This is an optimization exercise on Yosys and OpenROAD, whose aim is small area, a short achievable clock period and few clock cycles, not a production implementation. Function was checked by simulation only, so behaviour that the tests miss may differ from the original. The series may have gaps, and a smaller design here may also do less where the tests do not look. In runs 2 to 7 the design's own scripts or RTL, not TritonCTS, make the clock network. The clock port is modelled as an ideal driver, which makes a skipped or thinned clock tree look cheaper than it is; a real chip needs a root buffer or a tree. Power and IR drop assume default switching activity.

===== design/flow/constraint.sdc =====
create_clock -name core_clock -period 16.5 [get_ports {clk}]
set_input_delay 3.3000 -clock core_clock [delete_from_list [all_inputs] [get_ports {clk}]]
set_output_delay 3.3000 -clock core_clock [all_outputs]
set_load 0.01 [all_outputs]

===== design/flow/design.v =====
module LZ77_Encoder(clk,reset,chardata,valid,encode,finish,offset,match_len,char_nxt);
input               clk;
input               reset;
input       [7:0]   chardata;
output  reg         valid;
output  reg         encode;
output  reg         finish;
output  reg [4:0]   offset;
output  reg [4:0]   match_len;
output      [7:0]   char_nxt;
	reg  [7:0]  cur;             
	reg  [7:0]  hist [0:29];     
	reg  [4:0]  cnt;             
	reg  [4:0]  len;             
	reg  [29:0] alive;           
	assign char_nxt = hist[0];
	wire        en = (cnt != 5'd0);
	wire [29:0] eq;
	wire [29:0] vld;
	genvar k;
	generate
		for (k = 0; k < 30; k = k + 1) begin : CMP
			assign eq[k]  = (cur == hist[k]);
			assign vld[k] = (cnt > k + 1);
		end
	endgenerate
	wire [29:0] a       = alive & vld & eq;
	wire        emit    = (len == 5'd24) | ~|a;
	wire        restart = ~en | emit;
	reg [4:0] maxk;
	integer i;
	always @(*) begin
		maxk = 5'd0;
		for (i = 0; i < 30; i = i + 1)
			if (alive[i]) maxk = i;
	end
	integer j;
	always @(posedge clk) begin
		cur <= chardata;
		hist[0] <= cur;
		for (j = 1; j < 30; j = j + 1)
			hist[j] <= hist[j-1];
		if (reset)
			cnt <= 5'd0;
		else if (cnt != 5'd31)
			cnt <= cnt + 5'd1;
		len   <= restart ? 5'd0 : len + 5'd1;
		alive <= a | {30{restart}};
		valid <= ~reset & en & emit;
		if (emit) begin
			match_len <= len;
			offset    <= (len == 5'd0) ? 5'd0 : maxk;
		end
		finish <= ~reset & (finish | (valid & (char_nxt == 8'h24)));
		encode <= reset | ~(finish | (valid & (char_nxt == 8'h24)));
	end
endmodule

===== design/flow/config.mk =====
export PLATFORM = sky130hd
export DESIGN_NAME = LZ77_Encoder
export DESIGN_NICKNAME = LZ77_Encoder
export VERILOG_FILES = /design/flow/design.v
export SDC_FILE = /design/flow/constraint.sdc
export NUM_CORES = 4
export LEC_CHECK = 0
export CAP_MARGIN = 35
export CORE_MARGIN = 2
export CORE_UTILIZATION = 40
export SLEW_MARGIN = 35
export SYNTH_MEMORY_MAX_BITS = 8192

===== design/flow/run.sh =====
#!/bin/bash
# synth_recipe.tcl (not shown) runs the flow's synth.tcl, then flattens the netlist and writes it again
# the make line also repeats each setting of config.mk as NAME=value (left out here)
make -C /OpenROAD-flow-scripts/flow DESIGN_CONFIG=/design/flow/config.mk WORK_HOME=/design/flow/orfs CLKGATE_MAP_FILE= SYNTH_SCRIPT=/design/flow/synth_recipe.tcl finish

**Run 1: cells colored by class**

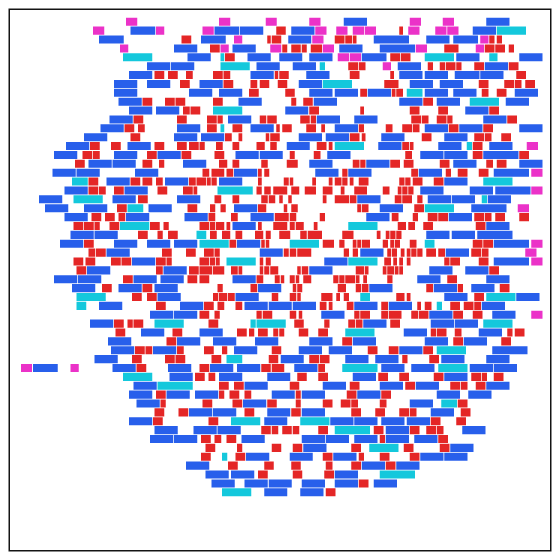
- clock drivers and dummy loads: cyan (cells 53)
- other buffers and delay cells: magenta (cells 38)
- combinational and other logic: red (cells 549)
- flops: blue (cells 301)

**Run 1: clock routing**

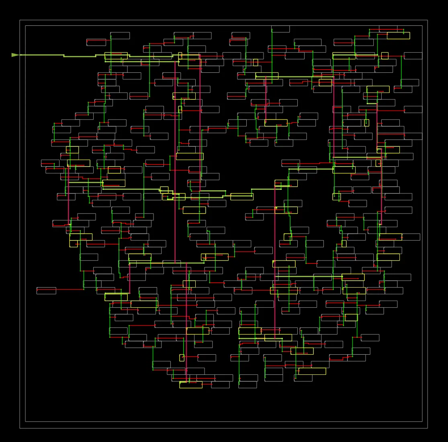
later-pin clock latency in the skew report: 550 ps
Sink Count: 301

**Run 1: pin map**

Bar = 50 µm. Pins as bars across the die edge, other pins in gray.
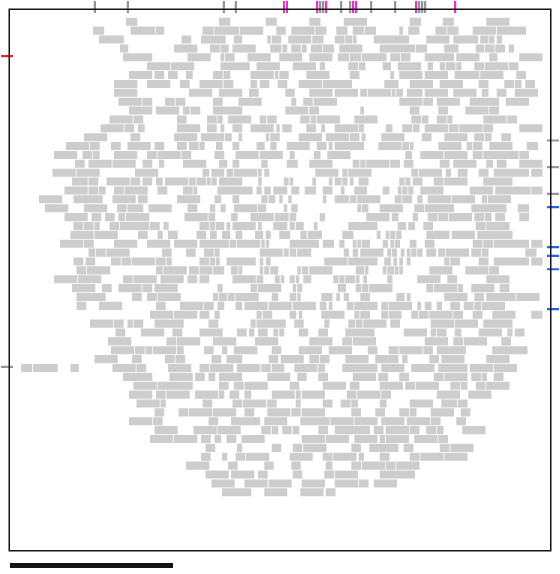
- clk: red (pins 1; direction input; edge left)
- char_nxt: magenta (pins 8; direction output; edge top)
- offset: blue (pins 5; direction output; edge right)
- all pins by edge: 21 top, 8 right, 2 left

**Run 1: logic cells by family**

Bar = 50 µm.
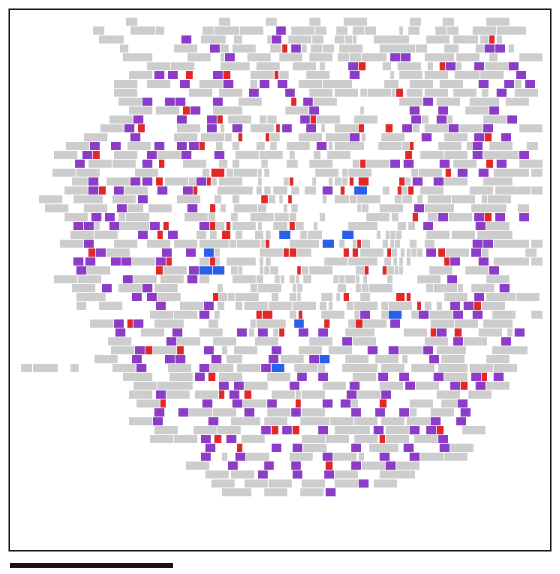
- AND-OR and OR-AND gates: blue (cells 11; where middle)
- XOR/XNOR gates: purple (cells 245; most used xnor2_1; where spread over the die)
- NAND gates: red (cells 98; most used nand3_1)

==> run summary, run 1 <==
grt ovf=0; DR iter-0 viols=359; area delta synth->final=14.2%; pre-CTS setup slack=12,160 ps; grt met2 use=28.5%; Routed WL=22,800 µm; initial antenna violation count=0; setup_tns=0 ps; CP required=13,200 ps; global-route wire length before repair=36,000 µm; EDFF count, synth=10; ys flop type=dfxtp_1; post-synthesis sequential area ratio=58.8%; Cells after Synth=898; Clk pin slew, worst setup/hold paths=60 ps; Arr. time, crit path=1520 ps; setup bufs post-CTS=0; drt first pass iters=4; Crit Path Category=flip-flop to output pin; wire per inst=17.8 µm; Crit path max-delay family=buffers and inverters; Hold Path Cell Cnt=0; Die Y=165 µm; Die Span X=165 µm; vias in the first global route=6,269; leakage power=0.00439 µW; HP Class=flip-flop to flip-flop; Initial Util=40.4%; top-count cell post-synth=dfxtp_1; met1 Use GR=23.5%; CTS tree=yes; post-synthesis cell type count=57; Max VDD drop=87.3 µV; FF+latch count, synth=301; Slew headroom=35.0%; GRT Total Usage=17.1%; Post-Syn Area=10,400 µm²; Inserted Clock Buffers=29; root buffer cell=clkbuf_16; final hold violations=0; Synth Warn #=2; hold buffers post-CTS=0; layout cells sized above 1=7.86%; Worst R2R Path Depth=8; Boundary Pins=31; # diodes=0; Via density=4.88; RSZ-0062 raised after global routing=false; DPL Wire Length=15,300 µm; minimum clock period=4820 ps; total power=1600 µW; detailed-route DRC error count=0; CP max stage delay=560 ps; top post-synthesis cells by area=dfxtp_1 56%, xnor2_1 15%, xor2_1 5.2%, edfxtp_1 2.9%, buf_6 2.1%; IO buf count=30; Crit path depth=1; DRT antenna net count=0; Slew Limit Fails=0; GP Congestion=0.861; commonest cells in the netlist=291 x dfxtp_1, 183 x xnor2_1, 62 x xor2_1; Via Count=6,227; # rows=59; Max clock buf depth=3; fmax=207 MHz; top cell type's share of synthesized area=55.9%; CP max stage cell=clkdlybuf4s50_1; mean area per synthesized cell=11.6 µm²; CP Launch Type=flip-flop; Post-synth ARST share=0%; Tcrit/Tclk final=29.2%; Buf+Inv Stages, Crit Path=1; CTS HTree Levels=1; fin area=11,900 µm²; Worst Path Max Fanout=4; status=timing/DRC/antenna clean; Synth area leader=dfxtp_1; post-CTS sizing=0; largest net degree at the start of global routing=39; final setup fails=0; core area=25,800 µm²; placed inst area=10,900 µm²; final worst slack=11,680 ps; met3 Use GR=2.65%; Post-layout nets=937; maxcap violations=0; Cell Pwr Density=134 nW/µm²; die area=27,400 µm²; worst clock skew=21.7 ps; crit-path cells=clkdlybuf4s50_1; critical path capture point type=output pin; Most Crowded Layer GR=met2; Worst-Margin Slew=973 ps
Testbench counts for the RTL of run 1, summed over its fixed seeds: cycles 12,360.
run 1: per-layer routing:
metal  part of all wire (%)  wire length (µm)  vias to the layer above
li1                       -                 -                     3075
met1                     48             10900                     3026
met2                     47             10600                       98
met3                    3.7               850                       28
met4                    1.7               382                        0
met5                      0                 0                        -
run 1: report_power, final:
group	leakage (µW)	internal, µW	total (µW)	switching, µW
clock	0.000519	433	712	279
combinational	0.00131	47.3	99.5	52.2
sequential	0.00256	765	790	24.9
run 1: final timing paths:
check | end | slack (ps) | start
min reg2reg | hist[17][1] | 350 | hist[16][1]
max reg2reg | alive[6] | 12770 | cnt[4]
min | hist[17][1] | 350 | hist[16][1]
max | char_nxt[4] | 11680 | hist[0][4]
run 1: logic make-up after synthesis:
logic type	share of synthesized area, %
AO/OA/AOI/OAI	3.83
flip-flops	58.8
XOR/XNOR	20.6
buffers and inverters	3.95
multiplexers	0.0960
adder cells (fa/ha/maj)	0.960
AND/OR/NAND/NOR	11.8
run 1: registers in the layout (all words and copies together), names as in the netlist:
signal	cells
alive	30
cnt	5
cur	8
encode	1
finish	1
hist	240
len	5
match_len	5
offset	5
valid	1
run 1: layout by cell type (no fill, tap or decap), types with 5 or more instances in the layout:
master           synthesis  layout
dfxtp_1                291     283
xnor2_1                183     183
xor2_1                  62      62
nand3_1                 38      38
nand4_1                 32      32
nor2_1                  30      30
clkbuf_16                0      30
clkdlybuf4s50_1          0      30
or3_1                   25      25
nor4_1                  24      24
nand2_1                 22      22
nor3_1                  22      22
a21oi_1                 16      16
inv_1                   12      12
o21ai_0                 11      11
edfxtp_1                10      10
ha_1                     8       8
dfxtp_2                  0       8
buf_4                    6       8
clkinv_2                 0       6
and3_1                   5       5
nor4b_1                  5       5
bufinv_16                0       5
clkbuf_8                 0       5
run 1: through the flow:
step | hold slack [ps] | utilization (%) | instances
floorplan | 326 | - | 898
global placement | 352 | 42.0 | 1223
detailed placement | 353 | 42.0 | 1223
CTS | 357 | 46.1 | 1276
global route | 356 | 46.1 | 1276
finish | 354 | 46.1 | 1276
run 1: cell type report:
cell class                      count  area [µm²]
Clock buffer                       37         827
Sequential cell                   301        6140
Tap cell                          335         419
Fill cell                        2400       13900
Timing Repair Buffer               38         360
Clock inverter                     16         223
Multi-Input combinational cell    536        3890
Inverter                           13        48.8
**Run 1: met3 routing**

Cells faint in the background.
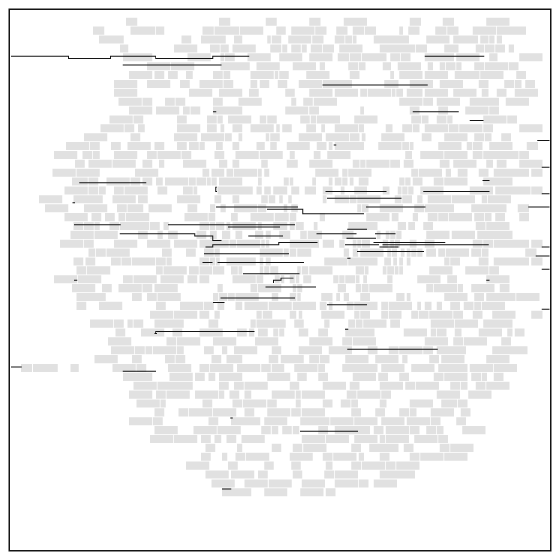

## Run 2: files that changed since run 1, shown whole
removed: design/flow/run.sh
==> design/flow/design.v <==
module LZ77_Encoder(clk,reset,chardata,valid,encode,finish,offset,match_len,char_nxt);
input               clk;
input               reset;
input       [7:0]   chardata;
output  reg         valid;
output  reg         encode;
output  reg         finish;
output  reg [4:0]   offset;
output  reg [4:0]   match_len;
output      [7:0]   char_nxt;
	reg  [7:0]  cur;             
	reg  [7:0]  hist [0:29];     
	reg  [4:0]  cnt;             
	reg  [4:0]  len;             
	reg  [29:0] alive;           
	assign char_nxt = hist[0];
	wire        en = (cnt != 5'd0);
	wire [29:0] eq;
	wire [29:0] vld;
	genvar k;
	generate
		for (k = 0; k < 30; k = k + 1) begin : CMP
			assign eq[k]  = (cur == hist[k]);
			assign vld[k] = (cnt > k + 1);
		end
	endgenerate
	wire [29:0] a       = alive & vld & eq;
	wire        emit    = (len == 5'd24) | ~|a;
	wire        restart = ~en | emit;
	reg [4:0] maxk;
	integer i;
	always @(*) begin
		maxk = 5'd0;
		for (i = 0; i < 30; i = i + 1)
			if (alive[i]) maxk = i;
	end
	integer j;
	always @(posedge clk) begin
		cur <= chardata;
		hist[0] <= cur;
		for (j = 1; j < 30; j = j + 1)
			hist[j] <= hist[j-1];
		if (reset)
			cnt <= 5'd0;
		else if (cnt != 5'd31)
			cnt <= cnt + 5'd1;
		len   <= restart ? 5'd0 : len + 5'd1;
		alive <= a | {30{restart}};
		valid <= ~reset & en & emit;
		match_len <= len;
		offset    <= (len == 5'd0) ? 5'd0 : maxk;
		finish <= ~reset & (finish | (valid & (char_nxt == 8'h24)));
		encode <= reset | ~(finish | (valid & (char_nxt == 8'h24)));
	end
endmodule
==> design/flow/flow/run.sh <==
#!/bin/bash
# Standard ORFS layout with three changes: port buffers are buf_4, timing
# repair aims for a short period (the SDC is unchanged), and the clock tree is
# a balanced two-level tree built in a PRE_CTS hook (mytree.tcl).
set -uo pipefail
W=$PWD
F=$W/flow
export MY_CTS_LEAVES=${MY_CTS_LEAVES:-12}
export MY_CTS_ROOTS=${MY_CTS_ROOTS:-4}
export MY_CTS_LEAF_CELL=${MY_CTS_LEAF_CELL:-sky130_fd_sc_hd__clkbuf_16}
export MY_CTS_ROOT_CELL=${MY_CTS_ROOT_CELL:-sky130_fd_sc_hd__clkbuf_16}
bash standard.sh \
  SETUP_SLACK_MARGIN=${MY_SETUP_MARGIN:-12.4} \
  "BUFFER_PORTS_ARGS=-buffer_cell sky130_fd_sc_hd__buf_4" \
  PRE_CTS_TCL=$F/cts_hook.tcl \
  finish > $W/make_finish.log 2>&1
rc=$?
cp -f $W/orfs/logs/*/LZ77_Encoder/base/*.log $W/ 2>/dev/null
exit $rc
==> design/flow/flow/cts_hook.tcl <==
# PRE_CTS hook: build the clock tree here (mytree.tcl) and make the CTS
# step's clock_tree_synthesis call a no-op, so the rest of the step (placement
# legalisation and timing repair) runs on this tree.
source [file join [file dirname [info script]] mytree.tcl]
build_clock_tree $::env(MY_CTS_LEAVES) $::env(MY_CTS_ROOTS) $::env(MY_CTS_LEAF_CELL) $::env(MY_CTS_ROOT_CELL)
set_propagated_clock [all_clocks]
rename clock_tree_synthesis tritoncts_unused
proc clock_tree_synthesis { args } {
  puts "clock tree built by flow/mytree.tcl; TritonCTS not run"
}
==> design/flow/flow/mytree.tcl <==

# Cluster points {x y} into k groups of at most ceil(n/k)+slack points.
# Returns {assignment centres}.
proc kmeans_cap { pts k slack } {
  set n [llength $pts]
  set order [lsort -real -indices [lmap p $pts {lindex $p 0}]]
  set cen {}
  for {set j 0} {$j < $k} {incr j} {
    lappend cen [lindex $pts [lindex $order [expr {int(($j + 0.5) * $n / $k)}]]]
  }
  set cap [expr {int(ceil(1.0 * $n / $k)) + $slack}]
  for {set iter 0} {$iter < 30} {incr iter} {
    set cand {}
    for {set i 0} {$i < $n} {incr i} {
      lassign [lindex $pts $i] x y
      for {set j 0} {$j < $k} {incr j} {
        lassign [lindex $cen $j] cx cy
        lappend cand [list [expr {abs($x - $cx) + abs($y - $cy)}] $i $j]
      }
    }
    set asg [lrepeat $n -1]
    set cnt [lrepeat $k 0]
    foreach c [lsort -real -index 0 $cand] {
      lassign $c d i j
      if {[lindex $asg $i] >= 0 || [lindex $cnt $j] >= $cap} continue
      lset asg $i $j
      lset cnt $j [expr {[lindex $cnt $j] + 1}]
    }
    set sx [lrepeat $k 0.0]
    set sy [lrepeat $k 0.0]
    for {set i 0} {$i < $n} {incr i} {
      set j [lindex $asg $i]
      lassign [lindex $pts $i] x y
      lset sx $j [expr {[lindex $sx $j] + $x}]
      lset sy $j [expr {[lindex $sy $j] + $y}]
    }
    for {set j 0} {$j < $k} {incr j} {
      if {[lindex $cnt $j] > 0} {
        lset cen $j [list [expr {[lindex $sx $j] / [lindex $cnt $j]}] [expr {[lindex $sy $j] / [lindex $cnt $j]}]]
      }
    }
  }
  return [list $asg $cen $cnt]
}

proc place_inst { inst xy } {
  lassign $xy x y
  set m [$inst getMaster]
  $inst setLocation [expr {int($x - [$m getWidth] / 2)}] [expr {int($y - [$m getHeight] / 2)}]
  $inst setPlacementStatus PLACED
}

proc build_clock_tree { nleaf nroot leafcell rootcell } {
  set db [ord::get_db]
  set block [ord::get_db_block]
  set clk [$block findNet clk]
  set sinks {}
  set pts {}
  foreach it [$clk getITerms] {
    set bb [[$it getInst] getBBox]
    lappend sinks $it
    lappend pts [list [expr {([$bb xMin] + [$bb xMax]) / 2.0}] [expr {([$bb yMin] + [$bb yMax]) / 2.0}]]
  }
  lassign [kmeans_cap $pts $nleaf 2] lasg lcen lcnt
  lassign [kmeans_cap $lcen $nroot 0] rasg rcen rcnt
  puts "clock tree: [llength $sinks] sinks; leaf clusters $lcnt; root groups $rcnt"
  set rootm [$db findMaster $rootcell]
  set leafm [$db findMaster $leafcell]
  set rnets {}
  for {set r 0} {$r < $nroot} {incr r} {
    set b [odb::dbInst_create $block $rootm clkbuf_root_$r]
    set net [odb::dbNet_create $block clknet_root_$r]
    $net setSigType CLOCK
    [$b findITerm A] connect $clk
    [$b findITerm X] connect $net
    place_inst $b [lindex $rcen $r]
    lappend rnets $net
  }
  set lnets {}
  for {set j 0} {$j < $nleaf} {incr j} {
    set b [odb::dbInst_create $block $leafm clkbuf_leaf_$j]
    set net [odb::dbNet_create $block clknet_leaf_$j]
    $net setSigType CLOCK
    [$b findITerm A] connect [lindex $rnets [lindex $rasg $j]]
    [$b findITerm X] connect $net
    place_inst $b [lindex $lcen $j]
    lappend lnets $net
  }
  for {set i 0} {$i < [llength $sinks]} {incr i} {
    set it [lindex $sinks $i]
    $it disconnect
    $it connect [lindex $lnets [lindex $lasg $i]]
  }
}
==> design/flow/standard.sh <==
#!/bin/bash
# synth_recipe.tcl (not shown) runs the flow's synth.tcl, then flattens the netlist and writes it again
# the make line also repeats each setting of config.mk as NAME=value (left out here)
make -C /OpenROAD-flow-scripts/flow DESIGN_CONFIG=/design/flow/config.mk WORK_HOME=/design/flow/orfs CLKGATE_MAP_FILE= SYNTH_SCRIPT=/design/flow/synth_recipe.tcl "${@:-finish}"
**Run 2: met3 routing**

Cells faint in the background.
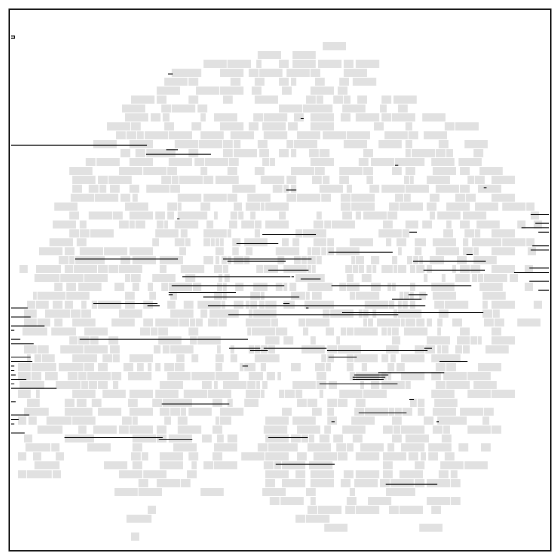
- nets with wire on the layer: 67
- main direction: horizontal
- share of all routed wire: 4.7%
- longest straight run: 66.0 µm
- wire length on this layer: 1,070 µm

**Run 2: logic cells by family**

Bar = 50 µm.
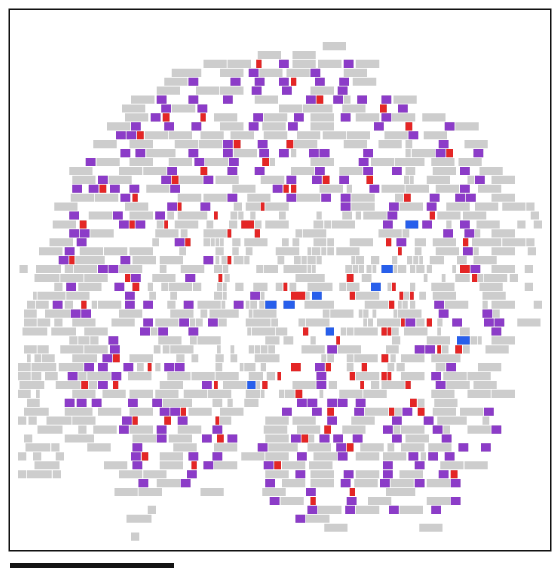
- AND-OR and OR-AND gates: blue (cells 9; where middle)
- NAND gates: red (cells 94; most used nand3_1)
- XOR/XNOR gates: purple (cells 239; most used xnor2_1; where spread over the die)

**Run 2: clock routing**

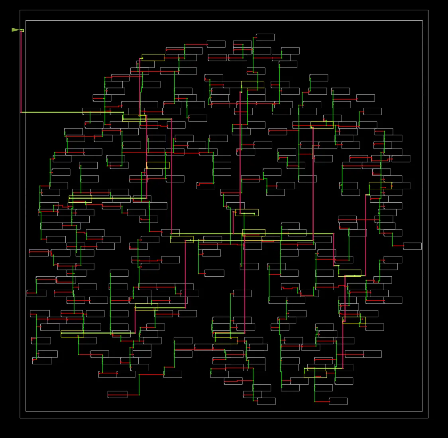
worst clock skew: 29.5 ps
later-pin clock latency in the skew report: 330 ps
Seq cells: 301
P_clk: 383 µW

==> run summary, run 2 <==
Via density=4.95; Layout Utilization=44.7%; Cell Count, Final, Fillers Out=1,249; ys flop type=dfxtp_1; post-synthesis sequential area ratio=58.3%; Die Y=165 µm; Slew headroom=43.7%; Buf+Inv Stages, Crit Path=1; pre-CTS setup slack=12,620 ps; Cells after Synth=897; mean area per synthesized cell=11.5 µm²; Worst-Margin Slew=844 ps; # rows=58; CP max stage cell=dfxtp_4; CP Launch Type=flip-flop; FF+latch count, synth=301; die area=27,100 µm²; CP required=13,200 ps; Boundary Pins=31; setup_tns=0 ps; WHS=342 ps; most frequent cells in the layout=280 x dfxtp_1, 183 x xnor2_1, 56 x xor2_1; fmax=243 MHz; Via Count=6,178; initial antenna violation count=0; detailed-route DRC error count=0; status=timing/DRC/antenna clean; grt ovf=0; crit-path cells=buf_6; Slew Limit Fails=0; core area=25,300 µm²; top-count cell post-synth=dfxtp_1; Initial Util=40.9%; Clk pin slew, worst setup/hold paths=100 ps; max FFs per register=240; GP Congestion=0.829; wire per inst=18.3 µm; Post-layout nets=939; # diodes=0; # placed instances=1,226; Cell Pwr Density=112 nW/µm²; final hold violations=0; CP max stage delay=370 ps; final worst slack=12,380 ps; Die Span X=165 µm; layout cells sized above 1=10.3%; Arr. time, crit path=820 ps; Reg with most FFs=hist; Post-synth ARST share=0%; Crit Path Category=flip-flop to output pin; largest net degree at the start of global routing=33; global-route wire length before repair=36,400 µm; DRT antenna net count=0; GRT Total Usage=17.3%; EDFF count, synth=0; Post-Syn Area=10,300 µm²; top cell type's share of synthesized area=58.3%; DPL Wire Length=16,200 µm; commonest non-fill, non-tap cell in the layout=dfxtp_1; Routed WL=22,900 µm; final setup fails=0; commonest cells in the netlist=301 x dfxtp_1, 183 x xnor2_1, 56 x xor2_1; minimum clock period=4120 ps; Tcrit/Tclk final=25.0%; hold buffers post-CTS=0; DR iter-0 viols=427; largest registers=hist: 240 flops, alive: 30 flops, cur: 8 flops; critical path capture point type=output pin; vias in the first global route=6,321; Synth area leader=dfxtp_1; drt first pass iters=4; post-synthesis cell type count=57; Crit path max-delay family=flip-flops; RSZ-0062 raised after global routing=true; Worst Path Max Fanout=4; leakage power=0.00415 µW; Synth Warn #=2; Max VDD drop=85.3 µV; IO buf count=30; maxcap violations=0; top post-synthesis cells by area=dfxtp_1 58%, xnor2_1 16%, xor2_1 4.7%, nand4_1 1.9%, nand3_1 1.6%; area delta synth->final=9.23%; HP Class=flip-flop to flip-flop
Testbench counts for the RTL of run 2, summed over its fixed seeds: cycles 12,360.
==> run 2: changes by cell type in the layout (fill, tap and decap cells not counted), sizes merged, moves of 9 or more <==
| cell | delta |
|---|---|
| clkdlybuf4s50 | -30 |
| edfxtp | -10 |
| clkinv | -9 |
| clkbuf | -21 |
| buf | +39 |
| dfxtp | +10 |
==> run 2: cells by family (layout without fill, tap and decap cells) <==
kind of cell | Yosys count | in the layout | synth area share [%]
flip-flops | 301 | 301 | 58.3
multiplexers | 1 | 1 | 0.0969
buffers and inverters | 56 | 78 | 3.42
AND/OR/NAND/NOR | 226 | 226 | 12.4
adder cells (fa/ha/maj) | 8 | 8 | 0.969
AO/OA/AOI/OAI | 66 | 66 | 4.53
XOR/XNOR | 239 | 239 | 20.3
==> run 2: final cells by class <==
type                            count  area (µm²)
Fill cell                        2363       14000
Sequential cell                   301        6060
Multi-Input combinational cell    540        3950
Tap cell                          330         413
Timing Repair Buffer               47         402
Buffer                             16         400
Inverter                           15        56.3
==> run 2: metal layers <==
| layer | vias up | routed length (µm) | global-route usage, % |
|---|---|---|---|
| met1 | 2969 | 10600 | 24.4 |
| met3 | 38 | 1070 | 1.41 |
| li1 | 3049 | - | - |
| met5 | - | 0 | 0 |
| met2 | 122 | 10700 | 29.2 |
| met4 | 0 | 561 | 3.68 |
==> run 2: power breakdown <==
group	total (µW)	leakage [µW]	switching, µW	internal, µW
combinational	95.7	0.00143	47.8	47.8
sequential	789	0.00252	28.9	760
clock	383	0.000197	208	175
total	1270	0.00415	285	983
==> run 2: metrics by stage <==
stage | cell area [µm²] | power [µW]
CTS | 11300 | 1280
global route | 11300 | 1320
global placement | 10700 | 900
finish | 11300 | 1270
floorplan | 10300 | 873
detailed placement | 10800 | 901
==> run 2: path summary, 6_finish.rpt <==
path | depth (start not counted) | slack, ps | startpoint | to
worst min register to register | 0 | 340 | cur[5] | hist[0][5]
worst min-delay path | 0 | 340 | cur[5] | hist[0][5]
worst max register to register | 8 | 13210 | cur[6] | len[1]
worst max-delay path | 1 | 12380 | hist[0][3] | char_nxt[3]
==> run 2: what timing repair did <==
| action | CTS | global route |
|---|---|---|
| setup buffers | 6 | 1 |
| resized for setup | 18 | 6 |
| setup endpoints to repair | 10 | 11 |
| hold endpoints to repair | 0 | 0 |
**Run 2: pin map**

Bar = 50 µm. Pins as bars across the die edge, other pins in gray.
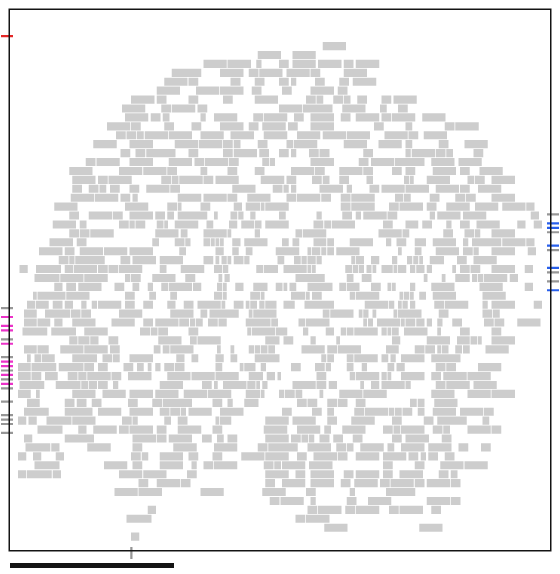

--- run 3 (diff from run 2) ---
==> design/flow/flow/run.sh (replaced) <==
#!/bin/bash
# Standard ORFS layout (standard.sh) with these changes:
# - the clock tree is a balanced two-level buffer tree built in a PRE_CTS hook
#   (cts_hook.tcl, mytree.tcl) in place of TritonCTS;
# - timing repair aims for a short period through SETUP_SLACK_MARGIN (the SDC,
#   and so the clock period and I/O delays, are unchanged);
# - port buffers start as buf_1 (repair upsizes those on critical paths);
# - ABC's buffers are removed at floorplan (REMOVE_ABC_BUFFERS).
# Each step's log is copied next to make_finish.log when the flow ends.
set -uo pipefail
W=$PWD
F=$W/flow
export MY_CTS_LEAVES=${MY_CTS_LEAVES:-12}
export MY_CTS_ROOTS=${MY_CTS_ROOTS:-4}
export MY_CTS_LEAF_CELL=${MY_CTS_LEAF_CELL:-sky130_fd_sc_hd__buf_12}
export MY_CTS_ROOT_CELL=${MY_CTS_ROOT_CELL:-sky130_fd_sc_hd__buf_8}
bash standard.sh \
  SETUP_SLACK_MARGIN=${MY_SETUP_MARGIN:-12.4} \
  "BUFFER_PORTS_ARGS=-buffer_cell ${MY_PORT_BUF:-sky130_fd_sc_hd__buf_1}" \
  PRE_CTS_TCL=$F/cts_hook.tcl REMOVE_ABC_BUFFERS=1 ${MY_EXTRA:-} \
  finish > $W/make_finish.log 2>&1
rc=$?
cp -f $W/orfs/logs/*/LZ77_Encoder/base/*.log $W/ 2>/dev/null
exit $rc
**Run 3: pin map**

Bar = 50 µm. Pins as bars across the die edge, other pins in gray.
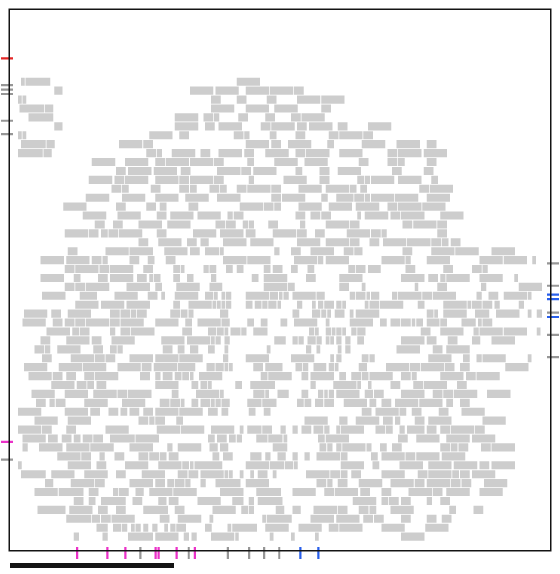
- clk: red (pins 1; direction input; edge left)
- offset: blue (pins 5; direction output; edge 3 right, 2 bottom)
- char_nxt: magenta (pins 8; direction output; edge 7 bottom, 1 left)

**Run 3: logic cells by family**

Bar = 50 µm.
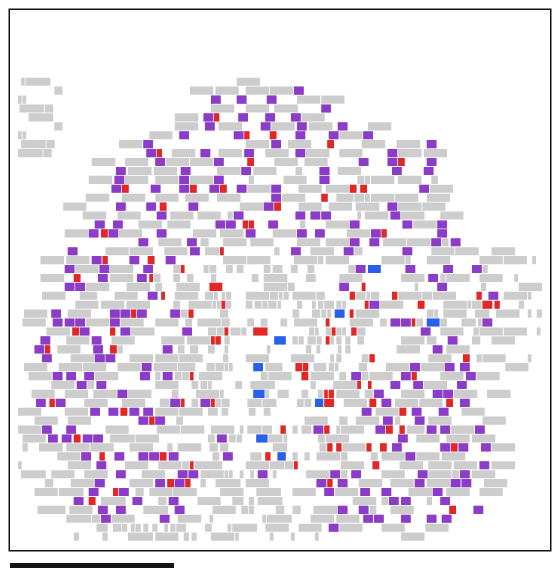
- NAND gates: red (cells 94; most used nand3_1)
- AND-OR and OR-AND gates: blue (cells 9)
- XOR/XNOR gates: purple (cells 239; most used xnor2_1; where spread over the die)

**Run 3: cells colored by class**

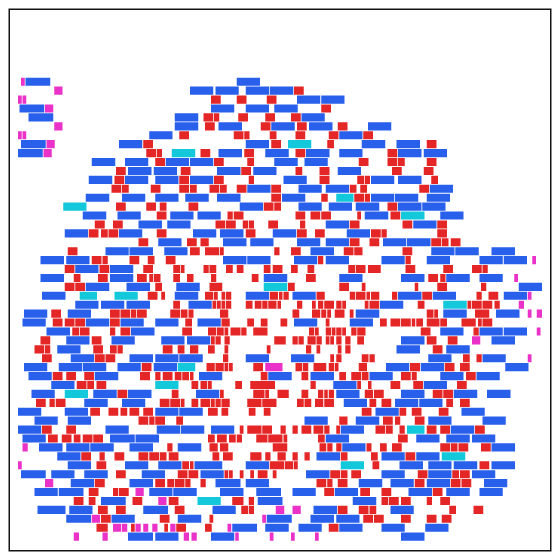
- other buffers and delay cells: magenta (cells 44)
- combinational and other logic: red (cells 555)
- flops: blue (cells 301)
- clock drivers: cyan (cells 16)

==> run summary, run 3 <==
DPL Wire Length=15,000 µm; # diodes=0; metal3 WL=703 µm; RSZ-0062 raised after global routing=true; wire per inst=17.7 µm; DR iter-0 viols=479; FF-to-FF Start=cnt[2]; Hold Path Cell Cnt=0; Worst R2R Path Depth=7; commonest cells in the netlist=301 x dfxtp_1, 183 x xnor2_1, 56 x xor2_1; layout cells sized above 1=7.86%; fmax=245 MHz; final setup fails=0; largest net degree at the start of global routing=33; Cells after Synth=897; GRT Total Usage=16.4%; later-pin clock latency in the skew report=290 ps; hold_sp=hist[10][4]; Reg with most FFs=hist; Metal-1 WL=10,600 µm; most frequent cells in the layout=282 x dfxtp_1, 183 x xnor2_1, 56 x xor2_1; Max VDD drop=80.6 µV; post-synthesis sequential area ratio=58.3%; maxcap violations=0; leakage power=0.00399 µW; HP Class=flip-flop to flip-flop; largest registers=hist: 240 flops, alive: 30 flops, cur: 8 flops; Cell Pwr Density=112 nW/µm²; Boundary Pins=31; CP Launch Type=flip-flop; EDFF count, synth=0; detailed-route DRC error count=0; Crit path max-delay family=flip-flops; FF+latch count, synth=301; die area=27,100 µm²; Die Span X=165 µm; top-count cell post-synth=dfxtp_1; WL met2=10,200 µm; vias in the first global route=6,063; initial antenna violation count=0; grt ovf=0; GP Congestion=0.853; Post-synth ARST share=0%; Slew Limit Fails=0; Worst Hold End=hist[11][4]; ys flop type=dfxtp_1; CP max stage delay=380 ps; CP max stage cell=dfxtp_4; final hold violations=0; Buf+Inv Stages, Crit Path=1; area delta synth->final=6.65%; critical path capture point type=output pin; core area=25,300 µm²; Worst-Margin Slew=891 ps; Synth Warn #=2; Clk pin slew, worst setup/hold paths=100 ps; CP required=13,200 ps; top post-synthesis cells by area=dfxtp_1 58%, xnor2_1 16%, xor2_1 4.7%, nand4_1 1.9%, nand3_1 1.6%; minimum clock period=4080 ps; crit-path cells=clkbuf_2; Post-layout nets=936; drt first pass iters=5; # rows=58; Tcrit/Tclk final=24.7%; top cell type's share of synthesized area=58.3%; max FFs per register=240; final worst slack=12,420 ps; commonest non-fill, non-tap cell in the layout=dfxtp_1; R2R Path End=alive[13]; Die Y=165 µm; Arr. time, crit path=780 ps; Routed WL=22,000 µm; worst clock skew=35.5 ps; highest metal used=met4; global-route wire length before repair=35,000 µm; Synth area leader=dfxtp_1; pre-CTS setup slack=12,580 ps; # fillers=2,406; Post-Syn Area=10,300 µm²; post-synthesis cell type count=57; Worst Path Max Fanout=4; Initial Util=40.9%; Crit Path Category=flip-flop to output pin; mean area per synthesized cell=11.5 µm²; DRT antenna net count=0; setup_tns=0 ps; IO buf count=30; Via density=4.90; status=timing/DRC/antenna clean; reg2reg setup slack=13,140 ps; Slew headroom=39.1%; Via Count=6,106; hold buffers post-CTS=0
==> run 3: kinds of logic (layout without fill, tap and decap cells) <==
kind of cell	Yosys count	count (layout)	synth area share, %
buffers and inverters	56	75	3.42
adders and majority gates	8	8	0.969
AOI/OAI and AO/OA	66	66	4.53
xor gates and xnor gates	239	239	20.3
DFF	301	301	58.3
muxes	1	1	0.0969
and+or+nand+nor	226	226	12.4
==> run 3: power by group <==
| part | switching, µW | internal [µW] | total, µW |
|---|---|---|---|
| clock | 213 | 143 | 356 |
| combinational | 50.7 | 45.1 | 95.7 |
| sequential | 24.5 | 761 | 785 |
| total | 288 | 948 | 1240 |
==> run 3: layout make-up <==
cell class,count,area [µm²],share of cell area [%]
Sequential cell,301,6050,55.0
Multi-Input combinational cell,540,3950,35.9
Tap cell,330,413,3.75
Buffer,16,300,2.73
Timing Repair Buffer,44,240,2.18
Inverter,15,56.3,0.511
==> run 3: layer usage <==
| metal | global-route usage, % | vias up |
|---|---|---|
| met2 | 27.5 | 101 |
| met3 | 1.10 | 30 |
| met4 | 3.52 | 0 |
| li1 | - | 3056 |
| met1 | 23.4 | 2919 |
| met5 | 0 | - |
==> run 3: timing repair <==
item                                    4_1_cts  5_1_grt
setup buffers                                 0        4
endpoints found under the setup margin        9        9
resized for setup                            16        7
==> run 3: how the worst max path moves through the flow <==
stage          depth (start not counted)     endpoint  startpoint  slack (ps)
3_3_place_gp                           2       encode       reset       12590
5_1_grt                                1  char_nxt[6]  hist[0][6]       12380
6_report                               1  char_nxt[6]  hist[0][6]       12420
3_5_place_dp                           2       encode       reset       12580
2_1_floorplan                          1       encode       reset       12790
4_1_cts                                1  char_nxt[6]  hist[0][6]       12370
==> run 3: stage by stage <==
stage,instance area (µm²),std cells,total power (µW),hold WS (ps),util [%]
finish,11000,1246,1240,327,43.6
global route,11000,1246,1280,343,43.6
CTS,11000,1242,1250,339,43.4
detailed placement,10700,1226,897,353,42.2
global placement,10600,1225,896,352,42.1
floorplan,10000,856,867,344,-
**Run 3: clock routing**

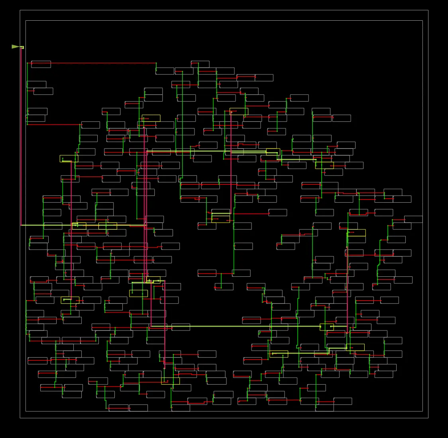

--- run 4 (diff from run 3) ---
--- a/design/flow/flow/run.sh
+++ b/design/flow/flow/run.sh
@@ -5,7 +5,8 @@
 # - timing repair aims for a short period through SETUP_SLACK_MARGIN (the SDC,
 #   and so the clock period and I/O delays, are unchanged);
 # - port buffers start as buf_1 (repair upsizes those on critical paths);
-# - ABC's buffers are removed at floorplan (REMOVE_ABC_BUFFERS).
+# - ABC's buffers are removed at floorplan (REMOVE_ABC_BUFFERS), and the
+#   combinational logic is then resynthesised for area (floorplan_hook.tcl).
 # Each step's log is copied next to make_finish.log when the flow ends.
 set -uo pipefail
 W=$PWD
@@ -17,7 +18,7 @@
 bash standard.sh \
   SETUP_SLACK_MARGIN=${MY_SETUP_MARGIN:-12.4} \
   "BUFFER_PORTS_ARGS=-buffer_cell ${MY_PORT_BUF:-sky130_fd_sc_hd__buf_1}" \
-  PRE_CTS_TCL=$F/cts_hook.tcl REMOVE_ABC_BUFFERS=1 ${MY_EXTRA:-} \
+  PRE_CTS_TCL=$F/cts_hook.tcl REMOVE_ABC_BUFFERS=1 POST_FLOORPLAN_TCL=$F/floorplan_hook.tcl ${MY_EXTRA:-} \
   finish > $W/make_finish.log 2>&1
 rc=$?
 cp -f $W/orfs/logs/*/LZ77_Encoder/base/*.log $W/ 2>/dev/null
==> design/flow/flow/floorplan_hook.tcl (new file) <==
# POST_FLOORPLAN hook: resynthesise the combinational logic for area with
# OpenROAD's restructure (ABC); registers are not touched. Timing repair
# later in the flow upsizes what the short-period target needs.
set rmp_dir [file join $::env(OBJECTS_DIR) rmp]
file mkdir $rmp_dir
log_cmd restructure -liberty_file [lindex $::env(LIB_FILES) 0] -target area \
  -tielo_port sky130_fd_sc_hd__conb_1/LO -tiehi_port sky130_fd_sc_hd__conb_1/HI \
  -work_dir $rmp_dir -abc_logfile [file join $rmp_dir abc.log]
report_design_area
**Run 4: clock routing**

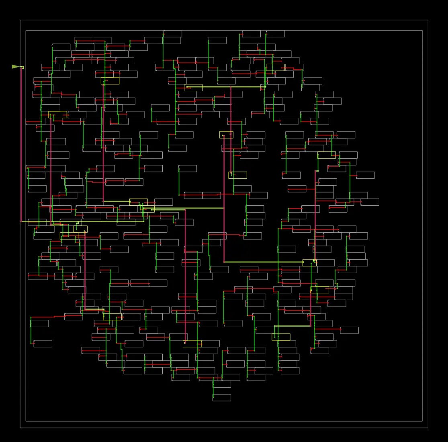
worst clock skew: 33.4 ps
P_clk: 351 µW
later-pin clock latency in the skew report: 290 ps

**Run 4: met3 routing**

Cells faint in the background.
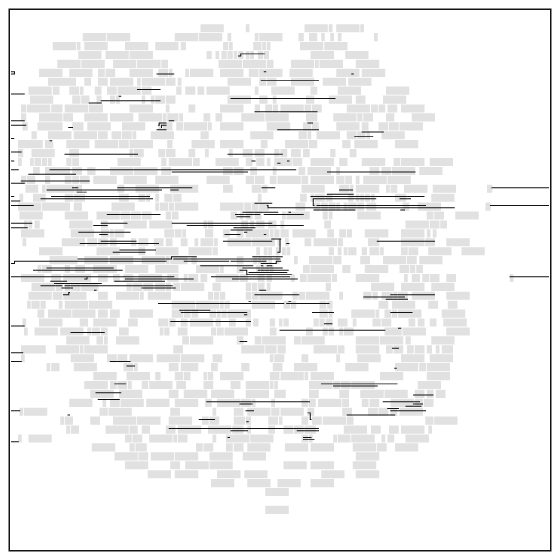
- wire length on this layer: 1,940 µm
- nets with wire on the layer: 126
- share of all routed wire: 7.2%

==> run summary, run 4 <==
Via Count=7,310; Tcrit/Tclk final=24.7%; FF/Latch Area=6050 µm²; Synth Warn #=2; pre-CTS setup slack=11,920 ps; DR iter-0 viols=707; area occupied by multi-input gates=3290 µm²; Worst-Margin Slew=1000 ps; global-route wire length before repair=41,100 µm; DPL Wire Length=18,200 µm; top-count cell post-synth=dfxtp_1; Cells after Synth=897; Reg with most FFs=hist; ys flop type=dfxtp_1; CP max stage delay=370 ps; critical path capture point type=output pin; Clk pin slew, worst setup/hold paths=90 ps; Die Y=165 µm; # fillers=2,432; final hold violations=0; Cell Count, Final, Fillers Out=1,235; largest registers=hist: 240 flops, alive: 30 flops, cur: 8 flops; grt ovf=0; HP Class=flip-flop to flip-flop; top cell type's share of synthesized area=58.3%; fmax=245 MHz; mean area per synthesized cell=11.5 µm²; initial antenna violation count=0; Buf+Inv Stages, Crit Path=1; CP max stage cell=dfxtp_4; Boundary Pins=31; final setup fails=0; Initial Util=40.9%; maxcap violations=0; total power=1220 µW; Slew headroom=32.7%; Crit path depth=1; RSZ-0062 raised after global routing=false; Via density=5.92; vias in the first global route=6,833; Synth area leader=dfxtp_1; Post-layout nets=916; minimum clock period=4080 ps; core area=25,300 µm²; Post-synth ARST share=0%; most frequent cells in the layout=291 x dfxtp_1, 60 x o22ai_1, 55 x nor2_1; GRT Total Usage=19.5%; Crit Path Category=flip-flop to output pin; layout cells sized above 1=6.64%; largest net degree at the start of global routing=55; Slew Limit Fails=0; final worst slack=12,420 ps; CP required=13,200 ps; CP Launch Type=flip-flop; crit-path cells=buf_6; IO buf count=30; Post-Syn Area=10,300 µm²; hold buffers post-CTS=0; setup_tns=0 ps; wire per inst=21.7 µm; # rows=58; Routed WL=26,800 µm; post-synthesis sequential area ratio=58.3%; commonest cells in the netlist=301 x dfxtp_1, 183 x xnor2_1, 56 x xor2_1; Hold Path Cell Cnt=0; post-synthesis cell type count=57; Arr. time, crit path=780 ps; commonest non-fill, non-tap cell in the layout=dfxtp_1; Max VDD drop=99.0 µV; # placed instances=1,212; GP Congestion=0.872; Worst Path Max Fanout=2; EDFF count, synth=0; max FFs per register=240; Die Span X=165 µm; Crit path max-delay family=flip-flops; Cell Pwr Density=116 nW/µm²; top post-synthesis cells by area=dfxtp_1 58%, xnor2_1 16%, xor2_1 4.7%, nand4_1 1.9%, nand3_1 1.6%; DRT antenna net count=0; WHS=339 ps; area delta synth->final=1.55%; leakage power=0.00365 µW; status=timing/DRC/antenna clean; die area=27,100 µm²; Worst R2R Path Depth=10; FF+latch count, synth=301; drt first pass iters=8; detailed-route DRC error count=0
**Run 4: logic cells by family**

Bar = 50 µm.
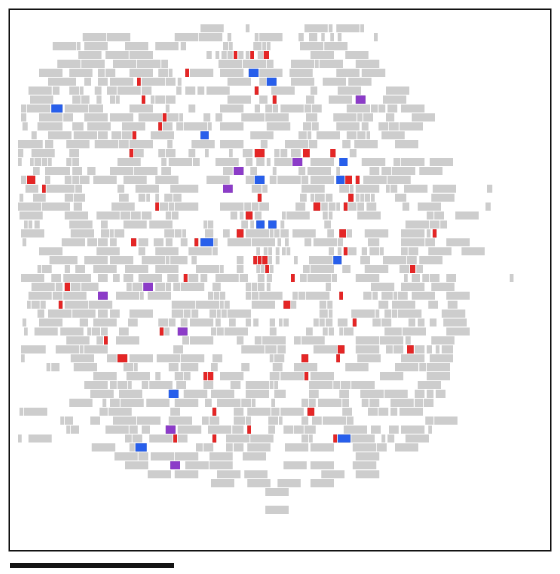
- AND-OR and OR-AND gates: blue (cells 14; most used o21a_1)
- NAND gates: red (cells 59; most used nand2_1)
- XOR/XNOR gates: purple (cells 9; most used xnor2_1)

-- run 4: final cells by class --
type / instances / share of cell area (%)
antenna: 1 / 0.0239
buffer: 16 / 2.86
inverter: 42 / 1.57
multi-input combinational: 499 / 31.3
sequential: 301 / 57.7
tap: 330 / 3.94
timing repair buffer: 46 / 2.55
-- run 4: kinds of logic (layout without fill, tap and decap cells) --
family	count (synthesis)	in the layout	synth area share [%]
flip-flops	301	301	58.3
XOR/XNOR	239	9	20.3
AND/OR/NAND/NOR	226	215	12.4
AO/OA/AOI/OAI	66	275	4.53
buffers and inverters	56	104	3.42
adder cells (fa/ha/maj)	8	0	0.969
multiplexers	1	0	0.0969
other	0	1	0
-- run 4: metrics by stage --
stage	area [µm²]	utilization [%]
after floorplan	10000	-
after global placement	10100	39.8
after detailed placement	10100	39.8
after CTS	10400	41.3
after global routing	10500	41.5
final	10500	41.5
-- run 4: routing by layer --
| layer | GRT usage, % | routed length [µm] | vias to the layer above |
|---|---|---|---|
| met1 | 28.0 | 11900 | 3526 |
| li1 | - | - | 3439 |
| met2 | 31.5 | 12300 | 304 |
| met4 | 4.55 | 694 | 0 |
| met3 | 2.29 | 1940 | 41 |
| met5 | 0 | 0 | - |
-- run 4: power breakdown --
part / total, µW / switching, µW / internal [µW] / leakage, µW
Combinational: 77.0 / 46.0 / 31.0 / 0.000985
Clock: 351 / 209 / 143 / 0.000142
Sequential: 792 / 32.0 / 760 / 0.00252
Total: 1220 / 287 / 934 / 0.00365
-- run 4: final timing paths --
path                   start         end  slack (ps)
setup / recovery       valid       valid       12420
hold / removal    hist[1][1]  hist[2][1]         340
setup reg to reg      cur[2]   alive[24]       12700
hold reg to reg   hist[1][1]  hist[2][1]         340
-- run 4: repair_timing --
| action | in CTS | in global routing |
|---|---|---|
| pin swaps | 0 | 0 |
| gates resized for setup | 25 | 11 |
| endpoints found under the setup margin | 45 | 40 |
| setup buffers | 3 | 2 |
**Run 4: pin map**

Bar = 50 µm. Pins as bars across the die edge, other pins in gray.
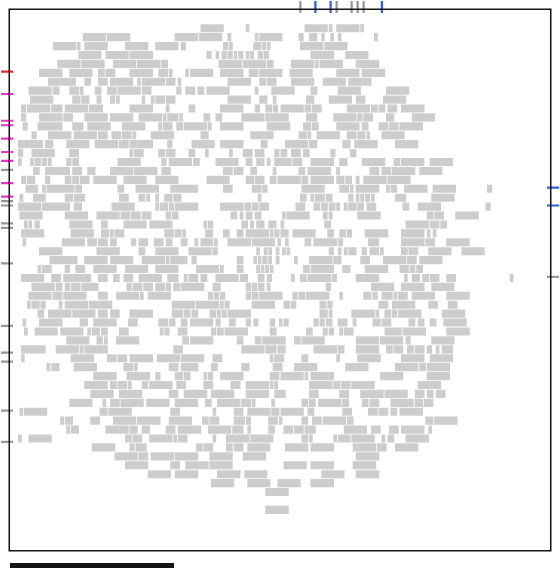

--- run 5 (diff from run 4) ---
==> design/flow/flow/floorplan_hook.tcl (replaced) <==
# POST_FLOORPLAN hook: resynthesise the combinational logic for area with
# OpenROAD's restructure (ABC), twice; registers are not touched. Timing
# repair later in the flow upsizes what the short-period target needs.
set rmp_dir [file join $::env(OBJECTS_DIR) rmp]
file mkdir $rmp_dir
for {set pass 0} {$pass < 2} {incr pass} {
  log_cmd restructure -liberty_file [lindex $::env(LIB_FILES) 0] -target area \
    -tielo_port sky130_fd_sc_hd__conb_1/LO -tiehi_port sky130_fd_sc_hd__conb_1/HI \
    -work_dir $rmp_dir -abc_logfile [file join $rmp_dir abc_$pass.log]
  report_design_area
}
**Run 5: pin map**

Bar = 50 µm. Pins as bars across the die edge, other pins in gray.
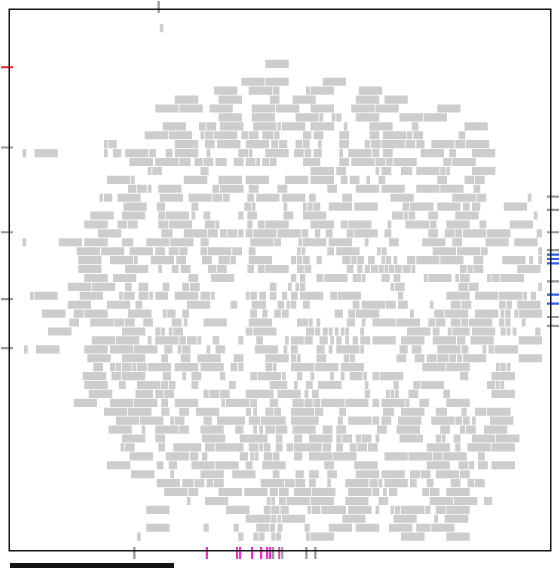
- char_nxt: magenta (pins 8; direction output; edge bottom)
- offset: blue (pins 5; direction output; edge right)
- clk: red (pins 1; direction input; edge left)
- all pins by edge: 13 bottom, 12 right, 5 left, 1 top

**Run 5: logic cells by family**

Bar = 50 µm.
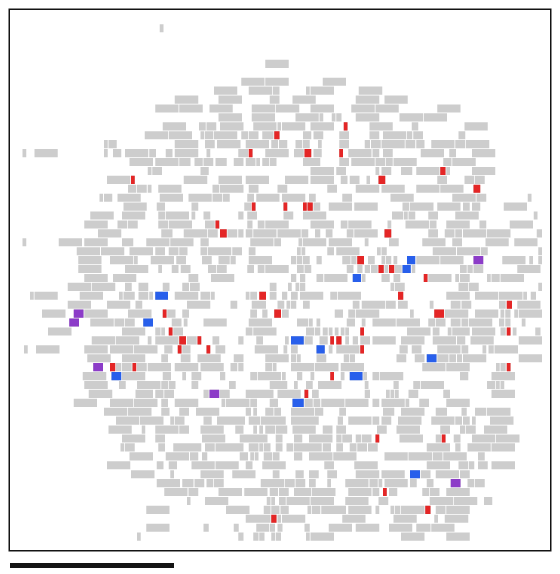
- NAND gates: red (cells 46; most used nand2_1)
- XOR/XNOR gates: purple (cells 6; most used xnor2_1)
- AND-OR and OR-AND gates: blue (cells 12; most used o21a_1)

==> run summary, run 5 <==
Tcrit/Tclk final=24.7%; EDFF count, synth=0; setup_tns=0 ps; Post-Syn Area=10,300 µm²; later-pin clock latency in the skew report=290 ps; layout cells sized above 1=7.60%; DPL Wire Length=18,400 µm; Slew Limit Fails=0; Int Pwr=933 µW; Hold Path Cell Cnt=0; global-route wire length before repair=41,900 µm; FF+latch count, synth=301; Cell Pwr Density=117 nW/µm²; Slew headroom=45.9%; FF-to-FF Start=cur[5]; CP Launch Type=flip-flop; top cell type's share of synthesized area=58.3%; Via density=6.02; hold_sp=hist[25][4]; Arr. time, crit path=780 ps; fmax=245 MHz; Post-layout nets=907; switching part of the total=23.7%; most frequent cells in the layout=291 x dfxtp_1, 68 x o22ai_1, 57 x nor2_1; area delta synth->final=1.28%; Crit Path Category=flip-flop to output pin; Max VDD drop=85.3 µV; minimum clock period=4080 ps; Layout Utilization=41.4%; Routed WL=27,400 µm; grt ovf=0; CP max stage cell=dfxtp_4; post-synthesis cell type count=57; top post-synthesis cells by area=dfxtp_1 58%, xnor2_1 16%, xor2_1 4.7%, nand4_1 1.9%, nand3_1 1.6%; R2R Path End=valid; commonest non-fill, non-tap cell in the layout=dfxtp_1; mean area per synthesized cell=11.5 µm²; GRT Total Usage=19.8%; ys flop type=dfxtp_1; placed inst area=10,000 µm²; critical path capture point type=output pin; Worst Path Max Fanout=2; CP required=13,200 ps; Initial Util=40.9%; reg2reg setup slack=12,650 ps; final setup fails=0; Buf+Inv Stages, Crit Path=1; max FFs per register=240; DR iter-0 viols=924; sequential power share=64.8%; detailed-route DRC error count=0; Die Span X=165 µm; wire per inst=22.3 µm; Cell Count, Final, Fillers Out=1,225; maxcap violations=0; post-synthesis sequential area ratio=58.3%; worst clock skew=24.4 ps; leakage power=0.00366 µW; status=timing/DRC/antenna clean; Die Y=165 µm; core area=25,300 µm²; Reg with most FFs=hist; Via Count=7,380; Worst R2R Path Depth=11; largest net degree at the start of global routing=59; Cells after Synth=897; Clock Power Share=28.9%; largest registers=hist: 240 flops, alive: 30 flops, cur: 8 flops; # rows=58; Synth Warn #=2; Crit path max-delay family=flip-flops; GP Congestion=0.892; CP max stage delay=360 ps; crit-path cells=buf_2; RSZ-0062 raised after global routing=false; # placed instances=1,198; top-count cell post-synth=dfxtp_1; final hold violations=0; HP Class=flip-flop to flip-flop; fin area=10,500 µm²; Comb pwr share=6.3%; drt first pass iters=6; # diodes=0
**Run 5: cells colored by class**

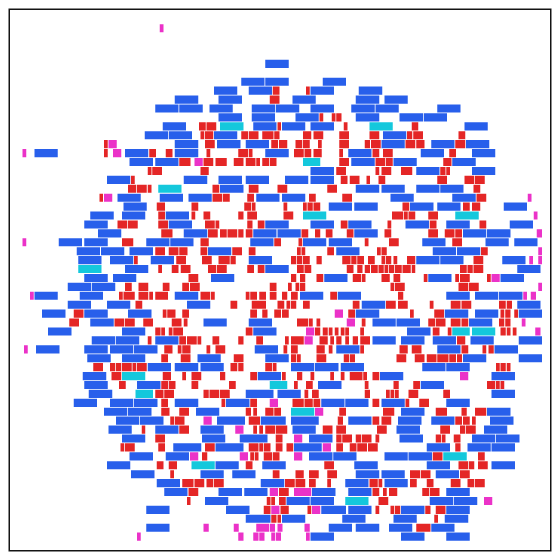
- combinational and other logic: red (cells 525)
- clock drivers: cyan (cells 16)
- flops: blue (cells 301)
- other buffers and delay cells: magenta (cells 53)

run 5: how the worst max path moves through the flow:
stage,startpoint,to,cells past startpoint
2_1_floorplan,reset,encode,1
3_3_place_gp,cur[5],valid,11
3_5_place_dp,cur[5],valid,11
4_1_cts,hist[0][4],char_nxt[4],1
5_1_grt,hist[0][2],char_nxt[2],1
6_report,hist[0][1],char_nxt[1],1
run 5: timing repair:
item                       CTS  global route
pin swaps                    0             0
setup endpoints to repair   29            10
buffers inserted             5             5
gates resized for setup     27            10
run 5: per-layer routing:
layer	vias to the layer above	track usage (%)	routed length [µm]
met4	0	5.53	845
met2	338	31.0	12200
met5	-	0	0
met1	3574	28.9	12500
li1	3420	-	-
met3	48	2.16	1900
run 5: cell families (layout without fill, tap and decap cells):
kind of cell             after synthesis  count (layout)  synth area share [%]
XOR/XNOR                             239               6                  20.3
buffers and inverters                 56             114                  3.42
AO/OA/AOI/OAI                         66             283                  4.53
AND/OR/NAND/NOR                      226             191                  12.4
adder cells (fa/ha/maj)                8               0                 0.969
multiplexers                           1               0                0.0969
flip-flops                           301             301                  58.3
run 5: area by class of cell:
cell class                      instances  area [µm²]
Fill cell                            2413       14800
Sequential cell                       301        6060
Multi-Input combinational cell        480        3200
Tap cell                              330         413
Timing Repair Buffer                   53         319
Buffer                                 16         300
Inverter                               45         171
run 5: stage by stage:
stage,total power (µW),worst slack (ps)
after floorplan,867,12790
after detailed placement,880,12320
final,1220,12420
after global routing,1260,12400
after global placement,880,12220
after CTS,1220,12340
run 5: power by group through the flow:
stage               sequential (µW)  clock, µW  combinational [µW]
global route                    796        384                82.7
global placement                810          0                69.9
floorplan                       806          0                60.9
detailed placement              809          0                70.8
CTS                             792        359                73.3
finish                          792        354                76.7
**Run 5: met3 routing**

Cells faint in the background.
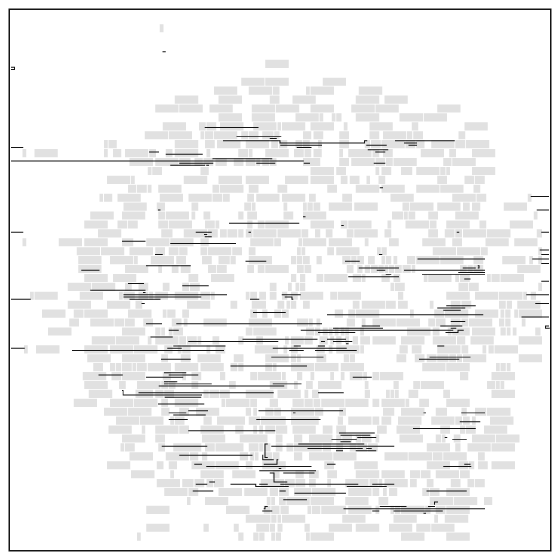

--- run 6 (diff from run 5) ---
--- a/design/flow/design.v
+++ b/design/flow/design.v
@@ -13,6 +13,7 @@
 	reg  [4:0]  cnt;             
 	reg  [4:0]  len;             
 	reg  [29:0] alive;           
+	reg         last;            
 	assign char_nxt = hist[0];
 	wire        en = (cnt != 5'd0);
 	wire [29:0] eq;
@@ -49,7 +50,8 @@
 		valid <= ~reset & en & emit;
 		match_len <= len;
 		offset    <= (len == 5'd0) ? 5'd0 : maxk;
-		finish <= ~reset & (finish | (valid & (char_nxt == 8'h24)));
-		encode <= reset | ~(finish | (valid & (char_nxt == 8'h24)));
+		last   <= ~reset & en & (cur == 8'h24);
+		finish <= ~reset & (finish | last);
+		encode <= reset | ~(finish | last);
 	end
 endmodule
**Run 6: met3 routing**

Cells faint in the background.
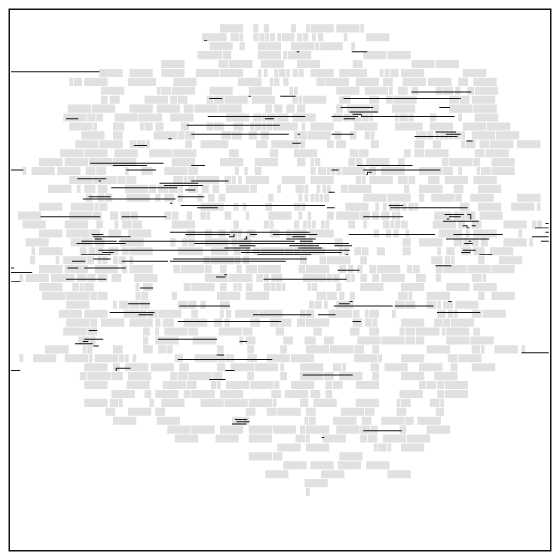
- nets with wire on the layer: 107
- wire length on this layer: 1,560 µm
- longest straight run: 76.4 µm
- main direction: horizontal
- share of all routed wire: 6.0%

**Run 6: logic cells by family**

Bar = 50 µm.
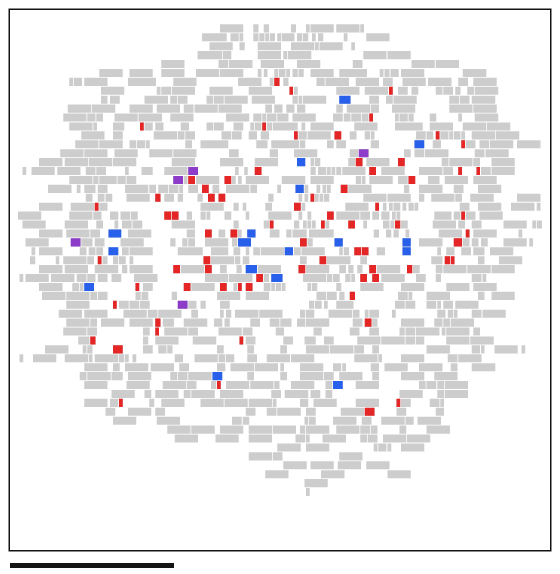
- AND-OR and OR-AND gates: blue (cells 17; most used o21a_1)
- XOR/XNOR gates: purple (cells 5; most used xnor2_1)
- NAND gates: red (cells 73; most used nand2_1)

**Run 6: pin map**

Bar = 50 µm. Pins as bars across the die edge, other pins in gray.
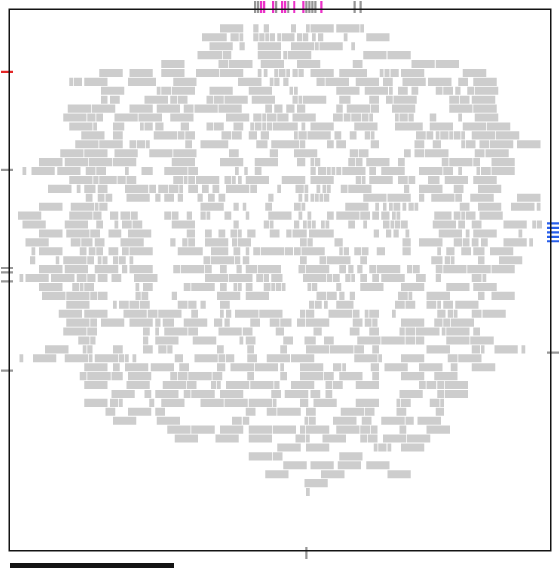
- char_nxt: magenta (pins 8; direction output; edge top)
- offset: blue (pins 5; direction output; edge right)
- clk: red (pins 1; direction input; edge left)
- all pins by edge: 18 top, 6 right, 6 left, 1 bottom

==> run summary, run 6 <==
die area=27,100 µm²; top-count cell post-synth=dfxtp_1; Worst-Margin Slew=978 ps; Crit path max-delay family=flip-flops; Post-layout nets=909; GRT Total Usage=19.0%; Post-Synth XOR/XNOR Area=20.7%; largest family of logic cells by synthesized area=XOR/XNOR gates; Worst R2R Path Depth=11; Routed WL=26,100 µm; maxcap violations=0; Post-Syn Area=10,300 µm²; commonest non-fill, non-tap cell in the layout=dfxtp_1; # rows=58; core area=25,300 µm²; CP max stage cell=dfxtp_4; final hold violations=0; leakage power=0.00362 µW; RSZ-0062 raised after global routing=false; Tcrit/Tclk final=24.7%; Cells after Synth=896; Synth area leader=dfxtp_1; Crit Path Category=flip-flop to output pin; crit-path cells=buf_2; Arr. time, crit path=780 ps; max FFs per register=240; minimum clock period=4080 ps; DPL Wire Length=17,500 µm; Worst Path Max Fanout=2; multiplexer area fraction after synthesis=0.0969%; vias in the first global route=6,971; most frequent cells in the layout=292 x dfxtp_1, 73 x o22ai_1, 54 x nor2_1; Synth Warn #=2; CP max stage delay=370 ps; fmax=245 MHz; HP Class=flip-flop to flip-flop; critical path capture point type=output pin; DRT antenna net count=0; global-route wire length before repair=40,500 µm; Buf+Inv Stages, Crit Path=1; post-synthesis cell type count=49; post-synthesis sequential area ratio=58.5%; later-pin clock latency in the skew report=290 ps; Post-synth ARST share=0%; compound-gate portion of the synthesized area=3.39%; Die Y=165 µm; Slew headroom=34.2%; setup_tns=0 ps; # diodes=0; Crit path depth=1; Cell Pwr Density=118 nW/µm²; detailed-route DRC error count=0; hold buffers post-CTS=0; CP Launch Type=flip-flop; Initial Util=40.9%; FF+latch count, synth=302; CP required=13,200 ps; final setup fails=0; ys flop type=dfxtp_1; commonest cells in the netlist=302 x dfxtp_1, 212 x xnor2_1, 37 x nand4_1; largest net degree at the start of global routing=59; Reg with most FFs=hist; grt ovf=0; top post-synthesis cells by area=dfxtp_1 59%, xnor2_1 18%, xor2_1 2.7%, nand4_1 2.2%, nor4_1 1.8%; Die Span X=165 µm; top cell type's share of synthesized area=58.5%; Via density=5.91; Hold Path Cell Cnt=0; Slew Limit Fails=0; initial antenna violation count=0; Clk pin slew, worst setup/hold paths=100 ps; Post-Synth Simple-Gate Area=12.4%; # fillers=2,463; area delta synth->final=0.751%; largest registers=hist: 240 flops, alive: 30 flops, cur: 8 flops; Boundary Pins=31; drt first pass iters=8; status=timing/DRC/antenna clean; worst clock skew=29.9 ps; IO buf count=30; Max VDD drop=82.3 µV; Layout Utilization=41.2%; EDFF count, synth=0; DR iter-0 viols=672; final worst slack=12,420 ps; mean area per synthesized cell=11.5 µm²; pre-CTS setup slack=11,570 ps; Via Count=7,249; wire per inst=21.3 µm; GP Congestion=0.868
Testbench counts for the RTL of run 6, summed over its fixed seeds: cycles 12,360.
==> run 6: cell count changes after synthesis, moves of 6 or more <==
cell	before	now
nor4_1	21	29
nand2_1	22	31
xnor2_1	183	212
nor3_1	25	14
nand4_1	31	37
nor2b_1	7	1
or3_1	27	2
xor2_1	56	32
nand2b_1	3	19
==> run 6: power by group <==
group | total (µW) | internal, µW | switching [µW]
Sequential | 795 | 763 | 31.5
Clock | 355 | 143 | 213
Combinational | 74.2 | 30.1 | 44.1
==> run 6: kinds of logic after synthesis <==
logic type	Yosys count
and+or+nand+nor	226
xor gates and xnor gates	244
buffers and inverters	63
adders and majority gates	8
muxes	1
AOI/OAI and AO/OA	52
DFF	302
==> run 6: path summary, 6_finish.rpt <==
kind	to	from	slack (ps)
max	char_nxt[6]	hist[0][6]	12420
min	hist[15][1]	hist[14][1]	360
max reg2reg	valid	cur[5]	12620
min reg2reg	hist[15][1]	hist[14][1]	360
==> run 6: area by class of cell <==
type / instances / area, µm² / share of cell area (%)
buffer: 16 / 300 / 2.88
inverter: 47 / 184 / 1.77
multi-input combinational: 488 / 3200 / 30.8
sequential: 302 / 6070 / 58.3
tap: 330 / 413 / 3.97
timing repair buffer: 44 / 239 / 2.30
==> run 6: routing by layer <==
metal / part of all wire [%] / up-vias / track usage, % / wire length (µm)
met3: 6.0 / 43 / 1.48 / 1560
li1: - / 3419 / - / -
met2: 45 / 282 / 31.2 / 11800
met4: 2.2 / 0 / 3.60 / 564
met5: 0 / - / 0 / 0
met1: 47 / 3505 / 27.6 / 12200
==> run 6: stage by stage <==
stage | instances | cell area [µm²] | hold WS [ps] | total power [µW]
2_1_floorplan | 849 | 9990 | 349 | 869
3_3_place_gp | 1205 | 10000 | 347 | 882
3_5_place_dp | 1205 | 10000 | 347 | 882
4_1_cts | 1226 | 10400 | 360 | 1230
5_1_grt | 1227 | 10400 | 369 | 1260
6_report | 1227 | 10400 | 358 | 1220
==> run 6: repair_timing <==
item	4_1_cts	5_1_grt
endpoints found under the setup margin	40	39
buffers inserted	5	1
gates resized for setup	23	9
**Run 6: cells colored by class**

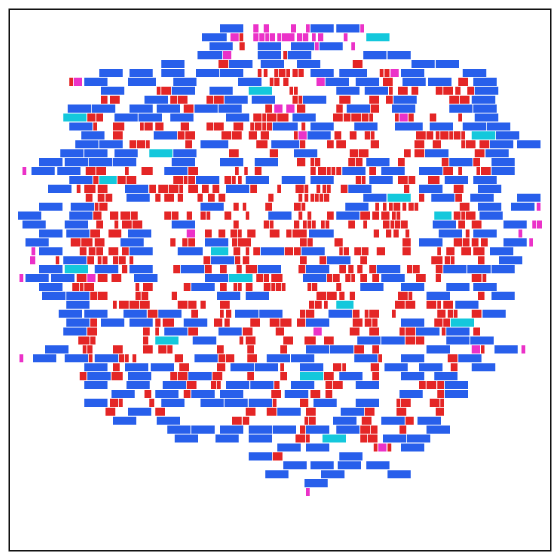

--- run 7 (diff from run 6) ---
--- a/design/flow/flow/run.sh
+++ b/design/flow/flow/run.sh
@@ -14,7 +14,7 @@
 export MY_CTS_LEAVES=${MY_CTS_LEAVES:-12}
 export MY_CTS_ROOTS=${MY_CTS_ROOTS:-4}
 export MY_CTS_LEAF_CELL=${MY_CTS_LEAF_CELL:-sky130_fd_sc_hd__buf_12}
-export MY_CTS_ROOT_CELL=${MY_CTS_ROOT_CELL:-sky130_fd_sc_hd__buf_8}
+export MY_CTS_ROOT_CELL=${MY_CTS_ROOT_CELL:-sky130_fd_sc_hd__buf_12}
 bash standard.sh \
   SETUP_SLACK_MARGIN=${MY_SETUP_MARGIN:-12.4} \
   "BUFFER_PORTS_ARGS=-buffer_cell ${MY_PORT_BUF:-sky130_fd_sc_hd__buf_1}" \
**Run 7: cells colored by class**

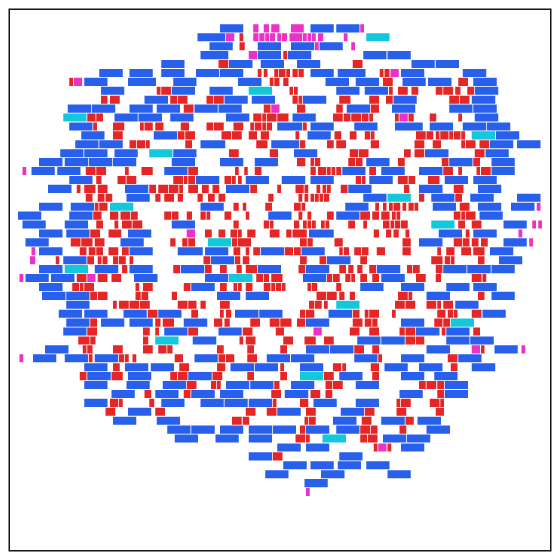
- other buffers and delay cells: magenta (cells 42)
- clock drivers: cyan (cells 16)
- flops: blue (cells 302)
- combinational and other logic: red (cells 535)

**Run 7: pin map**

Bar = 50 µm. Pins as bars across the die edge, other pins in gray.
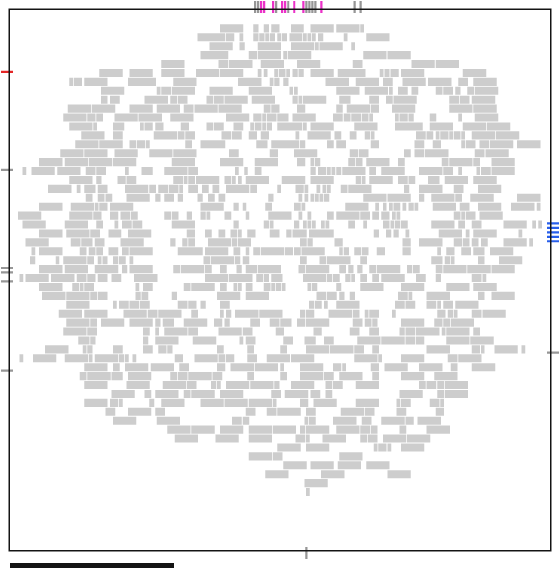
- char_nxt: magenta (pins 8; direction output; edge top)
- offset: blue (pins 5; direction output; edge right)
- clk: red (pins 1; direction input; edge left)
- all pins by edge: 18 top, 6 right, 6 left, 1 bottom

==> run summary, run 7 <==
Cell Count, Final, Fillers Out=1,225; area delta synth->final=0.859%; Via density=5.93; Worst R2R Path Depth=12; # diodes=0; Synth Warn #=2; GRT Total Usage=18.9%; Post-synth ARST share=0%; Arr. time, crit path=770 ps; detailed-route DRC error count=0; hold buffers post-CTS=0; mean area per synthesized cell=11.5 µm²; R2R Path End=alive[27]; reg2reg setup slack=12,690 ps; wire per inst=21.3 µm; Boundary Pins=31; top-count cell post-synth=dfxtp_1; Clock Power Share=29.7%; Buf+Inv Stages, Crit Path=1; CP required=13,200 ps; core area=25,300 µm²; drt first pass iters=7; grt ovf=0; most frequent cells in the layout=292 x dfxtp_1, 73 x o22ai_1, 54 x nor2_1; Via Count=7,264; area occupied by multi-input gates=3200 µm²; Synth area leader=dfxtp_1; DPL Wire Length=17,500 µm; fmax=246 MHz; post-synthesis cell type count=49; # rows=58; Post-Synth XOR/XNOR Area=20.7%; Worst Path Max Fanout=3; critical path capture point type=output pin; commonest non-fill, non-tap cell in the layout=dfxtp_1; commonest cells in the netlist=302 x dfxtp_1, 212 x xnor2_1, 37 x nand4_1; post-synthesis sequential area ratio=58.5%; Reg with most FFs=hist; layout cells sized above 1=5.92%; Post-layout nets=907; FF+latch count, synth=302; initial antenna violation count=0; leakage power=0.00362 µW; FF-to-FF Start=cur[2]; final setup fails=0; FF/Latch Area=6070 µm²; Post-Syn Area=10,300 µm²; Hold Path Cell Cnt=0; total power=1240 µW; RSZ-0062 raised after global routing=false; Die Y=165 µm; # fillers=2,467; final hold violations=0; Cell Pwr Density=119 nW/µm²; Routed WL=26,100 µm; Slew Limit Fails=0; Worst Hold End=hist[15][1]; largest net degree at the start of global routing=59; Initial Util=40.9%; ys flop type=dfxtp_1; largest family of logic cells by synthesized area=XOR/XNOR gates; Crit path max-delay family=flip-flops; Tcrit/Tclk final=24.6%; HP Class=flip-flop to flip-flop; adder-cell share of the synthesized area=0.969%; die area=27,100 µm²; vias in the first global route=6,950; Comb pwr share=6.0%; EDFF count, synth=0; Slew headroom=41.1%; IO buf count=30; GP Congestion=0.868; Sw Pwr=288 µW; setup_tns=0 ps; # placed instances=1,205; Crit path depth=1; max FFs per register=240; global-route wire length before repair=40,500 µm; Clk pin slew, worst setup/hold paths=100 ps; CP Launch Type=flip-flop; multiplexer area fraction after synthesis=0.0969%; DR iter-0 viols=597; Die Span X=165 µm; DRT antenna net count=0; switching part of the total=23.3%; Cells after Synth=896; status=timing/DRC/antenna clean; top cell type's share of synthesized area=58.5%; CP max stage delay=370 ps
**Run 7: clock routing**

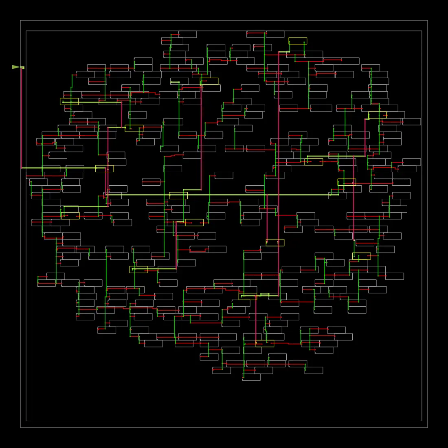
later-pin clock latency in the skew report: 270 ps
Seq cells: 302
P_clk: 367 µW
worst clock skew: 25.3 ps

==> run 7: cell counts after synthesis <==
No cell type changed its count.
==> run 7: timing repair <==
item | in CTS | in global routing
resized for setup | 21 | 11
setup buffers | 0 | 4
setup endpoints to repair | 40 | 42
==> run 7: worst register-to-register path: cells and delay by family, from the launching register on <==
family,cells,cell delay (ps)
AO/OA/AOI/OAI,5,1270
buffers and inverters,3,860
AND/OR/NAND/NOR,4,970
flip-flops,1,600
==> run 7: how the worst max path moves through the flow <==
stage / from / end / slack, ps
finish: hist[0][2] / char_nxt[2] / 12430
global route: hist[0][0] / char_nxt[0] / 12400
CTS: hist[0][4] / char_nxt[4] / 12400
detailed placement: cur[5] / valid / 11570
global placement: cur[5] / valid / 11630
floorplan: reset / encode / 12790
==> run 7: cell families after synthesis <==
kind of cell,after synthesis
xor+xnor,244
compound gates,52
mux,1
fa+ha+maj,8
simple gates,226
flops,302
buf+inv,63
==> run 7: final cells by class <==
type                            instances  share of cell area (%)
Inverter                               47                    1.76
Sequential cell                       302                    58.3
Timing Repair Buffer                   42                    2.19
Tap cell                              330                    3.96
Buffer                                 16                    3.07
Multi-Input combinational cell        488                    30.7
==> run 7: stage by stage <==
stage	instance area, µm²	worst slack [ps]	hold WS [ps]	util (%)
2_1_floorplan	9990	12790	349	-
3_3_place_gp	10000	11630	347	39.6
3_5_place_dp	10000	11570	347	39.6
4_1_cts	10400	12400	362	41.0
5_1_grt	10400	12400	371	41.3
6_report	10400	12430	363	41.3
==> run 7: metal layers <==
metal / up-vias / part of all wire (%) / wire length [µm] / GRT usage (%)
met2: 292 / 45 / 11800 / 31.1
li1: 3410 / - / - / -
met4: 0 / 1.9 / 484 / 3.40
met5: - / 0 / 0 / 0
met3: 38 / 6.4 / 1670 / 1.56
met1: 3524 / 46 / 12100 / 27.6
==> run 7: power groups by stage <==
stage	clock, µW	sequential (µW)	combinational [µW]
after global placement	0	812	70.2
after detailed placement	0	811	70.4
after CTS	374	795	71.1
final	367	795	73.7
after global routing	397	799	80.2
after floorplan	0	808	60.2

-- re-timing with driven ports --
No port has a modelled driver above. Below, the same layouts with a new extraction and two added sets of constraints.
Step 1 sets driving cells, clkbuf_16 on the clock port and buf_2 on the other inputs (assumed; they add their load-dependent delay and slew).
Step 2 moves the port delays by t, midway between the first and last clock arrival at a register: inputs arrive t later, outputs are due t later. That takes back most of the time a late clock gives input paths.
Three values: no drivers, after step 1, after step 2; two values: the first two.
run	t, ns	setup WS [ns]	cell pins on the clock port's net
run 1	0.586	11.680 / 11.633 / 12.156	1
run 2	0.399	12.383 / 12.296 / 12.632	4
run 3	0.365	12.422 / 12.328 / 12.583	4
run 4	0.361	12.424 / 12.334 / 12.233	4
run 5	0.373	12.425 / 12.326 / 12.470	4
run 6	0.358	12.422 / 12.336 / 12.208	4
run 7	0.350	12.434 / 12.342 / 12.221	4
After both steps every run listed still meets setup and hold. The setup slack of run 6, which loses most, moves by -0.086 ns with the drivers and by -0.214 ns with both steps.
